What follows belongs to an exercise in optimizing a design on an open flow for small area; a production flow would make more cautious choices. The RTL was checked by simulation tests, not by an equivalence proof against the original design. Some runs may be left out. An edit can pass the tests and still lose a function that they never use. Power and IR drop assume default switching activity.

==> design.v <==
module	square_object	(	
					input		logic	clk,
					input		logic	resetN,
					input 	logic signed	[10:0] pixelX, 
					input 	logic signed	[10:0] pixelY,
					input 	logic signed	[10:0] topLeftX,  
					input 	logic	signed [10:0] topLeftY,    
					output 	logic	[10:0] offsetX, 
					output 	logic	[10:0] offsetY,
					output	logic	drawingRequest,  
					output	logic	[7:0]	 RGBout  
);
parameter  int OBJECT_WIDTH_X = 100;
parameter  int OBJECT_HEIGHT_Y = 100;
parameter  logic [7:0] OBJECT_COLOR = 8'h5b ; 
localparam logic [7:0] TRANSPARENT_ENCODING = 8'hFF ; 
int rightX ;  
int bottomY ;
logic insideBracket ; 
assign rightX	= (topLeftX + OBJECT_WIDTH_X);
assign bottomY	= (topLeftY + OBJECT_HEIGHT_Y);
assign	insideBracket  = 	 ( (pixelX  >= topLeftX) &&  (pixelX < rightX)  
						   && (pixelY  >= topLeftY) &&  (pixelY < bottomY) )  ;  
always_ff@(posedge clk or negedge resetN)
begin
	if(!resetN) begin
		RGBout			<=	8'b0;
		drawingRequest	<=	1'b0;
	end
	else begin 
	      RGBout <= TRANSPARENT_ENCODING ;  
			drawingRequest <= 1'b0 ; 
			offsetX	<= 0;  
			offsetY	<= 0;  
		if (insideBracket)  
		begin 
			RGBout  <= OBJECT_COLOR ;	 
			drawingRequest <= 1'b1 ;
			offsetX	<= (pixelX - topLeftX);  
			offsetY	<= (pixelY - topLeftY);
		end 
	end
end 
endmodule 
module random 	
 ( 
	input	logic  clk,
	input	logic  resetN, 
	input	logic	 rise,
	output logic unsigned [SIZE_BITS-1:0] dout	
  ) ;
parameter SIZE_BITS = 8;
parameter unsigned MIN_VAL = 0;   
parameter unsigned MAX_VAL = 255;
	logic unsigned  [SIZE_BITS-1:0] counter ;
	logic rise_d  ;
always_ff @(posedge clk or negedge resetN) begin
		if (!resetN) begin
			dout <= (MAX_VAL+MIN_VAL)/2;
			counter <= MIN_VAL;
			rise_d <= 1'b0;
		end
		else begin
			counter <= counter+1;
			if ( counter >= MAX_VAL )  
				counter <=  MIN_VAL ;  
			rise_d <= rise;
			if (rise && !rise_d)  
				dout <= counter;
		end
	end
endmodule
module	GridMatrixBitMap	(	
					input	logic	clk,
					input	logic	resetN,
					input logic	[10:0] offsetX, 
					input logic	[10:0] offsetY,
					input	logic	InsideRectangle,  
					input logic random,
					input logic coin_collision,
					output	logic	drawingRequest,  
					output	logic	[7:0] RGBout,   
					output   logic coin_collect
 ) ;
localparam logic [7:0] TRANSPARENT_ENCODING = 8'hFF ; 
wire logic [1:0][0:15] [0:15] [2:0]  MazeBiMapMask= {
{{3'b01, 3'b01, 3'b01, 3'b01, 3'b01, 3'b01, 3'b01, 3'b01, 3'b01, 3'b01, 3'b01, 3'b01, 3'b01, 3'b01, 3'b01, 3'b01},
 {3'b01, 3'b10, 3'b10, 3'b10, 3'b10, 3'b10, 3'b10, 3'b01, 3'b01, 3'b01, 3'b01, 3'b01, 3'b01, 3'b01, 3'b01, 3'b01},
 {3'b10, 3'b01, 3'b01, 3'b01, 3'b01, 3'b01, 3'b10, 3'b01, 3'b01, 3'b01, 3'b01, 3'b01, 3'b01, 3'b01, 3'b01, 3'b01},
 {3'b10, 3'b01, 3'b01, 3'b01, 3'b01, 3'b01, 3'b10, 3'b01, 3'b01, 3'b01, 3'b01, 3'b01, 3'b01, 3'b01, 3'b01, 3'b01},
 {3'b10, 3'b01, 3'b01, 3'b01, 3'b01, 3'b01, 3'b10, 3'b01, 3'b01, 3'b01, 3'b01, 3'b01, 3'b01, 3'b01, 3'b01, 3'b01},
 {3'b10, 3'b01, 3'b01, 3'b01, 3'b01, 3'b01, 3'b10, 3'b01, 3'b01, 3'b01, 3'b01, 3'b01, 3'b01, 3'b01, 3'b01, 3'b01},
 {3'b10, 3'b01, 3'b01, 3'b01, 3'b01, 3'b01, 3'b10, 3'b10, 3'b10, 3'b10, 3'b10, 3'b10, 3'b10, 3'b10, 3'b01, 3'b01},
 {3'b10, 3'b01, 3'b01, 3'b01, 3'b01, 3'b01, 3'b10, 3'b10, 3'b01, 3'b01, 3'b01, 3'b10, 3'b10, 3'b10, 3'b01, 3'b01},
 {3'b10, 3'b01, 3'b01, 3'b01, 3'b01, 3'b01, 3'b10, 3'b10, 3'b10, 3'b01, 3'b01, 3'b10, 3'b01, 3'b01, 3'b01, 3'b01},
 {3'b01, 3'b01, 3'b01, 3'b10, 3'b01, 3'b01, 3'b01, 3'b01, 3'b01, 3'b01, 3'b01, 3'b10, 3'b01, 3'b01, 3'b01, 3'b01},
 {3'b01, 3'b01, 3'b01, 3'b10, 3'b01, 3'b01, 3'b01, 3'b01, 3'b10, 3'b10, 3'b10, 3'b10, 3'b01, 3'b01, 3'b01, 3'b01},
 {3'b01, 3'b01, 3'b01, 3'b10, 3'b01, 3'b01, 3'b01, 3'b01, 3'b10, 3'b01, 3'b01, 3'b10, 3'b01, 3'b01, 3'b01, 3'b01},
 {3'b01, 3'b01, 3'b01, 3'b10, 3'b01, 3'b01, 3'b01, 3'b01, 3'b10, 3'b01, 3'b01, 3'b10, 3'b01, 3'b01, 3'b01, 3'b01},
 {3'b01, 3'b01, 3'b01, 3'b10, 3'b01, 3'b01, 3'b01, 3'b01, 3'b01, 3'b01, 3'b01, 3'b01, 3'b01, 3'b01, 3'b01, 3'b01},
 {3'b01, 3'b01, 3'b01, 3'b01, 3'b01, 3'b01, 3'b01, 3'b01, 3'b01, 3'b01, 3'b01, 3'b01, 3'b10, 3'b10, 3'b10, 3'b01},
 {3'b01, 3'b01, 3'b01, 3'b01, 3'b01, 3'b01, 3'b01, 3'b01, 3'b01, 3'b01, 3'b01, 3'b01, 3'b01, 3'b01, 3'b01, 3'b01}},
 {{3'b01, 3'b01, 3'b01, 3'b01, 3'b10, 3'b10, 3'b10, 3'b10, 3'b10, 3'b01, 3'b01, 3'b01, 3'b01, 3'b01, 3'b01, 3'b01},
 {3'b01, 3'b01, 3'b10, 3'b10, 3'b10, 3'b10, 3'b10, 3'b01, 3'b10, 3'b01, 3'b01, 3'b01, 3'b01, 3'b01, 3'b01, 3'b01},
 {3'b10, 3'b01, 3'b01, 3'b01, 3'b01, 3'b01, 3'b10, 3'b01, 3'b10, 3'b01, 3'b01, 3'b01, 3'b01, 3'b01, 3'b01, 3'b01},
 {3'b10, 3'b01, 3'b01, 3'b01, 3'b01, 3'b01, 3'b10, 3'b01, 3'b10, 3'b01, 3'b01, 3'b01, 3'b01, 3'b01, 3'b01, 3'b01},
 {3'b10, 3'b10, 3'b10, 3'b10, 3'b10, 3'b01, 3'b01, 3'b01, 3'b10, 3'b01, 3'b01, 3'b01, 3'b01, 3'b01, 3'b01, 3'b01},
 {3'b10, 3'b01, 3'b01, 3'b01, 3'b01, 3'b01, 3'b10, 3'b01, 3'b01, 3'b01, 3'b01, 3'b01, 3'b01, 3'b01, 3'b01, 3'b01},
 {3'b10, 3'b10, 3'b10, 3'b10, 3'b10, 3'b10, 3'b10, 3'b10, 3'b10, 3'b10, 3'b10, 3'b10, 3'b10, 3'b10, 3'b01, 3'b01},
 {3'b10, 3'b01, 3'b01, 3'b01, 3'b01, 3'b01, 3'b10, 3'b10, 3'b10, 3'b01, 3'b01, 3'b10, 3'b10, 3'b10, 3'b01, 3'b01},
 {3'b10, 3'b01, 3'b01, 3'b01, 3'b01, 3'b01, 3'b10, 3'b10, 3'b10, 3'b01, 3'b01, 3'b10, 3'b01, 3'b01, 3'b01, 3'b01},
 {3'b01, 3'b01, 3'b01, 3'b10, 3'b01, 3'b01, 3'b01, 3'b01, 3'b01, 3'b01, 3'b01, 3'b10, 3'b01, 3'b01, 3'b01, 3'b01},
 {3'b01, 3'b10, 3'b01, 3'b10, 3'b01, 3'b01, 3'b01, 3'b01, 3'b01, 3'b10, 3'b10, 3'b10, 3'b01, 3'b01, 3'b01, 3'b01},
 {3'b01, 3'b10, 3'b01, 3'b10, 3'b01, 3'b01, 3'b01, 3'b01, 3'b10, 3'b01, 3'b01, 3'b10, 3'b01, 3'b01, 3'b01, 3'b01},
 {3'b01, 3'b10, 3'b01, 3'b10, 3'b01, 3'b01, 3'b01, 3'b01, 3'b01, 3'b01, 3'b01, 3'b10, 3'b01, 3'b01, 3'b01, 3'b01},
 {3'b01, 3'b10, 3'b10, 3'b10, 3'b01, 3'b01, 3'b01, 3'b01, 3'b01, 3'b01, 3'b01, 3'b01, 3'b01, 3'b01, 3'b01, 3'b01},
 {3'b01, 3'b01, 3'b01, 3'b01, 3'b01, 3'b01, 3'b01, 3'b01, 3'b01, 3'b01, 3'b01, 3'b01, 3'b10, 3'b10, 3'b10, 3'b01},
 {3'b10, 3'b10, 3'b10, 3'b10, 3'b10, 3'b10, 3'b10, 3'b10, 3'b10, 3'b10, 3'b10, 3'b10, 3'b10, 3'b10, 3'b10, 3'b10}}
 };
 logic [0:15] [0:15] [2:0] histo_cs;
 logic random_cs;
wire logic[0:31][0:31][7:0] object_colors = {
	{8'hff,8'hff,8'hff,8'hff,8'hff,8'hff,8'hff,8'hff,8'hff,8'hff,8'hff,8'hff,8'hff,8'hff,8'hff,8'hff,8'hff,8'hff,8'hff,8'hff,8'hff,8'hff,8'hff,8'hff,8'hff,8'hff,8'hff,8'hff,8'hff,8'hff,8'hff,8'hff},
	{8'hff,8'hff,8'hff,8'hff,8'hff,8'hff,8'hff,8'hff,8'hff,8'hff,8'hff,8'hff,8'hff,8'hff,8'hff,8'hff,8'hff,8'hff,8'hff,8'hff,8'hff,8'hff,8'hff,8'hff,8'hff,8'hff,8'hff,8'hff,8'hff,8'hff,8'hff,8'hff},
	{8'hff,8'hff,8'hff,8'hff,8'hff,8'hff,8'hff,8'hff,8'hff,8'hff,8'hff,8'hff,8'hff,8'hff,8'hff,8'hff,8'hff,8'hff,8'hff,8'hff,8'hff,8'hff,8'hff,8'hff,8'hff,8'hff,8'hff,8'hff,8'hff,8'hff,8'hff,8'hff},
	{8'hff,8'hff,8'hff,8'hff,8'hff,8'hff,8'hff,8'hff,8'hff,8'hff,8'hff,8'hff,8'hff,8'hff,8'hff,8'hff,8'hff,8'hff,8'hff,8'hff,8'hff,8'hff,8'hff,8'hff,8'hff,8'hff,8'hff,8'hff,8'hff,8'hff,8'hff,8'hff},
	{8'hff,8'hff,8'hff,8'hff,8'hff,8'hff,8'hff,8'hff,8'hff,8'hff,8'hff,8'hff,8'hff,8'hff,8'hff,8'hff,8'hff,8'hff,8'hff,8'hff,8'hff,8'hff,8'hff,8'hff,8'hff,8'hff,8'hff,8'hff,8'hff,8'hff,8'hff,8'hff},
	{8'hff,8'hff,8'hff,8'hff,8'hff,8'hff,8'hff,8'hff,8'hff,8'hff,8'hff,8'hff,8'hff,8'hff,8'h20,8'hf5,8'hf5,8'hf1,8'hf5,8'h64,8'hdf,8'hff,8'hff,8'hff,8'hff,8'hff,8'hff,8'hff,8'hff,8'hff,8'hff,8'hff},
	{8'hff,8'hff,8'hff,8'hff,8'hff,8'hff,8'hff,8'hff,8'hff,8'hff,8'hff,8'hff,8'hd1,8'hf0,8'hf0,8'hf0,8'hf0,8'hf0,8'hf0,8'hf0,8'hf0,8'hf5,8'hb6,8'hff,8'hff,8'hff,8'hff,8'hff,8'hff,8'hff,8'hff,8'hff},
	{8'hff,8'hff,8'hff,8'hff,8'hff,8'hff,8'hff,8'hff,8'hff,8'hff,8'h64,8'hf0,8'hf0,8'hf0,8'hf0,8'hf0,8'hf0,8'hf0,8'hf0,8'hf0,8'hf0,8'hf0,8'hf0,8'hd1,8'hff,8'hff,8'hff,8'hff,8'hff,8'hff,8'hff,8'hff},
	{8'hff,8'hff,8'hff,8'hff,8'hff,8'hff,8'hff,8'hff,8'hff,8'h84,8'hf0,8'hf0,8'hf0,8'hf0,8'hf0,8'hf0,8'hf0,8'hf0,8'hf0,8'hf0,8'hf0,8'hf0,8'hf0,8'hf0,8'hb1,8'hff,8'hff,8'hff,8'hff,8'hff,8'hff,8'hff},
	{8'hff,8'hff,8'hff,8'hff,8'hff,8'hff,8'hff,8'hff,8'h6d,8'hf0,8'hf0,8'hf0,8'hf0,8'hf0,8'hf0,8'hf0,8'hf0,8'hf0,8'hf0,8'hf0,8'hf0,8'hf0,8'hf0,8'hf0,8'hf0,8'had,8'hff,8'hff,8'hff,8'hff,8'hff,8'hff},
	{8'hff,8'hff,8'hff,8'hff,8'hff,8'hff,8'hff,8'hff,8'hf0,8'hf0,8'hf0,8'hf0,8'hf0,8'hf0,8'hf0,8'hf0,8'hf0,8'hf0,8'hf0,8'hf0,8'hf0,8'hf0,8'hf0,8'hf0,8'hf0,8'hf0,8'h6d,8'hff,8'hff,8'hff,8'hff,8'hff},
	{8'hff,8'hff,8'hff,8'hff,8'hff,8'hff,8'hff,8'h64,8'hf0,8'hf0,8'hf0,8'hf0,8'hf0,8'hf0,8'hf0,8'hf0,8'hf0,8'hf4,8'hf0,8'hf0,8'hf0,8'hf0,8'hf0,8'hf0,8'hf0,8'hf0,8'hf5,8'hff,8'hff,8'hff,8'hff,8'hff},
	{8'hff,8'hff,8'hff,8'hff,8'hff,8'hff,8'hff,8'hf0,8'hf0,8'hf0,8'hf0,8'hf0,8'hf0,8'hf0,8'hf0,8'hf0,8'hf0,8'h00,8'hf0,8'hf0,8'hf0,8'hf0,8'hf0,8'hf0,8'hf0,8'hf0,8'hf0,8'hda,8'hff,8'hff,8'hff,8'hff},
	{8'hff,8'hff,8'hff,8'hff,8'hff,8'hff,8'h20,8'hf0,8'hf0,8'hf0,8'hf0,8'hf0,8'hf0,8'hf0,8'hf0,8'hf0,8'hac,8'h00,8'hf5,8'hf0,8'hf0,8'hf0,8'hf0,8'hf0,8'hf0,8'hf0,8'hf0,8'h64,8'hff,8'hff,8'hff,8'hff},
	{8'hff,8'hff,8'hff,8'hff,8'hff,8'hff,8'had,8'hf0,8'hf0,8'hf0,8'hf0,8'hf0,8'hf0,8'hf0,8'hf0,8'h00,8'hf1,8'hf5,8'h20,8'hf0,8'hf0,8'hf0,8'hf0,8'hf0,8'hf0,8'hf0,8'hf0,8'hf5,8'hff,8'hff,8'hff,8'hff},
	{8'hff,8'hff,8'hff,8'hff,8'hff,8'hff,8'hf5,8'hf0,8'hf0,8'hf0,8'hf0,8'hf0,8'hf0,8'hf0,8'hf0,8'h00,8'hf5,8'hf0,8'hf0,8'hf0,8'hf0,8'hf0,8'hf0,8'hf0,8'hf0,8'hf0,8'hf0,8'hf0,8'hff,8'hff,8'hff,8'hff},
	{8'hff,8'hff,8'hff,8'hff,8'hff,8'hff,8'hf5,8'hf0,8'hf0,8'hf0,8'hf0,8'hf0,8'hf0,8'hf0,8'hf0,8'hf1,8'h00,8'h20,8'hf0,8'hf4,8'hf0,8'hf0,8'hf0,8'hf0,8'hf0,8'hf0,8'hf0,8'hf0,8'hff,8'hff,8'hff,8'hff},
	{8'hff,8'hff,8'hff,8'hff,8'hff,8'hff,8'hf5,8'hf0,8'hf0,8'hf0,8'hf0,8'hf0,8'hf0,8'hf0,8'hf0,8'hf0,8'hf0,8'hf5,8'h00,8'hf4,8'hf0,8'hf0,8'hf0,8'hf0,8'hf0,8'hf0,8'hf0,8'hf0,8'hff,8'hff,8'hff,8'hff},
	{8'hff,8'hff,8'hff,8'hff,8'hff,8'hff,8'hd1,8'hf0,8'hf0,8'hf0,8'hf0,8'hf0,8'hf0,8'hf0,8'hf0,8'hf0,8'hf0,8'hf4,8'h00,8'hf4,8'hf0,8'hf0,8'hf0,8'hf0,8'hf0,8'hf0,8'hf0,8'hf5,8'hff,8'hff,8'hff,8'hff},
	{8'hff,8'hff,8'hff,8'hff,8'hff,8'hff,8'h24,8'hf0,8'hf0,8'hf0,8'hf0,8'hf0,8'hf0,8'hf0,8'hf0,8'h00,8'h20,8'h00,8'h00,8'hf0,8'hf0,8'hf0,8'hf0,8'hf0,8'hf0,8'hf0,8'hf0,8'h8d,8'hff,8'hff,8'hff,8'hff},
	{8'hff,8'hff,8'hff,8'hff,8'hff,8'hff,8'hff,8'hf0,8'hf0,8'hf0,8'hf0,8'hf0,8'hf0,8'hf0,8'hf0,8'hf0,8'h00,8'hf0,8'hf0,8'hf0,8'hf0,8'hf0,8'hf0,8'hf0,8'hf0,8'hf0,8'hf0,8'hdb,8'hff,8'hff,8'hff,8'hff},
	{8'hff,8'hff,8'hff,8'hff,8'hff,8'hff,8'hff,8'hac,8'hf0,8'hf0,8'hf0,8'hf0,8'hf0,8'hf0,8'hf0,8'hf0,8'hf5,8'hf0,8'hf0,8'hf0,8'hf0,8'hf0,8'hf0,8'hf0,8'hf0,8'hf0,8'hf0,8'hff,8'hff,8'hff,8'hff,8'hff},
	{8'hff,8'hff,8'hff,8'hff,8'hff,8'hff,8'hff,8'hff,8'hf0,8'hf0,8'hf0,8'hf0,8'hf0,8'hf0,8'hf0,8'hf0,8'hf0,8'hf0,8'hf0,8'hf0,8'hf0,8'hf0,8'hf0,8'hf0,8'hf0,8'hf0,8'h6d,8'hff,8'hff,8'hff,8'hff,8'hff},
	{8'hff,8'hff,8'hff,8'hff,8'hff,8'hff,8'hff,8'hff,8'h24,8'hf0,8'hf0,8'hf0,8'hf0,8'hf0,8'hf0,8'hf0,8'hf0,8'hf0,8'hf0,8'hf0,8'hf0,8'hf0,8'hf0,8'hf0,8'hf0,8'hf1,8'hff,8'hff,8'hff,8'hff,8'hff,8'hff},
	{8'hff,8'hff,8'hff,8'hff,8'hff,8'hff,8'hff,8'hff,8'hff,8'hd1,8'hf0,8'hf0,8'hf0,8'hf0,8'hf0,8'hf0,8'hf0,8'hf0,8'hf0,8'hf0,8'hf0,8'hf0,8'hf0,8'hf0,8'hf5,8'hff,8'hff,8'hff,8'hff,8'hff,8'hff,8'hff},
	{8'hff,8'hff,8'hff,8'hff,8'hff,8'hff,8'hff,8'hff,8'hff,8'hff,8'h64,8'hf0,8'hf0,8'hf0,8'hf0,8'hf0,8'hf0,8'hf0,8'hf0,8'hf0,8'hf0,8'hf0,8'hf0,8'hd1,8'hff,8'hff,8'hff,8'hff,8'hff,8'hff,8'hff,8'hff},
	{8'hff,8'hff,8'hff,8'hff,8'hff,8'hff,8'hff,8'hff,8'hff,8'hff,8'hff,8'hda,8'hf5,8'hf0,8'hf0,8'hf0,8'hf0,8'hf0,8'hf0,8'hf4,8'hf0,8'hf0,8'h20,8'hff,8'hff,8'hff,8'hff,8'hff,8'hff,8'hff,8'hff,8'hff},
	{8'hff,8'hff,8'hff,8'hff,8'hff,8'hff,8'hff,8'hff,8'hff,8'hff,8'hff,8'hff,8'hff,8'hff,8'h24,8'hf5,8'hf5,8'hf5,8'hf5,8'h64,8'hff,8'hff,8'hff,8'hff,8'hff,8'hff,8'hff,8'hff,8'hff,8'hff,8'hff,8'hff},
	{8'hff,8'hff,8'hff,8'hff,8'hff,8'hff,8'hff,8'hff,8'hff,8'hff,8'hff,8'hff,8'hff,8'hff,8'hff,8'hff,8'hff,8'hff,8'hff,8'hff,8'hff,8'hff,8'hff,8'hff,8'hff,8'hff,8'hff,8'hff,8'hff,8'hff,8'hff,8'hff},
	{8'hff,8'hff,8'hff,8'hff,8'hff,8'hff,8'hff,8'hff,8'hff,8'hff,8'hff,8'hff,8'hff,8'hff,8'hff,8'hff,8'hff,8'hff,8'hff,8'hff,8'hff,8'hff,8'hff,8'hff,8'hff,8'hff,8'hff,8'hff,8'hff,8'hff,8'hff,8'hff},
	{8'hff,8'hff,8'hff,8'hff,8'hff,8'hff,8'hff,8'hff,8'hff,8'hff,8'hff,8'hff,8'hff,8'hff,8'hff,8'hff,8'hff,8'hff,8'hff,8'hff,8'hff,8'hff,8'hff,8'hff,8'hff,8'hff,8'hff,8'hff,8'hff,8'hff,8'hff,8'hff},
	{8'hff,8'hff,8'hff,8'hff,8'hff,8'hff,8'hff,8'hff,8'hff,8'hff,8'hff,8'hff,8'hff,8'hff,8'hff,8'hff,8'hff,8'hff,8'hff,8'hff,8'hff,8'hff,8'hff,8'hff,8'hff,8'hff,8'hff,8'hff,8'hff,8'hff,8'hff,8'hff}};
always_ff@(posedge clk or negedge resetN)
begin
	if(!resetN) begin
		RGBout <=	8'h00;
		histo_cs <= MazeBiMapMask[0];
		random_cs <= 0;
	end
	else begin
		RGBout <= TRANSPARENT_ENCODING ;
		coin_collect = 0;
		if(random != random_cs) begin
			random_cs <= random;
			histo_cs <= MazeBiMapMask[random];
		end
		if ((InsideRectangle == 1'b1 ) & (histo_cs[offsetY[8:5]][offsetX[8:5]] == 3'b01 ) && coin_collision) begin
				coin_collect = 1;
				histo_cs[offsetY[8:5]][offsetX[8:5]] <= 0;
		end
		if((InsideRectangle == 1'b1 ) & (histo_cs[offsetY[8:5]][offsetX[8:5]] == 3'b00 )) begin
				RGBout <= TRANSPARENT_ENCODING;
		end else if((InsideRectangle == 1'b1 ) & (histo_cs[offsetY[8:5] ][offsetX[8:5]] == 3'b10 ))
				RGBout <= 8'b00000011;
      else if((InsideRectangle == 1'b1 ) & (histo_cs[offsetY[8:5]][offsetX[8:5]] == 3'b01 ))
				RGBout <= object_colors[offsetY[4:0]][offsetX[4:0]];
end
end
assign drawingRequest = (RGBout != TRANSPARENT_ENCODING ) ? 1'b1 : 1'b0 ;  
endmodule
module	HART_DISPLAY	(
					input	logic	clk,
					input	logic	resetN,
					input	logic	[10:0] pixelX,
					input	logic	[10:0] pixelY,
					input	logic	[10:0] topLeftX,
					input	logic	[10:0] topLeftY,
					input	logic	coin_collision,
					input	logic	star,
					output	logic	[7:0] hartRGB,
					output	logic	HartDrawingRequest,
					output	logic	coin_collect
);
logic	[10:0] offsetX;
logic	[10:0] offsetY;
logic	boxHartDrawingRequest;
logic	[7:0] boxRGB;
logic	rand_bit;
square_object #(
	.OBJECT_WIDTH_X(512),
	.OBJECT_HEIGHT_Y(416),
	.OBJECT_COLOR(8'b01011011)
) inst11 (
	.clk(clk),
	.resetN(resetN),
	.pixelX(pixelX),
	.pixelY(pixelY),
	.topLeftX(topLeftX),
	.topLeftY(topLeftY),
	.offsetX(offsetX),
	.offsetY(offsetY),
	.drawingRequest(boxHartDrawingRequest),
	.RGBout(boxRGB)
);
random #(
	.SIZE_BITS(1),
	.MIN_VAL(0),
	.MAX_VAL(1)
) inst1 (
	.clk(clk),
	.resetN(resetN),
	.rise(star),
	.dout(rand_bit)
);
GridMatrixBitMap inst (
	.clk(clk),
	.resetN(resetN),
	.offsetX(offsetX),
	.offsetY(offsetY),
	.InsideRectangle(boxHartDrawingRequest),
	.random(rand_bit),
	.coin_collision(coin_collision),
	.drawingRequest(HartDrawingRequest),
	.RGBout(hartRGB),
	.coin_collect(coin_collect)
);
endmodule
==> run.sh <==
#!/bin/bash
# synth_recipe.tcl (not shown) runs the flow's synth.tcl, then flattens the netlist and writes it again
# the make line also repeats each setting of config.mk as NAME=value (left out here)
make -C /OpenROAD-flow-scripts/flow DESIGN_CONFIG=/design/flow/config.mk WORK_HOME=/design/flow/orfs CLKGATE_MAP_FILE= SYNTH_SCRIPT=/design/flow/synth_recipe.tcl finish
==> config.mk <==
export PLATFORM = sky130hd
export DESIGN_NAME = HART_DISPLAY
export DESIGN_NICKNAME = HART_DISPLAY
export VERILOG_FILES = /design/flow/design.v
export SDC_FILE = /design/flow/constraint.sdc
export NUM_CORES = 4
export LEC_CHECK = 0
export CAP_MARGIN = 20
export CORE_MARGIN = 2
export CORE_UTILIZATION = 40
export SLEW_MARGIN = 20
==> constraint.sdc <==
create_clock -name core_clock -period 10.0 [get_ports {clk}]
set_input_delay 2.0000 -clock core_clock [delete_from_list [all_inputs] [get_ports {clk}]]
set_output_delay 2.0000 -clock core_clock [all_outputs]
set_load 0.01 [all_outputs]
**Run 1: register map, names as in the netlist**

Drawn at 1 px/um. Other sequential cells in the stronger grey, the rest of the logic in the fainter grey.
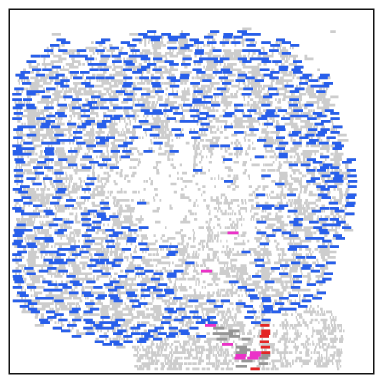
`inst11.offsetX`: drawn in magenta, flops 9. `inst.histo_cs`: drawn in blue, flops 768, where widely spread. `inst.RGBout`: drawn in red, flops 8.
post-layout util: 44.5%
sequential portion of the cell area: 35.9%
Seq. pwr: 3.51 mW

**Run 1: clock nets**

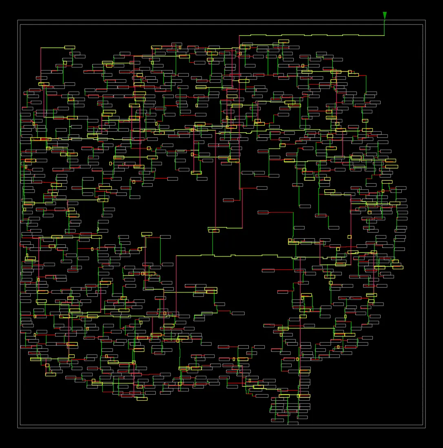
Clk. pwr: 3.59 mW
Worst Skew: 39.1 ps
clkbuf count: 133
CTS buffer count: 94

**Run 1: PDN straps and rails**

Drawn at 1 px/um. Pins as bars on the die edge. Tap cells in grey.
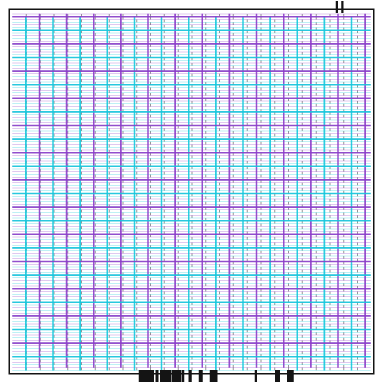
VSS: drawn in cyan. VDD: drawn in purple.
26 straps on met5. 132 met1 rails follow the rows. 26 straps on met4.
Die H: 363 um
CORE AREA: 128,000 um2

==> reports/metrics.csv, run 1 <==
metric,value,unit
tns,0,ps
cp_max_fo,41,
drt_wl_total,245000,um
final_common_cell,a21oi_1,
cts_hold_buffers,0,
finalHoldViolCount,0,
crit_type,reg2reg,
irDropWorstVdd,0.000222,V
dp_hpwl,167000,um
multi_input_area,28800,um2
crit_family,compound AO/OA/AOI/OAI gates,
fill_cells,12000,
ys_seq_area_share,39.6,%
postCtsResizedCells,0,
worst_hold_path_type,reg2reg,
setup_slack,1860,ps
critPathArrivalTime,8690,ps
synth_ff_type,dfrtp_1,
nMultiInputCombCells,3617,
synth_cells,4978,
synth_warnings,3,
regToRegEndpoint,inst.histo_cs[677],
clock_latency,740,ps
r2r_cells,17,
holdWs,405,ps
port_buffers,57,
largest_cell_class,multi-input gates,
path_cells,inv_1 -> ha_1 -> ha_4 -> inv_1 -> fa_4 -> inv_2 -> nand2_1 -> o31ai_1 -> o41ai_1 -> o21ai_0 -> a211o_1 -> a211oi_2 -> o32ai_4 -> buf_4 -> nor4_4 -> buf_4 -> a21oi_1,
regArea,20400,um2
endpoint_kind,flip-flop,
drv_cap,0,
grt_max_degree,202,
multi_input_area_share,50.7,%
synth_cell_types,91,
cellPowerDensity,213,nW/um2
rows,131,
slew_violations,0,
period_needed,8140,ps
hold_depth,1,
cts_max_level,3,
antennaDiodeCount,2,
die_w,363,um
initial_core_util,40.4,%
layout-drive-gt1-share,24.4,%
cts_setup_buffers,0,
overflow,0,
status,no timing/DRC/antenna violations,
critPathBufInv,5,
cts_num_sinks,800,
mostFrequentLayoutCells,"814 x a21oi_1, 707 x nand2_1, 525 x dfrtp_1, 482 x mux4_2, 367 x nor2_1",
crit_start,inst11.offsetX[7],
wire_per_inst,37.4,um
viasPerCell,7.12,
worst_pin_slew,1420,ps
inverters,70,
crit_path_start_kind,flip-flop,
synth_fp_nets,5085,
period_share,81.4,%
grt_pass1_wl,346000,um
syn_area,51600,um2
avgSynthCellArea,10.4,um2
grt_setup_unrepaired,no,
required,10550,ps
leakagePower,22.3,nW
place_congestion,1.06,
syn2layout_area_growth,10.2,%
slew_headroom,5.07,%
async_flop_share,97.6,%
first_pass_iters,6,
r2r_start,inst11.offsetX[7],
==> run 1: flip-flops by register name, indices dropped and copies added, names as in the netlist <==
| signal | count |
|---|---|
| inst.histo_cs | 768 |
| inst1.dout | 1 |
| inst11.offsetX | 9 |
| inst1.rise_d | 1 |
| inst11.offsetY | 9 |
| inst1.counter | 1 |
| inst.random_cs | 1 |
| inst.RGBout | 8 |
| inst11.drawingRequest | 1 |
| inst.coin_collect | 1 |
==> run 1: worst max-delay path by stage <==
stage | endpoint | slack (ps) | depth (start not counted)
6_report | inst.histo_cs[677] | 1860 | 17
5_1_grt | inst.histo_cs[677] | 1710 | 17
4_1_cts | inst.histo_cs[685] | 2080 | 17
3_5_place_dp | inst.histo_cs[680] | 2130 | 17
3_3_place_gp | inst.histo_cs[680] | 2000 | 17
2_1_floorplan | inst.histo_cs[200] | 4410 | 25
==> run 1: stage by stage <==
stage | util, % | area (um2) | cells | power, mW
after floorplan | - | 51600 | 4978 | 6.22
after CTS | 44.5 | 56800 | 6548 | 11.9
after global placement | 41.9 | 53500 | 6365 | 8.27
after detailed placement | 42.0 | 53600 | 6371 | 8.29
after global routing | 44.5 | 56800 | 6549 | 12.3
final | 44.5 | 56800 | 6551 | 12.1
==> run 1: where the power goes <==
part	internal [mW]	leakage [nW]	total [mW]	switching, mW
clock	2.08	1.55	3.59	1.51
combinational	1.46	10.8	5.00	3.53
sequential	3.39	10.0	3.51	0.116
==> run 1: synth_stat cells (28+ instances only) <==
cell	n	area, um2
a21oi_1	814	4070
nand2_1	708	2660
dfrtp_1	525	13100
mux4_2	482	10900
nor2_1	408	1530
clkbuf_1	259	972
dfstp_2	256	6730
a31oi_1	168	1050
mux2i_1	149	1490
buf_2	121	606
o21ai_0	85	425
a22oi_1	84	631
nand3_1	80	400
inv_1	67	251
buf_4	58	435
ha_1	55	688
o22ai_1	55	344
nor3_1	46	230
buf_6	31	349
nor2b_1	28	175
==> run 1: layer usage <==
layer	up-vias	global-route usage, %	routed length, um
met3	879	13.2	33000
met5	-	0	131
met4	20	23.8	19300
li1	18400	-	-
met2	3598	51.5	102000
met1	23800	48.3	90600
==> run 1: cell families after synthesis <==
logic type | share of synthesized area (%)
buffers and inverters | 5.25
xor gates and xnor gates | 0.641
AOI/OAI and AO/OA | 16.6
and+or+nand+nor | 11.9
adders and majority gates | 1.49
muxes | 24.5
DFF | 39.6
## Run 2: files that changed since run 1, shown whole
==> design.v <==
module	square_object	(
					input		logic	clk,
					input		logic	resetN,
					input 	logic signed	[10:0] pixelX,
					input 	logic signed	[10:0] pixelY,
					input 	logic signed	[10:0] topLeftX,
					input 	logic	signed [10:0] topLeftY,
					output 	logic	[8:0] offsetX,
					output 	logic	[8:0] offsetY,
					output	logic	drawingRequest  
);
parameter  int OBJECT_WIDTH_X = 512;
parameter  int OBJECT_HEIGHT_Y = 416;
wire signed [11:0] dX = pixelX - topLeftX;
wire signed [11:0] dY = pixelY - topLeftY;
wire insideBracket = (dX >= 0) && (dX < OBJECT_WIDTH_X) && (dY >= 0) && (dY < OBJECT_HEIGHT_Y);
always_ff@(posedge clk or negedge resetN)
begin
	if(!resetN)
		drawingRequest	<=	1'b0;
	else
		drawingRequest	<=	insideBracket;
end
always_ff@(posedge clk)
begin
	offsetX	<= dX[8:0];
	offsetY	<= dY[8:0];
end
endmodule
module random 	
 ( 
	input	logic  clk,
	input	logic  resetN, 
	input	logic	 rise,
	output logic unsigned [SIZE_BITS-1:0] dout	
  ) ;
parameter SIZE_BITS = 8;
parameter unsigned MIN_VAL = 0;   
parameter unsigned MAX_VAL = 255;
	logic unsigned  [SIZE_BITS-1:0] counter ;
	logic rise_d  ;
always_ff @(posedge clk or negedge resetN) begin
		if (!resetN) begin
			dout <= (MAX_VAL+MIN_VAL)/2;
			counter <= MIN_VAL;
			rise_d <= 1'b0;
		end
		else begin
			counter <= counter+1;
			if ( counter >= MAX_VAL )  
				counter <=  MIN_VAL ;  
			rise_d <= rise;
			if (rise && !rise_d)  
				dout <= counter;
		end
	end
endmodule
module GridMatrixBitMap (
	input  logic       clk,
	input  logic       resetN,
	input  logic [3:0] row,       
	input  logic [3:0] col,       
	input  logic [4:0] px,        
	input  logic [4:0] py,        
	input  logic       in_box,
	input  logic       random,
	input  logic       coin_collision,
	output logic       drawingRequest,
	output logic [7:0] RGBout,
	output logic       coin_collect
);
localparam logic [7:0] TRANSPARENT_ENCODING = 8'hFF;
localparam logic [255:0] M0COIN = 256'b0000000000000000000000000000000000000000000000001111011111110101111101101111010111110001111101011111011111110111111101100011111011000110001111101100000000000000111111111011111011111110111000001111111010111110111111101011111011111110100000111111111000001111;
localparam logic [255:0] M1COIN = 256'b0000000000000000000000000000000000000000000000001111011011110111111101101111011111110000111101111111011111110111111101100011111011000111001111101100000000111110111111111011111011111111101111101111111110111110111111111011111011111111100000011111111111111111;
localparam logic [255:0] M0WALL = 256'b0000000000000000000000000000000000000000000000000000100000001010000010010000101000001110000010100000100000001000000010011100000100111001110000010011111111111111000000000100000100000001000111110000000101000001000000010100000100000001011111000000000111110000;
localparam logic [255:0] M1WALL = 256'b0000000000000000000000000000000000000000000000000000100100001000000010010000100000001111000010000000100000001000000010011100000100111000110000010011111111000001000000000100000100000000010000010000000001000001000000000100000100000000011111100000000000000000;
logic random_cs;    
logic valid;        
logic [164:0] eaten;
wire  [255:0] eaten_grid;
wire  [7:0] cidx = {row, col};
assign eaten_grid[0] = eaten[0];
assign eaten_grid[1] = eaten[1];
assign eaten_grid[2] = eaten[2];
assign eaten_grid[3] = eaten[3];
assign eaten_grid[4] = eaten[4];
assign eaten_grid[5] = eaten[5];
assign eaten_grid[6] = eaten[6];
assign eaten_grid[7] = eaten[7];
assign eaten_grid[8] = eaten[8];
assign eaten_grid[9] = eaten[9];
assign eaten_grid[10] = eaten[10];
assign eaten_grid[11] = eaten[11];
assign eaten_grid[12] = eaten[12];
assign eaten_grid[13] = eaten[13];
assign eaten_grid[14] = eaten[14];
assign eaten_grid[15] = eaten[15];
assign eaten_grid[16] = eaten[16];
assign eaten_grid[17] = eaten[17];
assign eaten_grid[23] = eaten[18];
assign eaten_grid[24] = eaten[19];
assign eaten_grid[25] = eaten[20];
assign eaten_grid[26] = eaten[21];
assign eaten_grid[27] = eaten[22];
assign eaten_grid[28] = eaten[23];
assign eaten_grid[29] = eaten[24];
assign eaten_grid[30] = eaten[25];
assign eaten_grid[31] = eaten[26];
assign eaten_grid[33] = eaten[27];
assign eaten_grid[34] = eaten[28];
assign eaten_grid[35] = eaten[29];
assign eaten_grid[36] = eaten[30];
assign eaten_grid[37] = eaten[31];
assign eaten_grid[39] = eaten[32];
assign eaten_grid[40] = eaten[33];
assign eaten_grid[41] = eaten[34];
assign eaten_grid[42] = eaten[35];
assign eaten_grid[43] = eaten[36];
assign eaten_grid[44] = eaten[37];
assign eaten_grid[45] = eaten[38];
assign eaten_grid[46] = eaten[39];
assign eaten_grid[47] = eaten[40];
assign eaten_grid[49] = eaten[41];
assign eaten_grid[50] = eaten[42];
assign eaten_grid[51] = eaten[43];
assign eaten_grid[52] = eaten[44];
assign eaten_grid[53] = eaten[45];
assign eaten_grid[55] = eaten[46];
assign eaten_grid[56] = eaten[47];
assign eaten_grid[57] = eaten[48];
assign eaten_grid[58] = eaten[49];
assign eaten_grid[59] = eaten[50];
assign eaten_grid[60] = eaten[51];
assign eaten_grid[61] = eaten[52];
assign eaten_grid[62] = eaten[53];
assign eaten_grid[63] = eaten[54];
assign eaten_grid[65] = eaten[55];
assign eaten_grid[66] = eaten[56];
assign eaten_grid[67] = eaten[57];
assign eaten_grid[68] = eaten[58];
assign eaten_grid[69] = eaten[59];
assign eaten_grid[70] = eaten[60];
assign eaten_grid[71] = eaten[61];
assign eaten_grid[72] = eaten[62];
assign eaten_grid[73] = eaten[63];
assign eaten_grid[74] = eaten[64];
assign eaten_grid[75] = eaten[65];
assign eaten_grid[76] = eaten[66];
assign eaten_grid[77] = eaten[67];
assign eaten_grid[78] = eaten[68];
assign eaten_grid[79] = eaten[69];
assign eaten_grid[81] = eaten[70];
assign eaten_grid[82] = eaten[71];
assign eaten_grid[83] = eaten[72];
assign eaten_grid[84] = eaten[73];
assign eaten_grid[85] = eaten[74];
assign eaten_grid[87] = eaten[75];
assign eaten_grid[88] = eaten[76];
assign eaten_grid[89] = eaten[77];
assign eaten_grid[90] = eaten[78];
assign eaten_grid[91] = eaten[79];
assign eaten_grid[92] = eaten[80];
assign eaten_grid[93] = eaten[81];
assign eaten_grid[94] = eaten[82];
assign eaten_grid[95] = eaten[83];
assign eaten_grid[97] = eaten[84];
assign eaten_grid[98] = eaten[85];
assign eaten_grid[99] = eaten[86];
assign eaten_grid[100] = eaten[87];
assign eaten_grid[101] = eaten[88];
assign eaten_grid[110] = eaten[89];
assign eaten_grid[111] = eaten[90];
assign eaten_grid[113] = eaten[91];
assign eaten_grid[114] = eaten[92];
assign eaten_grid[115] = eaten[93];
assign eaten_grid[116] = eaten[94];
assign eaten_grid[117] = eaten[95];
assign eaten_grid[120] = eaten[96];
assign eaten_grid[121] = eaten[97];
assign eaten_grid[122] = eaten[98];
assign eaten_grid[126] = eaten[99];
assign eaten_grid[127] = eaten[100];
assign eaten_grid[129] = eaten[101];
assign eaten_grid[130] = eaten[102];
assign eaten_grid[131] = eaten[103];
assign eaten_grid[132] = eaten[104];
assign eaten_grid[133] = eaten[105];
assign eaten_grid[137] = eaten[106];
assign eaten_grid[138] = eaten[107];
assign eaten_grid[140] = eaten[108];
assign eaten_grid[141] = eaten[109];
assign eaten_grid[142] = eaten[110];
assign eaten_grid[143] = eaten[111];
assign eaten_grid[144] = eaten[112];
assign eaten_grid[145] = eaten[113];
assign eaten_grid[146] = eaten[114];
assign eaten_grid[148] = eaten[115];
assign eaten_grid[149] = eaten[116];
assign eaten_grid[150] = eaten[117];
assign eaten_grid[151] = eaten[118];
assign eaten_grid[152] = eaten[119];
assign eaten_grid[153] = eaten[120];
assign eaten_grid[154] = eaten[121];
assign eaten_grid[156] = eaten[122];
assign eaten_grid[157] = eaten[123];
assign eaten_grid[158] = eaten[124];
assign eaten_grid[159] = eaten[125];
assign eaten_grid[160] = eaten[126];
assign eaten_grid[161] = eaten[127];
assign eaten_grid[162] = eaten[128];
assign eaten_grid[164] = eaten[129];
assign eaten_grid[165] = eaten[130];
assign eaten_grid[166] = eaten[131];
assign eaten_grid[167] = eaten[132];
assign eaten_grid[168] = eaten[133];
assign eaten_grid[172] = eaten[134];
assign eaten_grid[173] = eaten[135];
assign eaten_grid[174] = eaten[136];
assign eaten_grid[175] = eaten[137];
assign eaten_grid[176] = eaten[138];
assign eaten_grid[177] = eaten[139];
assign eaten_grid[178] = eaten[140];
assign eaten_grid[180] = eaten[141];
assign eaten_grid[181] = eaten[142];
assign eaten_grid[182] = eaten[143];
assign eaten_grid[183] = eaten[144];
assign eaten_grid[185] = eaten[145];
assign eaten_grid[186] = eaten[146];
assign eaten_grid[188] = eaten[147];
assign eaten_grid[189] = eaten[148];
assign eaten_grid[190] = eaten[149];
assign eaten_grid[191] = eaten[150];
assign eaten_grid[192] = eaten[151];
assign eaten_grid[193] = eaten[152];
assign eaten_grid[194] = eaten[153];
assign eaten_grid[196] = eaten[154];
assign eaten_grid[197] = eaten[155];
assign eaten_grid[198] = eaten[156];
assign eaten_grid[199] = eaten[157];
assign eaten_grid[200] = eaten[158];
assign eaten_grid[201] = eaten[159];
assign eaten_grid[202] = eaten[160];
assign eaten_grid[204] = eaten[161];
assign eaten_grid[205] = eaten[162];
assign eaten_grid[206] = eaten[163];
assign eaten_grid[207] = eaten[164];
assign eaten_grid[18] = 1'b0;
assign eaten_grid[19] = 1'b0;
assign eaten_grid[20] = 1'b0;
assign eaten_grid[21] = 1'b0;
assign eaten_grid[22] = 1'b0;
assign eaten_grid[32] = 1'b0;
assign eaten_grid[38] = 1'b0;
assign eaten_grid[48] = 1'b0;
assign eaten_grid[54] = 1'b0;
assign eaten_grid[64] = 1'b0;
assign eaten_grid[80] = 1'b0;
assign eaten_grid[86] = 1'b0;
assign eaten_grid[96] = 1'b0;
assign eaten_grid[102] = 1'b0;
assign eaten_grid[103] = 1'b0;
assign eaten_grid[104] = 1'b0;
assign eaten_grid[105] = 1'b0;
assign eaten_grid[106] = 1'b0;
assign eaten_grid[107] = 1'b0;
assign eaten_grid[108] = 1'b0;
assign eaten_grid[109] = 1'b0;
assign eaten_grid[112] = 1'b0;
assign eaten_grid[118] = 1'b0;
assign eaten_grid[119] = 1'b0;
assign eaten_grid[123] = 1'b0;
assign eaten_grid[124] = 1'b0;
assign eaten_grid[125] = 1'b0;
assign eaten_grid[128] = 1'b0;
assign eaten_grid[134] = 1'b0;
assign eaten_grid[135] = 1'b0;
assign eaten_grid[136] = 1'b0;
assign eaten_grid[139] = 1'b0;
assign eaten_grid[147] = 1'b0;
assign eaten_grid[155] = 1'b0;
assign eaten_grid[163] = 1'b0;
assign eaten_grid[169] = 1'b0;
assign eaten_grid[170] = 1'b0;
assign eaten_grid[171] = 1'b0;
assign eaten_grid[179] = 1'b0;
assign eaten_grid[184] = 1'b0;
assign eaten_grid[187] = 1'b0;
assign eaten_grid[195] = 1'b0;
assign eaten_grid[203] = 1'b0;
assign eaten_grid[208] = 1'b0;
assign eaten_grid[209] = 1'b0;
assign eaten_grid[210] = 1'b0;
assign eaten_grid[211] = 1'b0;
assign eaten_grid[212] = 1'b0;
assign eaten_grid[213] = 1'b0;
assign eaten_grid[214] = 1'b0;
assign eaten_grid[215] = 1'b0;
assign eaten_grid[216] = 1'b0;
assign eaten_grid[217] = 1'b0;
assign eaten_grid[218] = 1'b0;
assign eaten_grid[219] = 1'b0;
assign eaten_grid[220] = 1'b0;
assign eaten_grid[221] = 1'b0;
assign eaten_grid[222] = 1'b0;
assign eaten_grid[223] = 1'b0;
assign eaten_grid[224] = 1'b0;
assign eaten_grid[225] = 1'b0;
assign eaten_grid[226] = 1'b0;
assign eaten_grid[227] = 1'b0;
assign eaten_grid[228] = 1'b0;
assign eaten_grid[229] = 1'b0;
assign eaten_grid[230] = 1'b0;
assign eaten_grid[231] = 1'b0;
assign eaten_grid[232] = 1'b0;
assign eaten_grid[233] = 1'b0;
assign eaten_grid[234] = 1'b0;
assign eaten_grid[235] = 1'b0;
assign eaten_grid[236] = 1'b0;
assign eaten_grid[237] = 1'b0;
assign eaten_grid[238] = 1'b0;
assign eaten_grid[239] = 1'b0;
assign eaten_grid[240] = 1'b0;
assign eaten_grid[241] = 1'b0;
assign eaten_grid[242] = 1'b0;
assign eaten_grid[243] = 1'b0;
assign eaten_grid[244] = 1'b0;
assign eaten_grid[245] = 1'b0;
assign eaten_grid[246] = 1'b0;
assign eaten_grid[247] = 1'b0;
assign eaten_grid[248] = 1'b0;
assign eaten_grid[249] = 1'b0;
assign eaten_grid[250] = 1'b0;
assign eaten_grid[251] = 1'b0;
assign eaten_grid[252] = 1'b0;
assign eaten_grid[253] = 1'b0;
assign eaten_grid[254] = 1'b0;
assign eaten_grid[255] = 1'b0;
wire present = ~(valid & eaten_grid[cidx]);
wire coin_m  = random_cs ? M1COIN[cidx] : M0COIN[cidx];
wire wall_m  = random_cs ? M1WALL[cidx] : M0WALL[cidx];
wire is_coin = in_box & present & coin_m;
wire is_wall = in_box & present & wall_m;
wire eat     = is_coin & coin_collision;
wire clr     = ~valid | (random != random_cs);
logic [7:0] coin_pix;
always_comb begin
	case ({py, px})
		10'd401, 10'd433, 10'd463, 10'd495, 10'd528, 10'd562, 10'd594, 10'd623, 10'd625, 10'd626, 10'd656: coin_pix = 8'h00;
		10'd174, 10'd422, 10'd466, 10'd529, 10'd624, 10'd854: coin_pix = 8'h20;
		10'd614, 10'd744, 10'd878: coin_pix = 8'h24;
		10'd179, 10'd234, 10'd359, 10'd443, 10'd810, 10'd883: coin_pix = 8'h64;
		10'd296, 10'd346, 10'd730: coin_pix = 8'h6d;
		10'd265: coin_pix = 8'h84;
		10'd635: coin_pix = 8'h8d;
		10'd432, 10'd679: coin_pix = 8'hac;
		10'd313, 10'd454: coin_pix = 8'had;
		10'd280: coin_pix = 8'hb1;
		10'd214: coin_pix = 8'hb6;
		10'd204, 10'd247, 10'd582, 10'd777, 10'd823: coin_pix = 8'hd1;
		10'd411, 10'd843: coin_pix = 8'hda;
		10'd667: coin_pix = 8'hdb;
		10'd180: coin_pix = 8'hdf;
		10'd205, 10'd206, 10'd207, 10'd208, 10'd209, 10'd210, 10'd211, 10'd212, 10'd235, 10'd236, 10'd237, 10'd238, 10'd239, 10'd240, 10'd241, 10'd242, 10'd243, 10'd244, 10'd245, 10'd246, 10'd266, 10'd267, 10'd268, 10'd269, 10'd270, 10'd271, 10'd272, 10'd273, 10'd274, 10'd275, 10'd276, 10'd277, 10'd278, 10'd279, 10'd297, 10'd298, 10'd299, 10'd300, 10'd301, 10'd302, 10'd303, 10'd304, 10'd305, 10'd306, 10'd307, 10'd308, 10'd309, 10'd310, 10'd311, 10'd312, 10'd328, 10'd329, 10'd330, 10'd331, 10'd332, 10'd333, 10'd334, 10'd335, 10'd336, 10'd337, 10'd338, 10'd339, 10'd340, 10'd341, 10'd342, 10'd343, 10'd344, 10'd345, 10'd360, 10'd361, 10'd362, 10'd363, 10'd364, 10'd365, 10'd366, 10'd367, 10'd368, 10'd370, 10'd371, 10'd372, 10'd373, 10'd374, 10'd375, 10'd376, 10'd377, 10'd391, 10'd392, 10'd393, 10'd394, 10'd395, 10'd396, 10'd397, 10'd398, 10'd399, 10'd400, 10'd402, 10'd403, 10'd404, 10'd405, 10'd406, 10'd407, 10'd408, 10'd409, 10'd410, 10'd423, 10'd424, 10'd425, 10'd426, 10'd427, 10'd428, 10'd429, 10'd430, 10'd431, 10'd435, 10'd436, 10'd437, 10'd438, 10'd439, 10'd440, 10'd441, 10'd442, 10'd455, 10'd456, 10'd457, 10'd458, 10'd459, 10'd460, 10'd461, 10'd462, 10'd467, 10'd468, 10'd469, 10'd470, 10'd471, 10'd472, 10'd473, 10'd474, 10'd487, 10'd488, 10'd489, 10'd490, 10'd491, 10'd492, 10'd493, 10'd494, 10'd497, 10'd498, 10'd499, 10'd500, 10'd501, 10'd502, 10'd503, 10'd504, 10'd505, 10'd506, 10'd507, 10'd519, 10'd520, 10'd521, 10'd522, 10'd523, 10'd524, 10'd525, 10'd526, 10'd530, 10'd532, 10'd533, 10'd534, 10'd535, 10'd536, 10'd537, 10'd538, 10'd539, 10'd551, 10'd552, 10'd553, 10'd554, 10'd555, 10'd556, 10'd557, 10'd558, 10'd559, 10'd560, 10'd564, 10'd565, 10'd566, 10'd567, 10'd568, 10'd569, 10'd570, 10'd571, 10'd583, 10'd584, 10'd585, 10'd586, 10'd587, 10'd588, 10'd589, 10'd590, 10'd591, 10'd592, 10'd596, 10'd597, 10'd598, 10'd599, 10'd600, 10'd601, 10'd602, 10'd615, 10'd616, 10'd617, 10'd618, 10'd619, 10'd620, 10'd621, 10'd622, 10'd627, 10'd628, 10'd629, 10'd630, 10'd631, 10'd632, 10'd633, 10'd634, 10'd647, 10'd648, 10'd649, 10'd650, 10'd651, 10'd652, 10'd653, 10'd654, 10'd655, 10'd657, 10'd658, 10'd659, 10'd660, 10'd661, 10'd662, 10'd663, 10'd664, 10'd665, 10'd666, 10'd680, 10'd681, 10'd682, 10'd683, 10'd684, 10'd685, 10'd686, 10'd687, 10'd689, 10'd690, 10'd691, 10'd692, 10'd693, 10'd694, 10'd695, 10'd696, 10'd697, 10'd698, 10'd712, 10'd713, 10'd714, 10'd715, 10'd716, 10'd717, 10'd718, 10'd719, 10'd720, 10'd721, 10'd722, 10'd723, 10'd724, 10'd725, 10'd726, 10'd727, 10'd728, 10'd729, 10'd745, 10'd746, 10'd747, 10'd748, 10'd749, 10'd750, 10'd751, 10'd752, 10'd753, 10'd754, 10'd755, 10'd756, 10'd757, 10'd758, 10'd759, 10'd760, 10'd778, 10'd779, 10'd780, 10'd781, 10'd782, 10'd783, 10'd784, 10'd785, 10'd786, 10'd787, 10'd788, 10'd789, 10'd790, 10'd791, 10'd811, 10'd812, 10'd813, 10'd814, 10'd815, 10'd816, 10'd817, 10'd818, 10'd819, 10'd820, 10'd821, 10'd822, 10'd845, 10'd846, 10'd847, 10'd848, 10'd849, 10'd850, 10'd852, 10'd853: coin_pix = 8'hf0;
		10'd177, 10'd464, 10'd527, 10'd761: coin_pix = 8'hf1;
		10'd369, 10'd531, 10'd563, 10'd593, 10'd595, 10'd851: coin_pix = 8'hf4;
		10'd175, 10'd176, 10'd178, 10'd213, 10'd378, 10'd434, 10'd465, 10'd475, 10'd486, 10'd496, 10'd518, 10'd550, 10'd561, 10'd603, 10'd688, 10'd792, 10'd844, 10'd879, 10'd880, 10'd881, 10'd882: coin_pix = 8'hf5;
		default: coin_pix = 8'hff;
	endcase
end
wire [15:0] row_hit = eat ? (16'd1 << row) : 16'd0;
wire [15:0] col_hit = 16'd1 << col;
always_ff @(posedge clk) begin
	coin_collect <= eat;
	eaten[0] <= (eaten[0] & ~clr) | (row_hit[0] & col_hit[0]);
	eaten[1] <= (eaten[1] & ~clr) | (row_hit[0] & col_hit[1]);
	eaten[2] <= (eaten[2] & ~clr) | (row_hit[0] & col_hit[2]);
	eaten[3] <= (eaten[3] & ~clr) | (row_hit[0] & col_hit[3]);
	eaten[4] <= (eaten[4] & ~clr) | (row_hit[0] & col_hit[4]);
	eaten[5] <= (eaten[5] & ~clr) | (row_hit[0] & col_hit[5]);
	eaten[6] <= (eaten[6] & ~clr) | (row_hit[0] & col_hit[6]);
	eaten[7] <= (eaten[7] & ~clr) | (row_hit[0] & col_hit[7]);
	eaten[8] <= (eaten[8] & ~clr) | (row_hit[0] & col_hit[8]);
	eaten[9] <= (eaten[9] & ~clr) | (row_hit[0] & col_hit[9]);
	eaten[10] <= (eaten[10] & ~clr) | (row_hit[0] & col_hit[10]);
	eaten[11] <= (eaten[11] & ~clr) | (row_hit[0] & col_hit[11]);
	eaten[12] <= (eaten[12] & ~clr) | (row_hit[0] & col_hit[12]);
	eaten[13] <= (eaten[13] & ~clr) | (row_hit[0] & col_hit[13]);
	eaten[14] <= (eaten[14] & ~clr) | (row_hit[0] & col_hit[14]);
	eaten[15] <= (eaten[15] & ~clr) | (row_hit[0] & col_hit[15]);
	eaten[16] <= (eaten[16] & ~clr) | (row_hit[1] & col_hit[0]);
	eaten[17] <= (eaten[17] & ~clr) | (row_hit[1] & col_hit[1]);
	eaten[18] <= (eaten[18] & ~clr) | (row_hit[1] & col_hit[7]);
	eaten[19] <= (eaten[19] & ~clr) | (row_hit[1] & col_hit[8]);
	eaten[20] <= (eaten[20] & ~clr) | (row_hit[1] & col_hit[9]);
	eaten[21] <= (eaten[21] & ~clr) | (row_hit[1] & col_hit[10]);
	eaten[22] <= (eaten[22] & ~clr) | (row_hit[1] & col_hit[11]);
	eaten[23] <= (eaten[23] & ~clr) | (row_hit[1] & col_hit[12]);
	eaten[24] <= (eaten[24] & ~clr) | (row_hit[1] & col_hit[13]);
	eaten[25] <= (eaten[25] & ~clr) | (row_hit[1] & col_hit[14]);
	eaten[26] <= (eaten[26] & ~clr) | (row_hit[1] & col_hit[15]);
	eaten[27] <= (eaten[27] & ~clr) | (row_hit[2] & col_hit[1]);
	eaten[28] <= (eaten[28] & ~clr) | (row_hit[2] & col_hit[2]);
	eaten[29] <= (eaten[29] & ~clr) | (row_hit[2] & col_hit[3]);
	eaten[30] <= (eaten[30] & ~clr) | (row_hit[2] & col_hit[4]);
	eaten[31] <= (eaten[31] & ~clr) | (row_hit[2] & col_hit[5]);
	eaten[32] <= (eaten[32] & ~clr) | (row_hit[2] & col_hit[7]);
	eaten[33] <= (eaten[33] & ~clr) | (row_hit[2] & col_hit[8]);
	eaten[34] <= (eaten[34] & ~clr) | (row_hit[2] & col_hit[9]);
	eaten[35] <= (eaten[35] & ~clr) | (row_hit[2] & col_hit[10]);
	eaten[36] <= (eaten[36] & ~clr) | (row_hit[2] & col_hit[11]);
	eaten[37] <= (eaten[37] & ~clr) | (row_hit[2] & col_hit[12]);
	eaten[38] <= (eaten[38] & ~clr) | (row_hit[2] & col_hit[13]);
	eaten[39] <= (eaten[39] & ~clr) | (row_hit[2] & col_hit[14]);
	eaten[40] <= (eaten[40] & ~clr) | (row_hit[2] & col_hit[15]);
	eaten[41] <= (eaten[41] & ~clr) | (row_hit[3] & col_hit[1]);
	eaten[42] <= (eaten[42] & ~clr) | (row_hit[3] & col_hit[2]);
	eaten[43] <= (eaten[43] & ~clr) | (row_hit[3] & col_hit[3]);
	eaten[44] <= (eaten[44] & ~clr) | (row_hit[3] & col_hit[4]);
	eaten[45] <= (eaten[45] & ~clr) | (row_hit[3] & col_hit[5]);
	eaten[46] <= (eaten[46] & ~clr) | (row_hit[3] & col_hit[7]);
	eaten[47] <= (eaten[47] & ~clr) | (row_hit[3] & col_hit[8]);
	eaten[48] <= (eaten[48] & ~clr) | (row_hit[3] & col_hit[9]);
	eaten[49] <= (eaten[49] & ~clr) | (row_hit[3] & col_hit[10]);
	eaten[50] <= (eaten[50] & ~clr) | (row_hit[3] & col_hit[11]);
	eaten[51] <= (eaten[51] & ~clr) | (row_hit[3] & col_hit[12]);
	eaten[52] <= (eaten[52] & ~clr) | (row_hit[3] & col_hit[13]);
	eaten[53] <= (eaten[53] & ~clr) | (row_hit[3] & col_hit[14]);
	eaten[54] <= (eaten[54] & ~clr) | (row_hit[3] & col_hit[15]);
	eaten[55] <= (eaten[55] & ~clr) | (row_hit[4] & col_hit[1]);
	eaten[56] <= (eaten[56] & ~clr) | (row_hit[4] & col_hit[2]);
	eaten[57] <= (eaten[57] & ~clr) | (row_hit[4] & col_hit[3]);
	eaten[58] <= (eaten[58] & ~clr) | (row_hit[4] & col_hit[4]);
	eaten[59] <= (eaten[59] & ~clr) | (row_hit[4] & col_hit[5]);
	eaten[60] <= (eaten[60] & ~clr) | (row_hit[4] & col_hit[6]);
	eaten[61] <= (eaten[61] & ~clr) | (row_hit[4] & col_hit[7]);
	eaten[62] <= (eaten[62] & ~clr) | (row_hit[4] & col_hit[8]);
	eaten[63] <= (eaten[63] & ~clr) | (row_hit[4] & col_hit[9]);
	eaten[64] <= (eaten[64] & ~clr) | (row_hit[4] & col_hit[10]);
	eaten[65] <= (eaten[65] & ~clr) | (row_hit[4] & col_hit[11]);
	eaten[66] <= (eaten[66] & ~clr) | (row_hit[4] & col_hit[12]);
	eaten[67] <= (eaten[67] & ~clr) | (row_hit[4] & col_hit[13]);
	eaten[68] <= (eaten[68] & ~clr) | (row_hit[4] & col_hit[14]);
	eaten[69] <= (eaten[69] & ~clr) | (row_hit[4] & col_hit[15]);
	eaten[70] <= (eaten[70] & ~clr) | (row_hit[5] & col_hit[1]);
	eaten[71] <= (eaten[71] & ~clr) | (row_hit[5] & col_hit[2]);
	eaten[72] <= (eaten[72] & ~clr) | (row_hit[5] & col_hit[3]);
	eaten[73] <= (eaten[73] & ~clr) | (row_hit[5] & col_hit[4]);
	eaten[74] <= (eaten[74] & ~clr) | (row_hit[5] & col_hit[5]);
	eaten[75] <= (eaten[75] & ~clr) | (row_hit[5] & col_hit[7]);
	eaten[76] <= (eaten[76] & ~clr) | (row_hit[5] & col_hit[8]);
	eaten[77] <= (eaten[77] & ~clr) | (row_hit[5] & col_hit[9]);
	eaten[78] <= (eaten[78] & ~clr) | (row_hit[5] & col_hit[10]);
	eaten[79] <= (eaten[79] & ~clr) | (row_hit[5] & col_hit[11]);
	eaten[80] <= (eaten[80] & ~clr) | (row_hit[5] & col_hit[12]);
	eaten[81] <= (eaten[81] & ~clr) | (row_hit[5] & col_hit[13]);
	eaten[82] <= (eaten[82] & ~clr) | (row_hit[5] & col_hit[14]);
	eaten[83] <= (eaten[83] & ~clr) | (row_hit[5] & col_hit[15]);
	eaten[84] <= (eaten[84] & ~clr) | (row_hit[6] & col_hit[1]);
	eaten[85] <= (eaten[85] & ~clr) | (row_hit[6] & col_hit[2]);
	eaten[86] <= (eaten[86] & ~clr) | (row_hit[6] & col_hit[3]);
	eaten[87] <= (eaten[87] & ~clr) | (row_hit[6] & col_hit[4]);
	eaten[88] <= (eaten[88] & ~clr) | (row_hit[6] & col_hit[5]);
	eaten[89] <= (eaten[89] & ~clr) | (row_hit[6] & col_hit[14]);
	eaten[90] <= (eaten[90] & ~clr) | (row_hit[6] & col_hit[15]);
	eaten[91] <= (eaten[91] & ~clr) | (row_hit[7] & col_hit[1]);
	eaten[92] <= (eaten[92] & ~clr) | (row_hit[7] & col_hit[2]);
	eaten[93] <= (eaten[93] & ~clr) | (row_hit[7] & col_hit[3]);
	eaten[94] <= (eaten[94] & ~clr) | (row_hit[7] & col_hit[4]);
	eaten[95] <= (eaten[95] & ~clr) | (row_hit[7] & col_hit[5]);
	eaten[96] <= (eaten[96] & ~clr) | (row_hit[7] & col_hit[8]);
	eaten[97] <= (eaten[97] & ~clr) | (row_hit[7] & col_hit[9]);
	eaten[98] <= (eaten[98] & ~clr) | (row_hit[7] & col_hit[10]);
	eaten[99] <= (eaten[99] & ~clr) | (row_hit[7] & col_hit[14]);
	eaten[100] <= (eaten[100] & ~clr) | (row_hit[7] & col_hit[15]);
	eaten[101] <= (eaten[101] & ~clr) | (row_hit[8] & col_hit[1]);
	eaten[102] <= (eaten[102] & ~clr) | (row_hit[8] & col_hit[2]);
	eaten[103] <= (eaten[103] & ~clr) | (row_hit[8] & col_hit[3]);
	eaten[104] <= (eaten[104] & ~clr) | (row_hit[8] & col_hit[4]);
	eaten[105] <= (eaten[105] & ~clr) | (row_hit[8] & col_hit[5]);
	eaten[106] <= (eaten[106] & ~clr) | (row_hit[8] & col_hit[9]);
	eaten[107] <= (eaten[107] & ~clr) | (row_hit[8] & col_hit[10]);
	eaten[108] <= (eaten[108] & ~clr) | (row_hit[8] & col_hit[12]);
	eaten[109] <= (eaten[109] & ~clr) | (row_hit[8] & col_hit[13]);
	eaten[110] <= (eaten[110] & ~clr) | (row_hit[8] & col_hit[14]);
	eaten[111] <= (eaten[111] & ~clr) | (row_hit[8] & col_hit[15]);
	eaten[112] <= (eaten[112] & ~clr) | (row_hit[9] & col_hit[0]);
	eaten[113] <= (eaten[113] & ~clr) | (row_hit[9] & col_hit[1]);
	eaten[114] <= (eaten[114] & ~clr) | (row_hit[9] & col_hit[2]);
	eaten[115] <= (eaten[115] & ~clr) | (row_hit[9] & col_hit[4]);
	eaten[116] <= (eaten[116] & ~clr) | (row_hit[9] & col_hit[5]);
	eaten[117] <= (eaten[117] & ~clr) | (row_hit[9] & col_hit[6]);
	eaten[118] <= (eaten[118] & ~clr) | (row_hit[9] & col_hit[7]);
	eaten[119] <= (eaten[119] & ~clr) | (row_hit[9] & col_hit[8]);
	eaten[120] <= (eaten[120] & ~clr) | (row_hit[9] & col_hit[9]);
	eaten[121] <= (eaten[121] & ~clr) | (row_hit[9] & col_hit[10]);
	eaten[122] <= (eaten[122] & ~clr) | (row_hit[9] & col_hit[12]);
	eaten[123] <= (eaten[123] & ~clr) | (row_hit[9] & col_hit[13]);
	eaten[124] <= (eaten[124] & ~clr) | (row_hit[9] & col_hit[14]);
	eaten[125] <= (eaten[125] & ~clr) | (row_hit[9] & col_hit[15]);
	eaten[126] <= (eaten[126] & ~clr) | (row_hit[10] & col_hit[0]);
	eaten[127] <= (eaten[127] & ~clr) | (row_hit[10] & col_hit[1]);
	eaten[128] <= (eaten[128] & ~clr) | (row_hit[10] & col_hit[2]);
	eaten[129] <= (eaten[129] & ~clr) | (row_hit[10] & col_hit[4]);
	eaten[130] <= (eaten[130] & ~clr) | (row_hit[10] & col_hit[5]);
	eaten[131] <= (eaten[131] & ~clr) | (row_hit[10] & col_hit[6]);
	eaten[132] <= (eaten[132] & ~clr) | (row_hit[10] & col_hit[7]);
	eaten[133] <= (eaten[133] & ~clr) | (row_hit[10] & col_hit[8]);
	eaten[134] <= (eaten[134] & ~clr) | (row_hit[10] & col_hit[12]);
	eaten[135] <= (eaten[135] & ~clr) | (row_hit[10] & col_hit[13]);
	eaten[136] <= (eaten[136] & ~clr) | (row_hit[10] & col_hit[14]);
	eaten[137] <= (eaten[137] & ~clr) | (row_hit[10] & col_hit[15]);
	eaten[138] <= (eaten[138] & ~clr) | (row_hit[11] & col_hit[0]);
	eaten[139] <= (eaten[139] & ~clr) | (row_hit[11] & col_hit[1]);
	eaten[140] <= (eaten[140] & ~clr) | (row_hit[11] & col_hit[2]);
	eaten[141] <= (eaten[141] & ~clr) | (row_hit[11] & col_hit[4]);
	eaten[142] <= (eaten[142] & ~clr) | (row_hit[11] & col_hit[5]);
	eaten[143] <= (eaten[143] & ~clr) | (row_hit[11] & col_hit[6]);
	eaten[144] <= (eaten[144] & ~clr) | (row_hit[11] & col_hit[7]);
	eaten[145] <= (eaten[145] & ~clr) | (row_hit[11] & col_hit[9]);
	eaten[146] <= (eaten[146] & ~clr) | (row_hit[11] & col_hit[10]);
	eaten[147] <= (eaten[147] & ~clr) | (row_hit[11] & col_hit[12]);
	eaten[148] <= (eaten[148] & ~clr) | (row_hit[11] & col_hit[13]);
	eaten[149] <= (eaten[149] & ~clr) | (row_hit[11] & col_hit[14]);
	eaten[150] <= (eaten[150] & ~clr) | (row_hit[11] & col_hit[15]);
	eaten[151] <= (eaten[151] & ~clr) | (row_hit[12] & col_hit[0]);
	eaten[152] <= (eaten[152] & ~clr) | (row_hit[12] & col_hit[1]);
	eaten[153] <= (eaten[153] & ~clr) | (row_hit[12] & col_hit[2]);
	eaten[154] <= (eaten[154] & ~clr) | (row_hit[12] & col_hit[4]);
	eaten[155] <= (eaten[155] & ~clr) | (row_hit[12] & col_hit[5]);
	eaten[156] <= (eaten[156] & ~clr) | (row_hit[12] & col_hit[6]);
	eaten[157] <= (eaten[157] & ~clr) | (row_hit[12] & col_hit[7]);
	eaten[158] <= (eaten[158] & ~clr) | (row_hit[12] & col_hit[8]);
	eaten[159] <= (eaten[159] & ~clr) | (row_hit[12] & col_hit[9]);
	eaten[160] <= (eaten[160] & ~clr) | (row_hit[12] & col_hit[10]);
	eaten[161] <= (eaten[161] & ~clr) | (row_hit[12] & col_hit[12]);
	eaten[162] <= (eaten[162] & ~clr) | (row_hit[12] & col_hit[13]);
	eaten[163] <= (eaten[163] & ~clr) | (row_hit[12] & col_hit[14]);
	eaten[164] <= (eaten[164] & ~clr) | (row_hit[12] & col_hit[15]);
end
always_ff @(posedge clk or negedge resetN) begin
	if (!resetN) begin
		RGBout    <= 8'h00;
		random_cs <= 1'b0;
		valid     <= 1'b0;
	end else begin
		valid     <= 1'b1;
		random_cs <= random;
		if (is_wall)
			RGBout <= 8'b00000011;
		else if (is_coin)
			RGBout <= coin_pix;
		else
			RGBout <= TRANSPARENT_ENCODING;
	end
end
assign drawingRequest = (RGBout != TRANSPARENT_ENCODING);
endmodule
module	HART_DISPLAY	(
					input	logic	clk,
					input	logic	resetN,
					input	logic	[10:0] pixelX,
					input	logic	[10:0] pixelY,
					input	logic	[10:0] topLeftX,
					input	logic	[10:0] topLeftY,
					input	logic	coin_collision,
					input	logic	star,
					output	logic	[7:0] hartRGB,
					output	logic	HartDrawingRequest,
					output	logic	coin_collect
);
logic	[8:0] offsetX;
logic	[8:0] offsetY;
logic	boxHartDrawingRequest;
logic	rand_bit;
square_object #(
	.OBJECT_WIDTH_X(512),
	.OBJECT_HEIGHT_Y(416)
) inst11 (
	.clk(clk),
	.resetN(resetN),
	.pixelX(pixelX),
	.pixelY(pixelY),
	.topLeftX(topLeftX),
	.topLeftY(topLeftY),
	.offsetX(offsetX),
	.offsetY(offsetY),
	.drawingRequest(boxHartDrawingRequest)
);
random #(
	.SIZE_BITS(1),
	.MIN_VAL(0),
	.MAX_VAL(1)
) inst1 (
	.clk(clk),
	.resetN(resetN),
	.rise(star),
	.dout(rand_bit)
);
GridMatrixBitMap inst (
	.clk(clk),
	.resetN(resetN),
	.row(offsetY[8:5]),
	.col(offsetX[8:5]),
	.px(offsetX[4:0]),
	.py(offsetY[4:0]),
	.in_box(boxHartDrawingRequest),
	.random(rand_bit),
	.coin_collision(coin_collision),
	.drawingRequest(HartDrawingRequest),
	.RGBout(hartRGB),
	.coin_collect(coin_collect)
);
endmodule
==> run 2 against run 1 <==
  * The run now fails in synthesis
==> reports/metrics.csv, run 2 <==
metric,value,unit
failed_stage,synthesis,
synth_warnings,3,
status,did not finish,
tool.error,ERROR: TCL interpreter returned an error: Source files actually used in the design:,
--- run 3 (diff from run 2) ---
--- a/config.mk
+++ b/config.mk
@@ -9,3 +9,4 @@
 export CORE_MARGIN = 2
 export CORE_UTILIZATION = 40
 export SLEW_MARGIN = 20
+export SYNTH_MEMORY_MAX_BITS = 16384
**Run 3: I/O nets highlighted**

Drawn at 3 px/um.
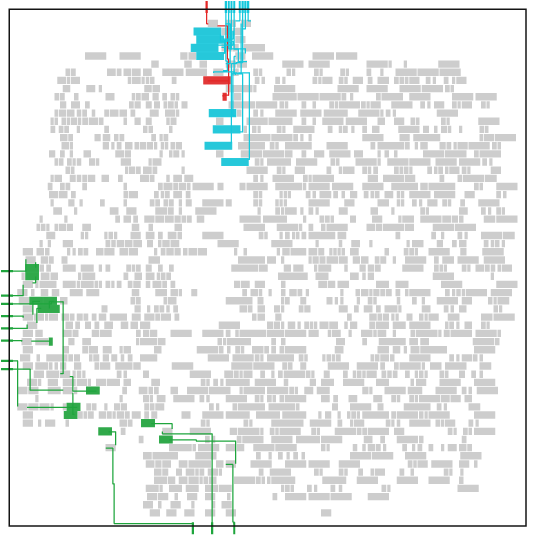
`pixelY`: drawn in green, bits 11, direction input, edge 8 left, 3 bottom, end cells 12, buffers 11, wire 350 um. `hartRGB`: drawn in cyan, bits 8, direction output, edge top, end cells 8, buffers 8, wire 285 um. `star`: drawn in red, bits 1, direction input, edge top, end cells 2, buffers 1, wire 40.9 um.
num ports: 58
IO Port Bufs: 57

**Run 3: finished layout with every layer on**

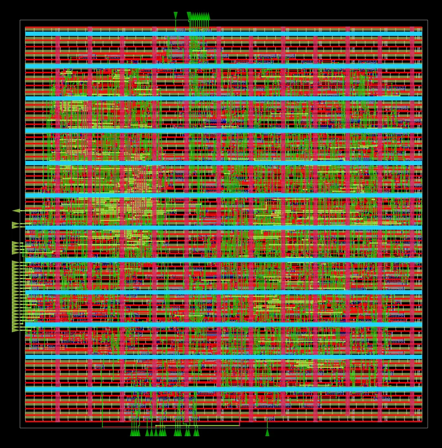
Die Area: 29,500 um2
row count: 61
post-route cell area: 12,600 um2
Post-Layout Cell Count: 1,790
DRT Wirelength: 35,900 um

==> run 3 against run 2 <==
  * Now clean on timing, DRC and antenna
==> reports/metrics.csv, run 3 <==
metric,value,unit
cellPowerDensity,184,nW/um2
crit_path_start_kind,input pin,
postCtsResizedCells,0,
fill_cells,2741,
synth_ff_type,dfxtp_1,
overflow,0,
mostFrequentLayoutCells,"247 x nand2_1, 205 x o21ai_0, 179 x dfxtp_1, 63 x nor2_1, 57 x clkdlybuf4s50_1",
wire_per_inst,20.0,um
leakagePower,4.47,nW
finalHoldViolCount,0,
dp_hpwl,24500,um
critPathBufInv,3,
synth_top_area_share,32.4,%
cts_max_level,4,
antennaDiodeCount,0,
ys_seq_area_share,35.5,%
async_flop_share,7.14,%
crit_family,compound AO/OA/AOI/OAI gates,
crit_type,in2reg,
initial_core_util,40.6,%
die_h,172,um
period_needed,5460,ps
synth_cells,1413,
status,no timing/DRC/antenna violations,
synth_cell_types,78,
path_cells,clkdlybuf4s50_1 -> inv_1 -> ha_1 -> fa_1 -> nand2b_1 -> a21oi_1 -> xnor2_2 -> buf_4 -> nor3_1 -> a21oi_1 -> o31ai_1 -> a211oi_1 -> o32ai_1,
yosysTopAreaCell,dfxtp_1,
slew_headroom,33.1,%
die_w,172,um
grt_max_degree,96,
syn_area,11300,um2
largest_reg_flops,165,
worst_pin_slew,1000,ps
grt_pass1_wl,56200,um
synth_warnings,3,
period_share,54.6,%
core-area,27700,um2
synth_common_cells,"247 x nand2_1, 205 x o21ai_0, 182 x dfxtp_1",
first_pass_iters,6,
layout-drive-gt1-share,7.58,%
drv_cap,0,
synth_fp_nets,1498,
synth.area.top_cells,"dfxtp_1 32%, o21ai_0 9.1%, nand2_1 8.2%",
syn2layout_area_growth,11.8,%
endpoint_kind,flip-flop,
cts_num_sinks,196,
cts_hold_buffers,0,
grt_setup_unrepaired,no,
finalClockSkew,10.7,ps
avgSynthCellArea,7.96,um2
worst_hold_path_type,reg2reg,
numCtsBuffers,17,
largest-register,inst.eaten,
critPathArrivalTime,5770,ps
r2r_start,inst11.offsetX[6],
final_util,45.4,%
cp_max_fo,35,
slew_violations,0,
yosysMostFrequentCell,nand2_1,
dpl_cell_area,12000,um2
required,10310,ps
**Run 3: clock nets**

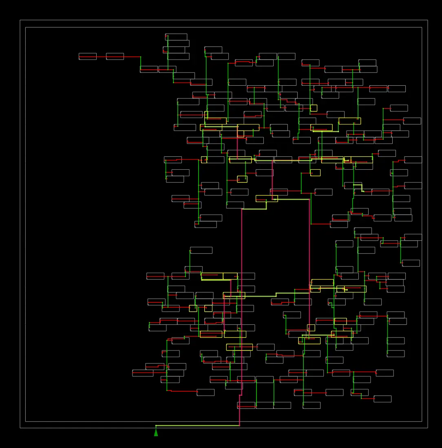
Seq cells: 196
Clk. pwr: 0.680 mW
Worst-Skew Late Latency: 430 ps

## run 3: metal layers
metal | share of wire, % | GRT usage, % | up-vias
li1 | - | - | 5108
met5 | 0 | 0 | -
met1 | 43 | 32.0 | 5058
met2 | 47 | 40.6 | 468
met4 | 3.7 | 9.84 | 0
met3 | 6.5 | 3.45 | 114
## run 3: path summary, 6_finish.rpt
check,endpoint,cells past startpoint
max,inst.coin_pix[0],13
min,inst1.counter,1
max reg2reg,inst.eaten[8],9
min reg2reg,inst1.counter,1
max in group asynchronous,inst11.drawingRequest,1
min in group asynchronous,inst.RGBout[5],1
## run 3: layout make-up
type                    count  area, um2  share of cell area [%]
clock buffers              19        443                    3.52
clock inverters            13        144                    1.14
inverters                  43        161                    1.28
multi-input cells        1066       6650                    52.9
flip-flops and latches    196       4000                    31.8
well taps                 378        473                    3.76
repair buffers             75        706                    5.61
## run 3: report_power, final
part           switching, mW  total (mW)  internal [mW]
registers             0.0481       0.854          0.806
logic                  0.522       0.776          0.254
clock network          0.321       0.680          0.359
## run 3: cell families (layout without fill, tap and decap cells)
| group | count (synthesis) | count (layout) | synth area share (%) |
|---|---|---|---|
| AO/OA/AOI/OAI | 456 | 456 | 25.6 |
| other | 1 | 1 | 0.0333 |
| multiplexers | 68 | 68 | 7.67 |
| AND/OR/NAND/NOR | 484 | 484 | 19.7 |
| flip-flops | 196 | 196 | 35.5 |
| adder cells (fa/ha/maj) | 37 | 37 | 4.25 |
| buffers and inverters | 151 | 150 | 5.75 |
| XOR/XNOR | 20 | 20 | 1.56 |
## run 3: through the flow
stage	worst slack, ps	hold WS (ps)	power (mW)	cells
2_1_floorplan	5150	383	1.39	1413
3_3_place_gp	4220	395	1.63	1758
3_5_place_dp	4180	394	1.62	1758
4_1_cts	4630	405	2.30	1790
5_1_grt	4350	446	2.41	1790
6_report	4540	403	2.31	1790
--- run 4 (diff from run 3) ---
==> flow/run.sh (new file) <==
#!/bin/bash
# Standard layout, with each tool's output kept in a log here.
bash standard.sh > standard.log 2>&1
==> standard.sh (new file) <==
#!/bin/bash
# synth_recipe.tcl (not shown) runs the flow's synth.tcl, then flattens the netlist and writes it again
# the make line also repeats each setting of config.mk as NAME=value (left out here)
make -C /OpenROAD-flow-scripts/flow DESIGN_CONFIG=/design/flow/config.mk WORK_HOME=/design/flow/orfs CLKGATE_MAP_FILE= SYNTH_SCRIPT=/design/flow/synth_recipe.tcl "${@:-finish}"
removed: run.sh
**Run 4: PDN straps and rails**

Drawn at 3 px/um. Pins as bars on the die edge. Tap cells in grey.
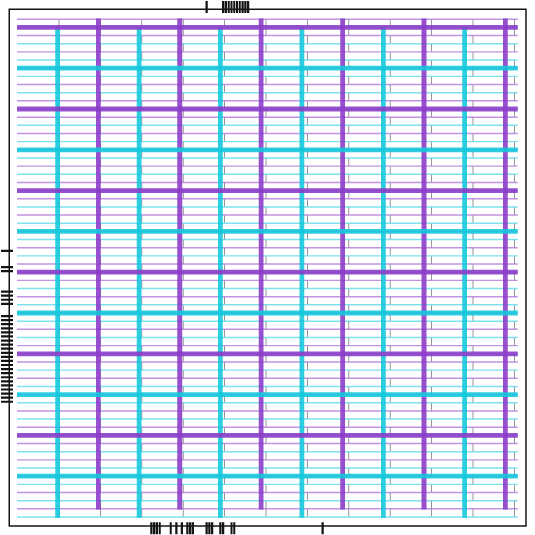
VSS: drawn in cyan. VDD: drawn in purple.
12 straps on met5. 378 tap cells. 58 signal pins sit on the boundary.
IR Drop Worst-Case VDD: 0.000115 V
Die X: 172 um
Die H: 172 um
CORE AREA: 27,700 um2

**Run 4: met4 routing**

Drawn at 2 px/um.
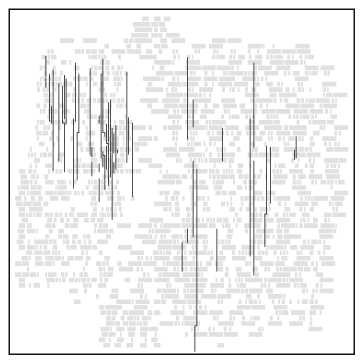
The layer holds 3.7% of the routed length. The wires run mostly vertical. 38 nets have wire on it. The longest straight run is 78.3 um. The layer carries 1,310 um of wire.
vias: 10,700

**Run 4: register map, names as in the netlist**

Drawn at 2 px/um. Other sequential cells in the stronger grey, the rest of the logic in the fainter grey.
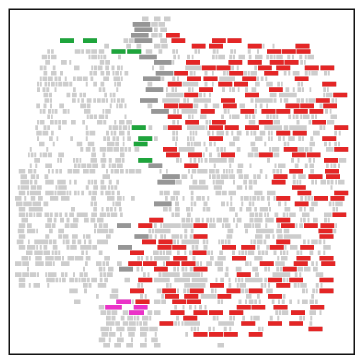
`inst.eaten`: drawn in red, flops 165. `inst11.offsetX`: drawn in magenta, flops 4. `inst.coin_pix`: drawn in green, flops 8.
Another 19 sequential cells are not coloured.
sequential portion of the cell area: 31.8%
Seq. pwr: 0.854 mW
Seq. cell area: 4000 um2
post-layout util: 45.4%

==> run 4 against run 3 <==
  * Still clean on timing, DRC and antenna
  * Core utilization unchanged
  * Global-route usage unchanged
  * Maximum frequency unchanged
  * Worst setup slack unchanged
  * Non-clock buffer count unchanged
  * Cell count unchanged
  * Critical path type unchanged
==> reports/metrics.csv, run 4 <==
metric,value,unit
synth_ff_type,dfxtp_1,
yosysMostFrequentCell,nand2_1,
final_common_cell,nand2_1,
postCtsResizedCells,0,
syn_area,11300,um2
drv_cap,0,
wire_per_inst,20.0,um
numCtsBuffers,17,
tns,0,ps
muxShareOfSynthArea,7.67,%
cts_max_level,4,
largest_reg_flops,165,
antennaDiodeCount,0,
endpoint_kind,flip-flop,
synth_cell_types,78,
yosysTopAreaCell,dfxtp_1,
synth_top_family_by_area,compound AO/OA/AOI/OAI gates,
initial_core_util,40.6,%
leakagePower,4.47,nW
grt_pass1_wl,56200,um
cellPowerDensity,184,nW/um2
slew_headroom,33.1,%
synth_warnings,3,
synth_top_area_share,32.4,%
cts_setup_buffers,0,
synth_compound_area_share,25.6,%
synth_common_cells,"247 x nand2_1, 205 x o21ai_0, 182 x dfxtp_1",
crit_type,in2reg,
instances_no_fill,1790,
largest-register,inst.eaten,
fin_area,12600,um2
avgSynthCellArea,7.96,um2
rows,61,
ios,58,
period_share,54.6,%
finalClockSkew,10.7,ps
port_buffers,57,
period_needed,5460,ps
cts_hold_buffers,0,
place_congestion,0.982,
worst_hold_path_type,reg2reg,
ys_seq_area_share,35.5,%
first_pass_iters,6,
fill_cells,2741,
layout-drive-gt1-share,7.58,%
fp.dieArea,29500,um2
critPathArrivalTime,5770,ps
crit_path_start_kind,input pin,
viasPerCell,6.00,
grt_max_degree,96,
required,10310,ps
synth_xor_area_share,1.56,%
syn2layout_area_growth,11.8,%
status,no timing/DRC/antenna violations,
grt_setup_unrepaired,no,
post-place-cells,1758,
mostFrequentLayoutCells,"247 x nand2_1, 205 x o21ai_0, 179 x dfxtp_1, 63 x nor2_1, 57 x clkdlybuf4s50_1",
async_flop_share,7.14,%
worst_pin_slew,1000,ps
[run 4: cell counts after synthesis]
No cell type changed its count.
[run 4: metal layers]
| metal | routed length (um) | share of wire [%] | up-vias | track usage, % |
|---|---|---|---|---|
| met5 | 0 | 0 | - | 0 |
| met4 | 1310 | 3.7 | 0 | 9.84 |
| met3 | 2330 | 6.5 | 114 | 3.45 |
| met2 | 16800 | 47 | 468 | 40.6 |
| met1 | 15400 | 43 | 5058 | 32.0 |
| li1 | - | - | 5108 | - |
[run 4: per-stage QoR]
step	setup slack, ps	total power [mW]	hold slack, ps
floorplan	5150	1.39	383
global placement	4220	1.63	395
detailed placement	4180	1.62	394
CTS	4630	2.30	405
global route	4350	2.41	446
finish	4540	2.31	403
[run 4: final timing paths]
| check | from | to | slack, ps | cells after the start |
|---|---|---|---|---|
| max in group asynchronous | resetN | inst11.drawingRequest | 7630 | 1 |
| max | pixelX[0] | inst.coin_pix[0] | 4540 | 13 |
| min reg2reg | inst1.counter | inst1.counter | 400 | 1 |
| max reg2reg | inst11.offsetX[6] | inst.eaten[8] | 5130 | 9 |
| min in group asynchronous | resetN | inst.RGBout[5] | 1950 | 1 |
| min | inst1.counter | inst1.counter | 400 | 1 |
[run 4: cell type report]
class,count,area (um2),area share [%]
multi-input combinational,1066,6650,52.9
sequential,196,4000,31.8
timing repair buffer,75,706,5.61
tap,378,473,3.76
clock buffer,19,443,3.52
inverter,43,161,1.28
clock inverter,13,144,1.14
[run 4: kinds of logic (layout without fill, tap and decap cells)]
family,after synthesis,after routing
buf+inv,151,150
xor+xnor,20,20
compound gates,456,456
mux,68,68
other cells,1,1
simple gates,484,484
fa+ha+maj,37,37
flops,196,196
[run 4: critical path, stage by stage]
cell and delay [ps]:
clkdlybuf4s50_1 450, inv_1 40, ha_1 220, fa_1 510, nand2b_1 230, a21oi_1 400, xnor2_2 80, buf_4 260
nor3_1 660, a21oi_1 160, o31ai_1 250, a211oi_1 120, o32ai_1 380
[run 4: where the power goes]
part,leakage [nW],internal (mW),switching (mW)
logic,2.58,0.254,0.522
registers,1.61,0.806,0.0481
clock network,0.279,0.359,0.321
## Run 5: large edit since run 4, in outline
design.v: 613 -> 881 lines; modules unchanged: 1
  square_object: edited, 29 -> 44 lines
  coin_lut: new, 491 lines
  GridMatrixBitMap: edited, 500 -> 261 lines
  HART_DISPLAY: edited, 56 -> 57 lines
==> module HART_DISPLAY as of run 5 <==
module	HART_DISPLAY	(
					input	logic	clk,
					input	logic	resetN,
					input	logic	[10:0] pixelX,
					input	logic	[10:0] pixelY,
					input	logic	[10:0] topLeftX,
					input	logic	[10:0] topLeftY,
					input	logic	coin_collision,
					input	logic	star,
					output	logic	[7:0] hartRGB,
					output	logic	HartDrawingRequest,
					output	logic	coin_collect
);
logic	[3:0] row;
logic	[3:0] col;
logic	[4:0] pix_code;
logic	boxHartDrawingRequest;
logic	rand_bit;
square_object #(
	.OBJECT_WIDTH_X(512),
	.OBJECT_HEIGHT_Y(416)
) inst11 (
	.clk(clk),
	.resetN(resetN),
	.pixelX(pixelX),
	.pixelY(pixelY),
	.topLeftX(topLeftX),
	.topLeftY(topLeftY),
	.row(row),
	.col(col),
	.pix_code(pix_code),
	.drawingRequest(boxHartDrawingRequest)
);
random #(
	.SIZE_BITS(1),
	.MIN_VAL(0),
	.MAX_VAL(1)
) inst1 (
	.clk(clk),
	.resetN(resetN),
	.rise(star),
	.dout(rand_bit)
);
GridMatrixBitMap inst (
	.clk(clk),
	.resetN(resetN),
	.row(row),
	.col(col),
	.pix_code(pix_code),
	.in_box(boxHartDrawingRequest),
	.random(rand_bit),
	.coin_collision(coin_collision),
	.drawingRequest(HartDrawingRequest),
	.RGBout(hartRGB),
	.coin_collect(coin_collect)
);
endmodule
==> module square_object as of run 5 <==
module	square_object	(
	input	logic	clk,
	input	logic	resetN,
	input 	logic signed	[10:0] pixelX,
	input 	logic signed	[10:0] pixelY,
	input 	logic signed	[10:0] topLeftX,
	input 	logic	signed [10:0] topLeftY,
	output 	logic	[3:0] row,         
	output 	logic	[3:0] col,         
	output 	logic	[4:0] pix_code,    
	output	logic	drawingRequest     
);
parameter  int OBJECT_WIDTH_X = 512;
parameter  int OBJECT_HEIGHT_Y = 416;
wire [11:0] pXe = {pixelX[10], pixelX}, tXe = {topLeftX[10], topLeftX};
wire [11:0] pYe = {pixelY[10], pixelY}, tYe = {topLeftY[10], topLeftY};
wire [12:0] cX, cY;
wire signed [11:0] dX, dY;
assign cX[0] = 1'b1;
assign cY[0] = 1'b1;
genvar gi;
for (gi = 0; gi < 12; gi++) begin : g_sub
	assign dX[gi] = pXe[gi] ^ ~tXe[gi] ^ cX[gi];
	assign cX[gi+1] = (pXe[gi] & ~tXe[gi]) | (pXe[gi] & cX[gi]) | (~tXe[gi] & cX[gi]);
	assign dY[gi] = pYe[gi] ^ ~tYe[gi] ^ cY[gi];
	assign cY[gi+1] = (pYe[gi] & ~tYe[gi]) | (pYe[gi] & cY[gi]) | (~tYe[gi] & cY[gi]);
end
wire insideBracket = (dX >= 0) && (dX < OBJECT_WIDTH_X) && (dY >= 0) && (dY < OBJECT_HEIGHT_Y);
wire [4:0] code_now;
coin_lut lut (.a({dY[4:0], dX[4:0]}), .q(code_now));
always_ff@(posedge clk or negedge resetN)
begin
	if(!resetN)
		drawingRequest	<=	1'b0;
	else
		drawingRequest	<=	insideBracket;
end
always_ff@(posedge clk)
begin
	row      <= dY[8:5];
	col      <= dX[8:5];
	pix_code <= code_now;
end
endmodule
==> flow/run.sh (replaced) <==
#!/bin/bash
# Layout flow: the standard ORFS flow, except that
#  - synthesis maps the logic with an area-oriented abc script (flow/abc_area.script)
#    instead of ORFS's delay-oriented one; everything else in synthesis (the
#    registers, their names and cells) is the standard synthesis;
#  - port buffers are buf_1 cells.
# Each step's output goes to a log file here (and ORFS's own logs under orfs/logs).
set -euo pipefail
W=$(pwd)
ABC_SCRIPT=$W/flow/abc_area.script

# synthesis script: synth_recipe.tcl, sourcing a copy of ORFS's synth.tcl whose
# abc call uses our script (abc_args starts with "-script <ORFS script>")
sed 's|log_cmd abc {\*}$abc_args|log_cmd abc -script '"$ABC_SCRIPT"' {*}[lrange $abc_args 2 end]|' \
  "$FLOW_HOME/scripts/synth.tcl" > "$W/synth_area.tcl"
grep -q "abc -script $ABC_SCRIPT" "$W/synth_area.tcl"
sed 's|\$::env(SCRIPTS_DIR)/synth.tcl|'"$W"'/synth_area.tcl|' synth_recipe.tcl > "$W/flow_synth.tcl"
grep -q "$W/synth_area.tcl" "$W/flow_synth.tcl"

bash standard.sh SYNTH_SCRIPT="$W/flow_synth.tcl" synth > "$W/synth.log" 2>&1
bash standard.sh BUFFER_PORTS_ARGS="-buffer_cell sky130_fd_sc_hd__buf_1" finish > "$W/layout.log" 2>&1
==> flow/abc_area.script (new file) <==
strash
dch
amap
topo
--- a/config.mk
+++ b/config.mk
@@ -9,4 +9,5 @@
 export CORE_MARGIN = 2
 export CORE_UTILIZATION = 40
+export CTS_BUF_LIST = sky130_fd_sc_hd__clkbuf_16
+export CTS_CLUSTER_SIZE = 30
 export SLEW_MARGIN = 20
-export SYNTH_MEMORY_MAX_BITS = 16384
**Run 5: PDN straps and rails**

Drawn at 3 px/um. Pins as bars on the die edge. Tap cells in grey.
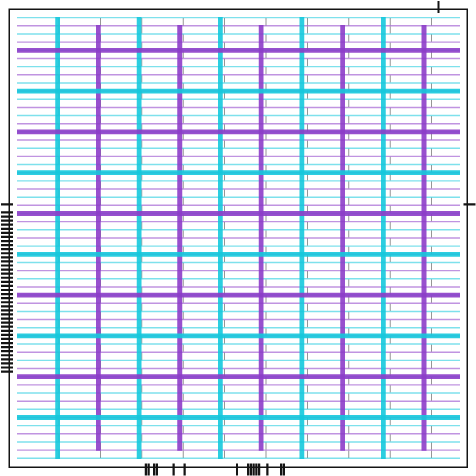
VSS: drawn in cyan. VDD: drawn in purple.
58 signal pins sit on the boundary. 280 tap cells. 10 straps on met4. The core has 54 rows. 10 straps on met5.
Die H: 152 um
CORE AREA: 21,700 um2
IR Drop Worst-Case VDD: 0.000116 V
Die X: 152 um

**Run 5: finished layout with every layer on**

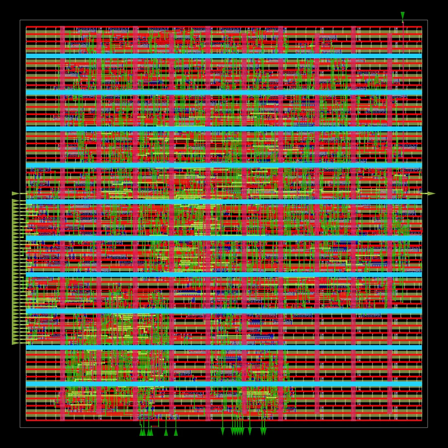
DRT Wirelength: 23,900 um
Post-Layout Cell Count: 1,324
row count: 54
post-layout util: 46.7%
Die Area: 23,100 um2

==> run 5 against run 4 <==
  * Still clean
  * Core utilization increased by 1.3 points
  * First-iteration DRC count decreased by 59%
  * Cell count decreased by 26%
  * Hold slack improved by 43 ps
  * Sequential share of layout area increased by 6.3 points
  * Critical path type unchanged
  * Largest power group unchanged
  * Highest routed layer unchanged
==> reports/metrics.csv, run 5 <==
metric,value,unit
overflow,0,
wire_per_inst,18.1,um
final_common_cell,dfxtp_1,
ys_seq_area_share,44.0,%
synth_warnings,3,
timing.critical_path.mode_cell,clkinv_1,
numCtsBuffers,17,
critPathBufInv,7,
tns,0,ps
period_share,66.8,%
finalClockSkew,17.0,ps
worst_pin_slew,1050,ps
synth_fp_nets,1029,
grt_max_degree,100,
num_vias,7890,
slew_headroom,30.2,%
largest_reg_flops,165,
cellPowerDensity,187,nW/um2
crit_family,compound AO/OA/AOI/OAI gates,
finalHoldViolCount,0,
avgSynthCellArea,9.35,um2
cts_hold_buffers,0,
clock_latency,440,ps
cts_max_level,4,
grt_setup_unrepaired,no,
synth_cells,939,
initial_core_util,40.5,%
largest-register,inst.eaten,
cts_setup_buffers,0,
cp_slowest_stage_delay,550,ps
yosysMostFrequentCell,dfxtp_1,
syn2layout_area_growth,15.3,%
first_pass_iters,5,
cp_max_fo,6,
endpoint_kind,flip-flop,
dp_hpwl,16300,um
synth_common_cells,"179 x dfxtp_1, 172 x o22a_1, 139 x nor2_1",
leakagePower,3.19,nW
synth_ff_type,dfxtp_1,
drv_cap,0,
cpMaxStageDelayCell,fa_1,
viasPerCell,5.96,
pre_cts_slack,2930,ps
period_needed,6680,ps
yosysTopAreaCell,dfxtp_1,
synth_top_area_share,40.8,%
crit_path_start_kind,input pin,
worst_hold_path_type,reg2reg,
ios,58,
crit_type,in2reg,
slew_violations,0,
antennaDiodeCount,0,
critPathArrivalTime,6990,ps
status,no timing/DRC/antenna violations,
port_buffers,57,
synth.area.top_cells,"dfxtp_1 41%, o22a_1 17%, nor2_1 5.9%",
cts_num_sinks,190,
**Run 5: I/O nets highlighted**

Drawn at 4 px/um.
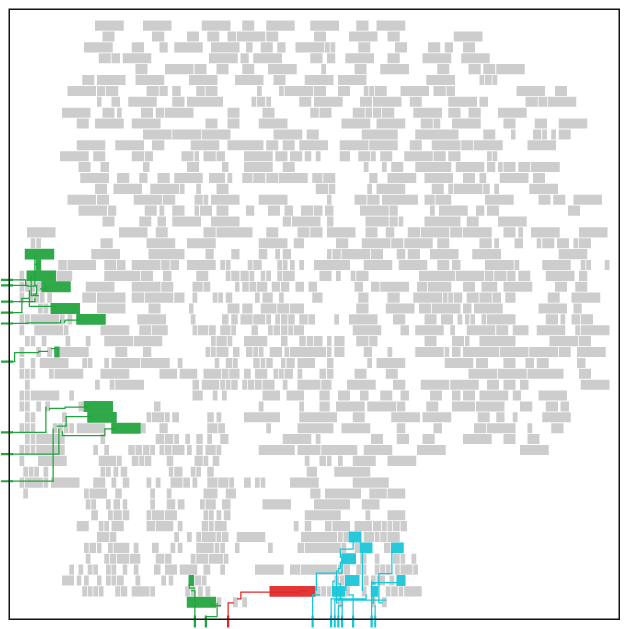
`hartRGB`: drawn in cyan, bits 8, direction output, edge bottom, end cells 8, buffers 8, wire 148 um. `star`: drawn in red, bits 1, direction input, edge bottom, end cells 2, buffers 1, wire 24.5 um. `pixelY`: drawn in green, bits 11, direction input, edge 9 left, 2 bottom, end cells 12, buffers 11, wire 201 um.

==> run 5: cell types whose count changed in the layout (fill, tap and decap cells not counted), moves of 29 or more <==
cell             change
o22a_1             +170
nor2_1              +76
inv_1               -41
o22ai_1             +41
buf_1               +57
clkinv_1            +90
nand2_1            -210
mux2i_1             -39
clkdlybuf4s50_1     -57
o21ai_0            -172
nand3_1             -29
a21oi_1             -36
==> run 5: logic make-up (layout without fill, tap and decap cells) <==
logic type,count (synthesis),in the layout,synth area share [%]
AO/OA/AOI/OAI,347,347,30.7
other,1,1,0.0427
adder cells (fa/ha/maj),42,42,7.78
buffers and inverters,92,197,3.93
flip-flops,190,190,44.0
AND/OR/NAND/NOR,267,267,13.6
==> run 5: final timing paths <==
path                       cells past startpoint  slack [ps]                     to          startpoint
max in group asynchronous                      1        7960             inst.valid              resetN
max reg2reg                                   14        3600         inst.eaten[59]       inst11.col[3]
min                                            2         450       inst.out_code[2]  inst11.pix_code[2]
min reg2reg                                    2         450       inst.out_code[2]  inst11.pix_code[2]
min in group asynchronous                      1        1590  inst11.drawingRequest              resetN
max                                           25        3320     inst11.pix_code[2]           pixelX[0]
==> run 5: worst register-to-register path: cells and delay by family, from the launching register on <==
| family | cells | cell delay, ps |
|---|---|---|
| buffers and inverters | 3 | 1260 |
| AOI/OAI and AO/OA | 4 | 870 |
| and+or+nand+nor | 7 | 3510 |
| DFF | 1 | 650 |
==> run 5: layer usage <==
metal / routed length, um / vias to the layer above / track usage, %
met1: 11400 / 3791 / 29.5
met3: 1340 / 48 / 3.56
met4: 543 / 0 / 6.76
li1: - / 3771 / -
met2: 10600 / 280 / 32.3
met5: 0 / - / 0
==> run 5: power by group <==
group | internal, mW | total, mW | switching [mW]
clock | 0.367 | 0.707 | 0.340
combinational | 0.115 | 0.387 | 0.272
sequential | 0.772 | 0.796 | 0.0237
total | 1.25 | 1.89 | 0.636
==> run 5: cell type report <==
type                            count  area [um2]
Fill cell                        2112       11600
Inverter                           92         345
Multi-Input combinational cell    657        4590
Tap cell                          280         350
Timing Repair Buffer               73         334
Sequential cell                   190        3860
Clock inverter                     15         215
Clock buffer                       17         425
==> run 5: per-stage QoR <==
stage	power, mW	hold slack [ps]	instance area (um2)
detailed placement	1.19	441	9480
global route	1.98	464	10100
CTS	1.90	454	10100
finish	1.89	446	10100
global placement	1.20	429	9480
floorplan	1.06	382	8780
--- run 6 (diff from run 5) ---
--- a/config.mk
+++ b/config.mk
@@ -8,6 +8,4 @@
 export CAP_MARGIN = 20
 export CORE_MARGIN = 2
 export CORE_UTILIZATION = 40
-export CTS_BUF_LIST = sky130_fd_sc_hd__clkbuf_16
-export CTS_CLUSTER_SIZE = 30
 export SLEW_MARGIN = 20
**Run 6: register map, names as in the netlist**

Drawn at 2 px/um. Other sequential cells in the stronger grey, the rest of the logic in the fainter grey.
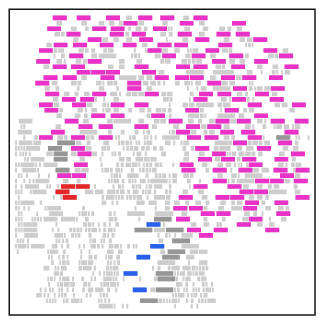
`inst11.pix_code`: drawn in blue, flops 5, where bottom middle. `inst.eaten`: drawn in magenta, flops 165. `inst11.col`: drawn in red, flops 4, where left middle.
Another 16 sequential cells are not coloured.
sequential portion of the cell area: 38.1%
Seq. cell area: 3860 um2
Seq. pwr: 0.796 mW

**Run 6: clock nets**

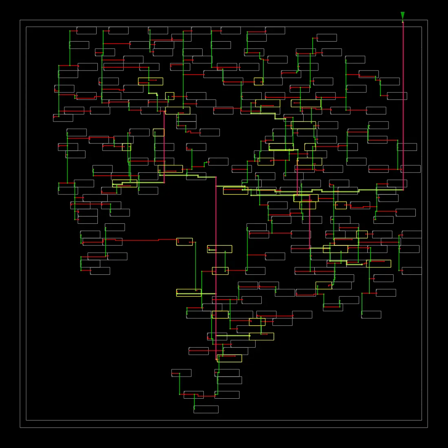
Worst Skew: 17.0 ps
Clk. pwr: 0.707 mW
Worst-Skew Late Latency: 440 ps

==> run 6 against run 5 <==
  * Still clean
  * Hold slack did not move
  * Synthesized cell count did not move
  * First-iteration DRC count did not move
  * Clock skew did not move
  * Global-route usage did not move
  * Maximum frequency did not move
  * Worst setup slack did not move
  * Sequential power barely moved
  * Register-to-register slack barely moved
  * Critical endpoint unchanged
==> reports/metrics.csv, run 6 <==
metric,value,unit
status,no timing/DRC/antenna violations,
rows,54,
layout-drive-gt1-share,4.69,%
cellPowerDensity,187,nW/um2
crit_start,pixelX[0],
grt_max_degree,100,
synth_top_family_by_area,compound AO/OA/AOI/OAI gates,
synth_xor_area_share,0,%
port_buffers,57,
synth_fp_nets,1029,
power,1.89,mW
hold_path.startpoint,inst11.pix_code[2],
crit_type,in2reg,
async_flop_share,5.79,%
wire_per_inst,18.1,um
viasPerCell,5.96,
synthAdderAreaFrac,7.78,%
synth_cell_types,47,
dp_hpwl,16300,um
drv_cap,0,
worst_pin_slew,1050,ps
grt_pass1_wl,39200,um
synth.area.top_cells,"dfxtp_1 41%, o22a_1 17%, nor2_1 5.9%",
critPathArrivalTime,6990,ps
period_share,66.8,%
irDropWorstVdd,0.000116,V
fin_area,10100,um2
syn_area,8780,um2
die_w,152,um
place_congestion,0.956,
avgSynthCellArea,9.35,um2
die_h,152,um
synth_compound_area_share,30.7,%
synth_warnings,3,
largest_reg_flops,165,
syn2layout_area_growth,15.3,%
slew_headroom,30.2,%
slew_violations,0,
synth_simple_gate_area_share,13.6,%
ys_seq_area_share,44.0,%
initial_core_util,40.5,%
synth_cells,939,
cts_hold_buffers,0,
yosysMostFrequentCell,dfxtp_1,
final_common_cell,dfxtp_1,
largest-register,inst.eaten,
postCtsResizedCells,0,
muxShareOfSynthArea,0,%
**Run 6: met4 routing**

Drawn at 2 px/um.
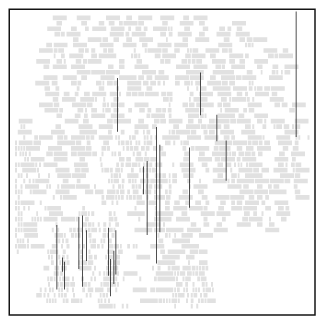
The longest straight run is 68.0 um. 17 nets have wire on it. The wires run mostly vertical. The layer carries 543 um of wire. The layer holds 2.3% of the routed length.
vias: 7,890

==> run 6: report_power, final <==
part | switching, mW | leakage, nW | internal (mW)
Sequential | 0.0237 | 1.59 | 0.772
Combinational | 0.272 | 1.29 | 0.115
Clock | 0.340 | 0.309 | 0.367
Total | 0.636 | 3.19 | 1.25
==> run 6: metal layers <==
metal | track usage [%] | vias up | share of wire [%]
met5 | 0 | - | 0
met4 | 6.76 | 0 | 2.3
met3 | 3.56 | 48 | 5.6
met2 | 32.3 | 280 | 44
met1 | 29.5 | 3791 | 48
li1 | - | 3771 | -
==> run 6: cell families after synthesis <==
logic type	Yosys count
adders and majority gates	42
buffers and inverters	92
AOI/OAI and AO/OA	347
other	1
and+or+nand+nor	267
DFF	190
==> run 6: layout make-up <==
| type | instances | area [um2] |
|---|---|---|
| inverter | 92 | 345 |
| fill | 2112 | 11600 |
| multi-input combinational | 657 | 4590 |
| clock inverter | 15 | 215 |
| sequential | 190 | 3860 |
| tap | 280 | 350 |
| clock buffer | 17 | 425 |
| timing repair buffer | 73 | 334 |
==> run 6: worst paths after layout <==
| kind | endpoint | slack, ps | depth (start not counted) |
|---|---|---|---|
| max | inst11.pix_code[2] | 3320 | 25 |
| min | inst.out_code[2] | 450 | 2 |
| max reg2reg | inst.eaten[59] | 3600 | 14 |
| min reg2reg | inst.out_code[2] | 450 | 2 |
| max in group asynchronous | inst.valid | 7960 | 1 |
| min in group asynchronous | inst11.drawingRequest | 1590 | 1 |
==> run 6: critical path, cell delays in order <==
cell and delay (ps):
buf_1 70, clkinv_1 40, ha_1 130, clkinv_1 70
fa_1 380, fa_1 390, fa_1 390, fa_1 550
clkinv_1 140, nor2_1 70, clkinv_1 70, nor2_1 50
o21ai_0 500, clkinv_1 250, a21oi_1 220, nor2_1 120
a31oi_1 180, nor2_1 60, o21ai_0 160, a22oi_1 100
o32a_1 330, o2111ai_1 220, o21ai_0 120, a222oi_1 280
clkinv_1 100
==> run 6: stage by stage <==
| step | utilization, % | cells |
|---|---|---|
| after floorplan | - | 939 |
| after global placement | 43.7 | 1292 |
| after detailed placement | 43.7 | 1292 |
| after CTS | 46.7 | 1324 |
| after global routing | 46.7 | 1324 |
| final | 46.7 | 1324 |
--- run 7 (diff from run 6) ---
--- a/config.mk
+++ b/config.mk
@@ -8,4 +8,5 @@
 export CAP_MARGIN = 20
 export CORE_MARGIN = 2
 export CORE_UTILIZATION = 40
+export CTS_BUF_LIST = sky130_fd_sc_hd__clkbuf_8
 export SLEW_MARGIN = 20
**Run 7: I/O nets highlighted**

Drawn at 4 px/um.
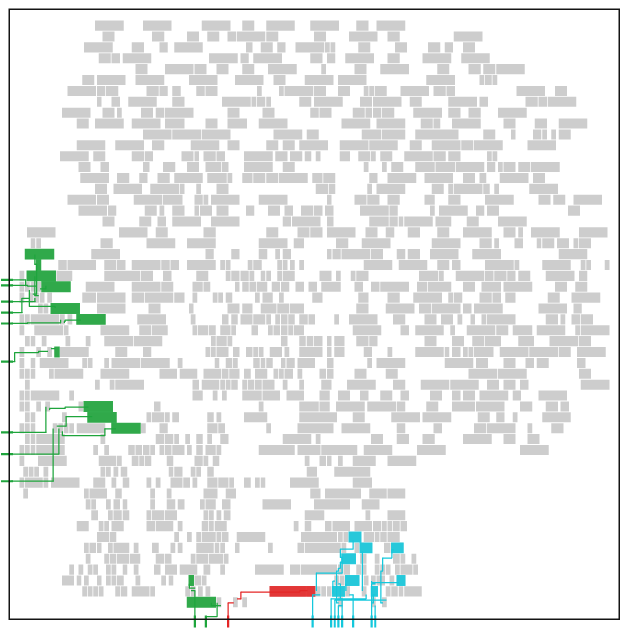
`pixelY`: drawn in green, bits 11, direction input, edge 9 left, 2 bottom, end cells 12, buffers 11, wire 200 um. `hartRGB`: drawn in cyan, bits 8, direction output, edge bottom, end cells 8, buffers 8, wire 148 um. `star`: drawn in red, bits 1, direction input, edge bottom, end cells 2, buffers 1, wire 24.5 um.

**Run 7: met4 routing**

Drawn at 2 px/um.
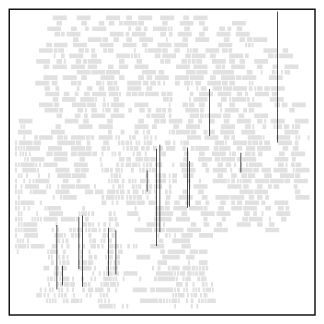
The layer carries 401 um of wire. 12 nets have wire on it. The layer holds 1.7% of the routed length.
vias: 7,842
DRT Wirelength: 23,800 um

==> run 7 against run 6 <==
  * Clock-buffer cell count is the same
  * Area after synthesis is the same
  * Routed wire length shrank 0.46%
  * Register-to-register slack lost 50 ps
  * Sequential share of layout area grew 0.73 points
==> reports/metrics.csv, run 7 <==
metric,value,unit
cts_setup_buffers,0,
numCtsBuffers,17,
avgSynthCellArea,9.35,um2
clock_latency,480,ps
p_sw,0.617,mW
slew_headroom,29.2,%
comb_power_share,22.4,%
clockBufferDepth,2,
clock-root-buffer,clkbuf_8,
fp.dieArea,23100,um2
layout-drive-gt1-share,4.69,%
grt_max_degree,100,
synth_top_area_share,40.8,%
ios,58,
antennaDiodeCount,0,
swShare,35.8,%
synth_cell_types,47,
num-nets-final,1121,
postCtsResizedCells,0,
rows,54,
initial_core_util,40.5,%
max_freq,0.150,GHz
drv_cap,0,
overflow,0,
finalHoldViolCount,0,
seqPwrFrac,46.2,%
synth_cells,939,
core-area,21700,um2
drc,0,
critPathArrivalTime,7000,ps
ys_seq_area_share,44.0,%
die_w,152,um
dp_hpwl,16300,um
async_flop_share,5.79,%
clk_pin_slew,100,ps
status,no timing/DRC/antenna violations,
synth_warnings,3,
wire_per_inst,18.0,um
mostFrequentLayoutCells,"179 x dfxtp_1, 172 x o22a_1, 139 x nor2_1, 92 x clkinv_1, 57 x buf_1",
synth_fp_nets,1029,
first_pass_iters,5,
r2r_start,inst11.col[3],
yosysTopAreaCell,dfxtp_1,
antenna_found_initial,0,
hold_path.startpoint,inst11.pix_code[2],
cts_tree,done,
cts_num_sinks,190,
setup_viol,0,
synth_edf_count,0,
period_needed,6650,ps
synth.area.top_cells,"dfxtp_1 41%, o22a_1 17%, nor2_1 5.9%",
cp_max_fo,6,
endpoint_kind,flip-flop,
internal_power,1.11,mW
worst_hold_path_type,reg2reg,
first_iter_violations,616,
synth_common_cells,"179 x dfxtp_1, 172 x o22a_1, 139 x nor2_1",
ys_ff_latch,190,
place_congestion,0.956,
required,10350,ps
grt_pass1_vias,7356,
viasPerCell,5.92,
cts_hold_buffers,0,
p_clk_share,31.4,%
leakagePower,3.10,nW
cellPowerDensity,174,nW/um2
port_buffers,57,
crit_start,pixelX[0],
tns,0,ps
largest-register,inst.eaten,
grt_usage,20.7,%
slew_violations,0,
grt_setup_unrepaired,no,
final_common_cell,dfxtp_1,
grt_pass1_wl,39000,um
worst_pin_slew,1060,ps
syn_area,8780,um2
die_h,152,um
largest_reg_flops,165,
yosysMostFrequentCell,dfxtp_1,
irDropWorstVdd,0.0000772,V
crit_path_start_kind,input pin,
syn2layout_area_growth,13.1,%
synth_ff_type,dfxtp_1,
period_share,66.5,%
rrSetupSlack,3550,ps
finalClockSkew,27.9,ps
cts_max_level,4,
ant_nets,0,
crit_type,in2reg,
**Run 7: finished layout with every layer on**

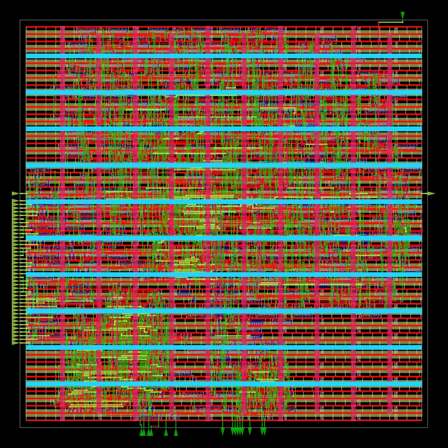
post-layout util: 45.8%
post-route cell area: 9930 um2

## run 7: cell types whose count changed in the layout (fill, tap and decap cells not counted)
cell and change:
clkbuf_16 -17, clkbuf_8 +17
## run 7: cells by family after synthesis
group | after synthesis | synth area share [%]
compound gates | 347 | 30.7
fa+ha+maj | 42 | 7.78
simple gates | 267 | 13.6
buf+inv | 92 | 3.93
flops | 190 | 44.0
other cells | 1 | 0.0427
## run 7: path summary, 6_finish.rpt
path,endpoint,cells past startpoint
setup / recovery,inst11.pix_code[2],25
hold / removal,inst.out_code[2],2
setup reg to reg,inst.eaten[59],14
hold reg to reg,inst.out_code[2],2
max in group asynchronous,inst.valid,1
min in group asynchronous,inst11.drawingRequest,1
## run 7: through the flow
step                      setup WS, ps  hold slack [ps]  cells  power, mW  instance area [um2]
after global placement            2970              429   1292       1.20                 9480
after floorplan                   2720              382    939       1.06                 8780
after global routing              2960              470   1324       1.82                 9930
after detailed placement          2930              441   1292       1.19                 9480
after CTS                         3440              459   1324       1.73                 9930
final                             3350              450   1324       1.72                 9930
## run 7: layer usage
metal	GRT usage (%)	vias up	wire length [um]
met2	32.1	267	10600
met4	5.87	0	400
met1	29.4	3778	11500
li1	-	3766	-
met3	4.01	31	1280
met5	0	-	0
## run 7: critical path: stages
cell,delay [ps]
buf_1,70
clkinv_1,40
ha_1,130
clkinv_1,70
fa_1,380
fa_1,390
fa_1,390
fa_1,550
clkinv_1,140
nor2_1,70
clkinv_1,70
nor2_1,50
o21ai_0,490
clkinv_1,250
a21oi_1,220
nor2_1,120
a31oi_1,180
nor2_1,60
o21ai_0,170
a22oi_1,100
o32a_1,330
o2111ai_1,220
o21ai_0,120
a222oi_1,290
clkinv_1,100
## run 7: final cells by class
| type | count | area [um2] |
|---|---|---|
| Clock inverter | 15 | 215 |
| Clock buffer | 17 | 234 |
| Tap cell | 280 | 350 |
| Inverter | 92 | 345 |
| Fill cell | 2133 | 11800 |
| Multi-Input combinational cell | 657 | 4590 |
| Timing Repair Buffer | 73 | 334 |
| Sequential cell | 190 | 3860 |
## run 7: power groups by stage
stage               clock, mW  sequential (mW)  combinational [mW]
finish                  0.542            0.796               0.387
global route            0.590            0.800               0.427
CTS                     0.555            0.795               0.380
detailed placement          0            0.813               0.379
global placement            0            0.813               0.390
floorplan                   0            0.805               0.254
==> run 8: too many edits to list; what changed since run 7 <==
design.v: 881 -> 792 lines; modules unchanged: 3
  coin_lut: edited, 491 -> 401 lines
  GridMatrixBitMap: edited, 261 -> 262 lines
--- a/flow/run.sh
+++ b/flow/run.sh
@@ -18,4 +18,4 @@
 grep -q "$W/synth_area.tcl" "$W/flow_synth.tcl"
 
-bash standard.sh SYNTH_SCRIPT="$W/flow_synth.tcl" synth > "$W/synth.log" 2>&1
+bash standard.sh SYNTH_SCRIPT="$W/flow_synth.tcl" ADDER_MAP_FILE= synth > "$W/synth.log" 2>&1
 bash standard.sh BUFFER_PORTS_ARGS="-buffer_cell sky130_fd_sc_hd__buf_1" finish > "$W/layout.log" 2>&1
**Run 8: PDN straps and rails**

Drawn at 3 px/um. Pins as bars on the die edge. Tap cells in grey.
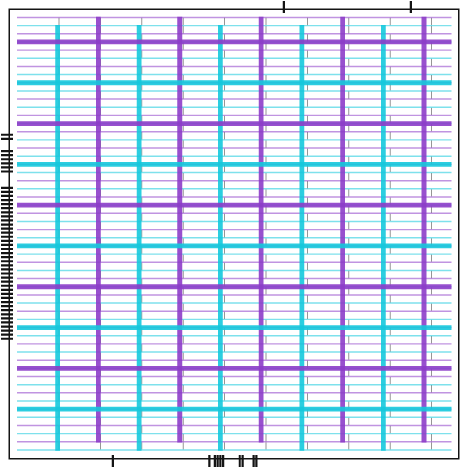
VSS: drawn in cyan. VDD: drawn in purple.
58 signal pins sit on the boundary. The core has 53 rows. 10 straps on met4. 54 met1 rails follow the rows. 10 straps on met5.
Die H: 149 um
Die X: 149 um
CORE AREA: 20,900 um2
IR Drop Worst-Case VDD: 0.0000918 V

**Run 8: clock nets**

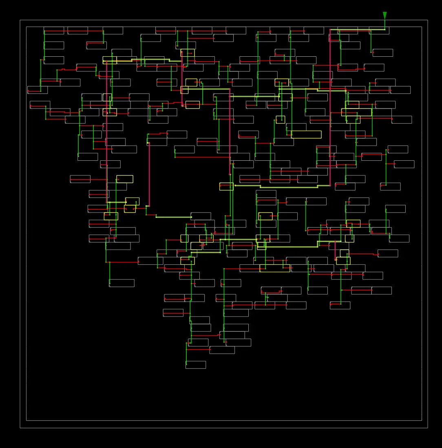
clkbuf count: 17
Worst-Skew Late Latency: 480 ps

==> run 8 against run 7 <==
  * Sequential share of layout area increased by 1.3 points
  * Area after synthesis decreased by 3.7%
  * Critical endpoint is now inst11.pix_code[2]
  * Clock-buffer cell count unchanged
  * Maximum frequency up 11%
  * Critical path depth fell by 3
  * Core utilization rose by 0.26 points
  * Cell count is 2.6% higher
==> reports/metrics.csv, run 8 <==
metric,value,unit
cts_num_sinks,190,
fp.dieArea,22300,um2
async_flop_share,5.79,%
worst_pin_slew,981,ps
postCtsResizedCells,0,
slew_violations,0,
yosysTopAreaCell,dfxtp_1,
clk_pin_slew,100,ps
syn2layout_area_growth,13.8,%
synth_warnings,3,
synth_cell_types,44,
cts_tree,done,
grt_pass1_wl,37400,um
slew_headroom,33.9,%
antennaDiodeCount,0,
synth_common_cells,"179 x dfxtp_1, 167 x o22a_1, 157 x nor2_1",
pre_cts_slack,3710,ps
wire_per_inst,16.9,um
crit_type,in2reg,
period_needed,6010,ps
grt_pass1_vias,7254,
viasPerCell,5.89,
grt_max_degree,89,
cellPowerDensity,170,nW/um2
first_iter_violations,648,
rows,53,
status,no timing/DRC/antenna violations,
critPathArrivalTime,6400,ps
hold_path.startpoint,inst11.pix_code[3],
grt_setup_unrepaired,no,
largest-register,inst.eaten,
post-place-cells,1327,
crit_path_start_kind,input pin,
drv_cap,0,
port_buffers,57,
tns,0,ps
cp_max_fo,7,
max_freq,0.166,GHz
finalHoldViolCount,0,
final_common_cell,dfxtp_1,
crit_path_end,inst11.pix_code[2],
num_vias,7997,
ys_ff_latch,190,
period_share,60.1,%
antenna_found_initial,0,
setup_viol,0,
finalClockSkew,17.0,ps
synth_cells,974,
overflow,0,
numCtsBuffers,17,
regToRegEndpoint,inst.eaten[2],
synth_fp_nets,1022,
largest_reg_flops,165,
worst_hold_path_type,reg2reg,
ios,58,
cts_setup_buffers,0,
grt_usage,21.0,%
fill_cells,2075,
leakagePower,2.98,nW
drc,0,
r2r_cells,17,
yosysMostFrequentCell,dfxtp_1,
drt_wl_total,23000,um
num-nets-final,1119,
synth_edf_count,0,
endpoint_kind,flip-flop,
required,10390,ps
clock-root-buffer,clkbuf_8,
avgSynthCellArea,8.68,um2
rrSetupSlack,4000,ps
instances_no_fill,1358,
crit_start,topLeftX[1],
place_congestion,0.959,
cts_max_level,4,
cts_hold_buffers,0,
dp_hpwl,15300,um
initial_core_util,40.5,%
synth_top_area_share,42.4,%
mostFrequentLayoutCells,"179 x dfxtp_1, 167 x o22a_1, 157 x nor2_1, 77 x clkinv_1, 66 x nand2_1",
ant_nets,0,
ys_seq_area_share,45.6,%
layout-drive-gt1-share,4.89,%
first_pass_iters,8,
r2r_start,inst11.col[3],
synth.area.top_cells,"dfxtp_1 42%, o22a_1 17%, nor2_1 7.0%",
syn_area,8450,um2
synth_ff_type,dfxtp_1,
setup_slack,3990,ps
clockBufferDepth,2,
**Run 8: register map, names as in the netlist**

Drawn at 2 px/um. Other sequential cells in the stronger grey, the rest of the logic in the fainter grey.
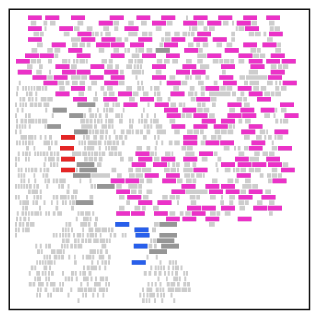
`inst.eaten`: drawn in magenta, flops 165. `inst11.pix_code`: drawn in blue, flops 5, where bottom middle. `inst11.col`: drawn in red, flops 4, where left middle.
sequential portion of the cell area: 40.1%
post-layout util: 46.0%
Seq. pwr: 0.787 mW

-- run 8: changes by cell type after synthesis, sizes merged, moves of 10 or more --
cell	delta
a21oi	+31
nand2	+29
fa	-21
ha	-21
nor2	+18
clkinv	-15
o22ai	+11
o21ai	+10
-- run 8: area by class of cell --
type                            count  area [um2]  area share (%)
Clock inverter                     14         199            2.07
Sequential cell                   190        3860            40.1
Clock buffer                       17         234            2.43
Multi-Input combinational cell    707        4320            44.9
Tap cell                          275         344            3.58
Inverter                           77         289            3.00
Timing Repair Buffer               78         372            3.86
-- run 8: how the worst min path moves through the flow --
stage | to | slack [ps] | cells past startpoint
2_1_floorplan | inst.random_cs | 380 | 0
3_3_place_gp | inst.out_code[4] | 430 | 2
3_5_place_dp | inst.out_code[3] | 430 | 1
4_1_cts | inst.out_code[3] | 450 | 1
5_1_grt | inst.out_code[1] | 470 | 1
6_report | inst.out_code[3] | 440 | 1
-- run 8: layer usage --
layer	global-route usage [%]	share of wire, %	up-vias
met5	0	0	-
met4	6.90	1.7	0
met3	4.10	6.1	37
met2	31.9	44	260
met1	29.9	49	3738
li1	-	-	3962
-- run 8: worst max-delay path, stage by stage --
cell and delay, ps:
buf_1 80, clkinv_1 90, nor2_1 160, nor2_1 100, a222oi_1 450, a21oi_1 190, o21ai_0 810, clkinv_1 300
nor3_1 360, a21oi_1 70, nor2_1 200, clkinv_1 200, nor2_1 130, nor2_1 70, nor2_1 200, o21ai_0 130
a31oi_1 190, o32a_1 170, o32ai_1 90, a21oi_1 220, nor2_1 50, o21ai_0 160
-- run 8: kinds of logic (layout without fill, tap and decap cells) --
family | after synthesis | after routing | share of synthesized area (%)
and+or+nand+nor | 303 | 303 | 15.4
xor gates and xnor gates | 2 | 2 | 0.207
AOI/OAI and AO/OA | 401 | 401 | 35.3
buffers and inverters | 77 | 186 | 3.42
DFF | 190 | 190 | 45.6
other | 1 | 1 | 0.0444
-- run 8: power by group --
group	total [mW]	switching (mW)	internal, mW
logic	0.294	0.209	0.0846
registers	0.787	0.0178	0.769
clock network	0.550	0.294	0.256
-- run 8: stage by stage --
step                cell area [um2]  power (mW)  hold WS [ps]  util (%)
global placement               9190        1.10           433      44.0
detailed placement             9190        1.09           432      44.0
CTS                            9620        1.64           446      46.0
global route                   9620        1.70           466      46.0
finish                         9620        1.63           444      46.0
floorplan                      8450       0.989           382         -
--- run 9 (diff from run 8) ---
--- a/flow/run.sh
+++ b/flow/run.sh
@@ -1,9 +1,11 @@
 #!/bin/bash
 # Layout flow: the standard ORFS flow, except that
 #  - synthesis maps the logic with an area-oriented abc script (flow/abc_area.script)
-#    instead of ORFS's delay-oriented one; everything else in synthesis (the
+#    instead of ORFS's delay-oriented one, and no adder cells (ADDER_MAP_FILE=);
+#    everything else in synthesis (the
 #    registers, their names and cells) is the standard synthesis;
-#  - port buffers are buf_1 cells.
+#  - port buffers are buf_1 cells;
+#  - clock tree synthesis uses clkbuf_8 and adds no dummy loads.
 # Each step's output goes to a log file here (and ORFS's own logs under orfs/logs).
 set -euo pipefail
 W=$(pwd)
@@ -18,4 +20,6 @@
 grep -q "$W/synth_area.tcl" "$W/flow_synth.tcl"
 
 bash standard.sh SYNTH_SCRIPT="$W/flow_synth.tcl" ADDER_MAP_FILE= synth > "$W/synth.log" 2>&1
-bash standard.sh BUFFER_PORTS_ARGS="-buffer_cell sky130_fd_sc_hd__buf_1" finish > "$W/layout.log" 2>&1
+bash standard.sh BUFFER_PORTS_ARGS="-buffer_cell sky130_fd_sc_hd__buf_1" \
+  CTS_ARGS="-sink_clustering_enable -repair_clock_nets -buf_list sky130_fd_sc_hd__clkbuf_8 -dont_use_dummy_load" \
+  finish > "$W/layout.log" 2>&1
==> flow/abc_area.script (replaced) <==
strash
&get -n
&deepsyn -T 120
&put
dch
amap
topo
==> config.mk (replaced) <==
export PLATFORM = sky130hd
export DESIGN_NAME = HART_DISPLAY
export DESIGN_NICKNAME = HART_DISPLAY
export VERILOG_FILES = /design/flow/design.v
export SDC_FILE = /design/flow/constraint.sdc
export NUM_CORES = 4
export LEC_CHECK = 0
export CAP_MARGIN = 0
export CORE_MARGIN = 2
export CORE_UTILIZATION = 40
export SLEW_MARGIN = 0
**Run 9: met4 routing**

Drawn at 2 px/um.
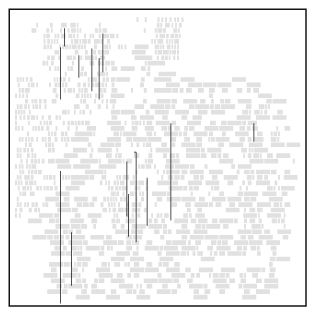
The layer carries 374 um of wire. The longest straight run is 66.0 um. The layer holds 1.6% of the routed length.
DRT Wirelength: 22,800 um
vias: 7,637

**Run 9: PDN straps and rails**

Drawn at 3 px/um. Pins as bars on the die edge. Tap cells in grey.
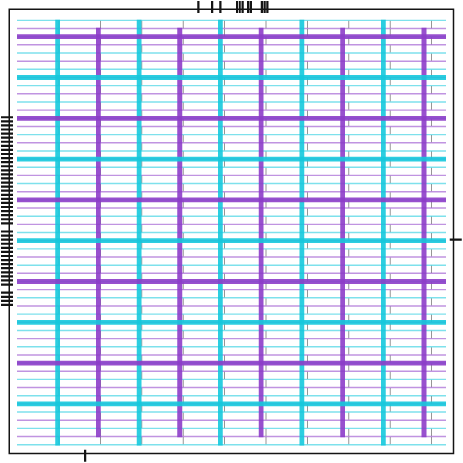
VSS: drawn in cyan. VDD: drawn in purple.
53 met1 rails follow the rows. The core has 52 rows. 10 straps on met4. 270 tap cells. 10 straps on met5.
Die H: 148 um
IR Drop Worst-Case VDD: 0.0000856 V
Die X: 148 um
CORE AREA: 20,200 um2

==> run 9 against run 8 <==
  * Still clean
  * Critical path depth down 6
  * Area after synthesis down 2.4%
  * Power down 12%
  * Largest power group unchanged
==> reports/metrics.csv, run 9 <==
metric,value,unit
clock-root-buffer,clkbuf_8,
first_iter_violations,613,
period_share,58.6,%
internal_power,1.00,mW
cts_tree,done,
synth_common_cells,"179 x dfxtp_1, 167 x o22a_1, 144 x nor2_1",
min_to,inst.out_code[4],
clockBufferDepth,2,
cellPowerDensity,157,nW/um2
antennaDiodeCount,0,
drv_cap,0,
grt_usage,21.3,%
numCtsBuffers,17,
crit_path_start_kind,flip-flop,
place_congestion,0.983,
worst_pin_slew,1120,ps
hold_depth,2,
ios,58,
initial_core_util,40.8,%
grt_pass1_vias,6919,
clk_pin_slew,80,ps
required,10330,ps
worst_hold_path_type,reg2reg,
tns,0,ps
r2r_cells,16,
p_sw,0.442,mW
fp.dieArea,21800,um2
setup_viol,0,
endpoint_kind,flip-flop,
cp_max_fo,16,
rrSetupSlack,4140,ps
synth.area.top_cells,"dfxtp_1 43%, o22a_1 18%, nor2_1 6.6%",
dpl_cell_area,8950,um2
largest_reg_flops,165,
layout-drive-gt1-share,3.39,%
fin_area,9180,um2
setup_slack,4140,ps
mostFrequentLayoutCells,"179 x dfxtp_1, 167 x o22a_1, 144 x nor2_1, 70 x clkinv_1, 62 x o21ai_0",
grt_setup_unrepaired,no,
synth_ff_type,dfxtp_1,
fill_cells,2046,
synth_cell_types,43,
hold_path.startpoint,inst11.pix_code[4],
critPathArrivalTime,6190,ps
regToRegEndpoint,inst.eaten[81],
drc,0,
crit_type,reg2reg,
ys_ff_latch,190,
cts_max_level,4,
port_buffers,57,
period_needed,5860,ps
final_common_cell,dfxtp_1,
max_freq,0.171,GHz
avgSynthCellArea,8.78,um2
holdWs,446,ps
synth_top_area_share,43.4,%
slew_violations,0,
wire_per_inst,17.5,um
ys_seq_area_share,46.8,%
cts_setup_buffers,0,
status,no timing/DRC/antenna violations,
synth_fp_nets,988,
synth_warnings,3,
rows,52,
p_clk_share,26.2,%
slew_headroom,24.3,%
comb_power_share,19.2,%
grt_pass1_wl,37100,um
grt_max_degree,103,
pre_cts_slack,3920,ps
cts_hold_buffers,0,
dp_hpwl,15500,um
ant_nets,0,
viasPerCell,5.87,
finalHoldViolCount,0,
yosysMostFrequentCell,dfxtp_1,
synth_cells,940,
async_flop_share,5.79,%
seqPwrFrac,54.6,%
first_pass_iters,5,
yosysTopAreaCell,dfxtp_1,
overflow,0,
multi_input_area,4150,um2
largest-register,inst.eaten,
regArea,3860,um2
r2r_start,inst11.col[0],
num-nets-final,1081,
postCtsResizedCells,0,
synth_edf_count,0,
leakagePower,2.75,nW
antenna_found_initial,0,
swShare,30.6,%
syn2layout_area_growth,11.3,%
syn_area,8250,um2
**Run 9: clock nets**

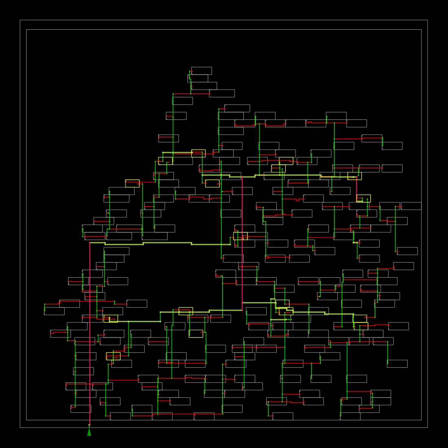
Clk. pwr: 0.378 mW
Worst-Skew Late Latency: 460 ps
clk sinks: 190
Seq cells: 190
Worst Skew: 47.3 ps

==> run 9: cell types whose count changed after synthesis, sizes merged, moves of 8 or more <==
cell / delta
o21ai: +19
nand2: -13
nor2: -13
a21oi: -11
a211oi: +8
o221ai: -8
o22ai: -8
==> run 9: worst max-delay path: stages (launching register included) <==
cell and delay (ps):
dfxtp_1 480, clkinv_1 370, nand3_1 560, buf_4 350, o221ai_1 170, or4_1 450, nor3_1 150, o2111ai_1 160
a31oi_1 210, a31oi_1 70, or3b_1 440, a31o_1 250, or2_0 250, nor2b_1 660, nand3_1 250, or3_1 610
o22a_1 290
==> run 9: power groups by stage <==
stage / logic [mW] / clock network (mW) / registers (mW)
3_5_place_dp: 0.272 / 0 / 0.806
5_1_grt: 0.306 / 0.421 / 0.790
6_report: 0.277 / 0.378 / 0.789
2_1_floorplan: 0.182 / 0 / 0.797
4_1_cts: 0.273 / 0.390 / 0.788
3_3_place_gp: 0.280 / 0 / 0.806
==> run 9: cell families (layout without fill, tap and decap cells) <==
group / Yosys count / in the layout / share of synthesized area [%]
and+or+nand+nor: 286 / 286 / 15.2
buffers and inverters: 70 / 161 / 3.18
other: 1 / 1 / 0.0455
AOI/OAI and AO/OA: 393 / 393 / 34.8
DFF: 190 / 190 / 46.8
==> run 9: layout make-up <==
type | count | area share (%)
multi-input cells | 680 | 45.2
flip-flops and latches | 190 | 42.0
repair buffers | 74 | 3.72
well taps | 270 | 3.68
inverters | 70 | 2.86
clock buffers | 17 | 2.55
==> run 9: worst max path at each step <==
stage	start	endpoint	slack, ps	cells after the start
finish	inst11.col[0]	inst.eaten[81]	4140	16
CTS	inst11.col[0]	inst.eaten[81]	4180	16
global route	inst11.col[0]	inst.eaten[10]	3650	16
floorplan	inst.random_cs	inst.eaten[0]	3060	2
global placement	pixelY[1]	inst11.pix_code[2]	3760	21
detailed placement	pixelX[0]	inst11.pix_code[2]	3920	24
==> run 9: layer usage <==
layer	up-vias	track usage (%)	routed length (um)
met2	272	32.5	9900
met1	3544	31.1	11100
met3	32	4.07	1390
met4	0	5.24	373
met5	-	0	0
li1	3789	-	-
==> run 9: stage by stage <==
stage | std cells | utilization, % | power (mW)
finish | 1301 | 45.4 | 1.44
global route | 1301 | 45.4 | 1.52
CTS | 1301 | 45.4 | 1.45
detailed placement | 1284 | 44.2 | 1.08
global placement | 1284 | 44.2 | 1.09
floorplan | 940 | - | 0.980

afterwards: timing with drivers on the ports:
The flow's constraints put no driver on any port. The routed layouts listed below were extracted and timed again, unchanged, in two steps. Step 1: set_driving_cell puts a clkbuf_16 on clk and a buf_2 on each other input, an assumption about the parent block. Step 2 moves the port delays by t, midway between the first and last clock arrival at a register: inputs arrive t later, outputs are due t later. That takes back most of the time a late clock gives input paths. a / b / c = no drivers / after step 1 / after step 2; a / b = the first two.
run | shift t [ns] | setup WS [ns] | worst hold slack (ns) | worst data-port slew with drivers (ns)
run 1 | 0.798 | 1.860 / 1.860 / 1.860 | 0.405 / 0.405 / 0.405 | 0.06
run 3 | 0.476 | 4.542 / 4.566 / 4.090 | 0.403 / 0.403 / 0.403 | 0.05
run 4 | 0.476 | 4.542 / 4.566 / 4.090 | 0.403 / 0.403 / 0.403 | 0.05
run 5 | 0.476 | 3.322 / 3.347 / 2.871 | 0.446 / 0.446 / 0.446 | 0.04
run 6 | 0.476 | 3.322 / 3.347 / 2.871 | 0.446 / 0.446 / 0.446 | 0.04
run 7 | 0.506 | 3.350 / 3.371 / 2.865 | 0.450 / 0.450 / 0.450 | 0.04
run 8 | 0.506 | 3.988 / 3.997 / 3.499 | 0.444 / 0.444 / 0.444 | 0.04
run 9 | 0.472 | 4.142 / 4.142 / 3.772 | 0.446 / 0.446 / 0.446 | 0.05
After both steps setup and hold are still met in every run listed. For run 8, which loses most, drivers alone change the setup slack by +0.009 ns; drivers and shift together by -0.489 ns.
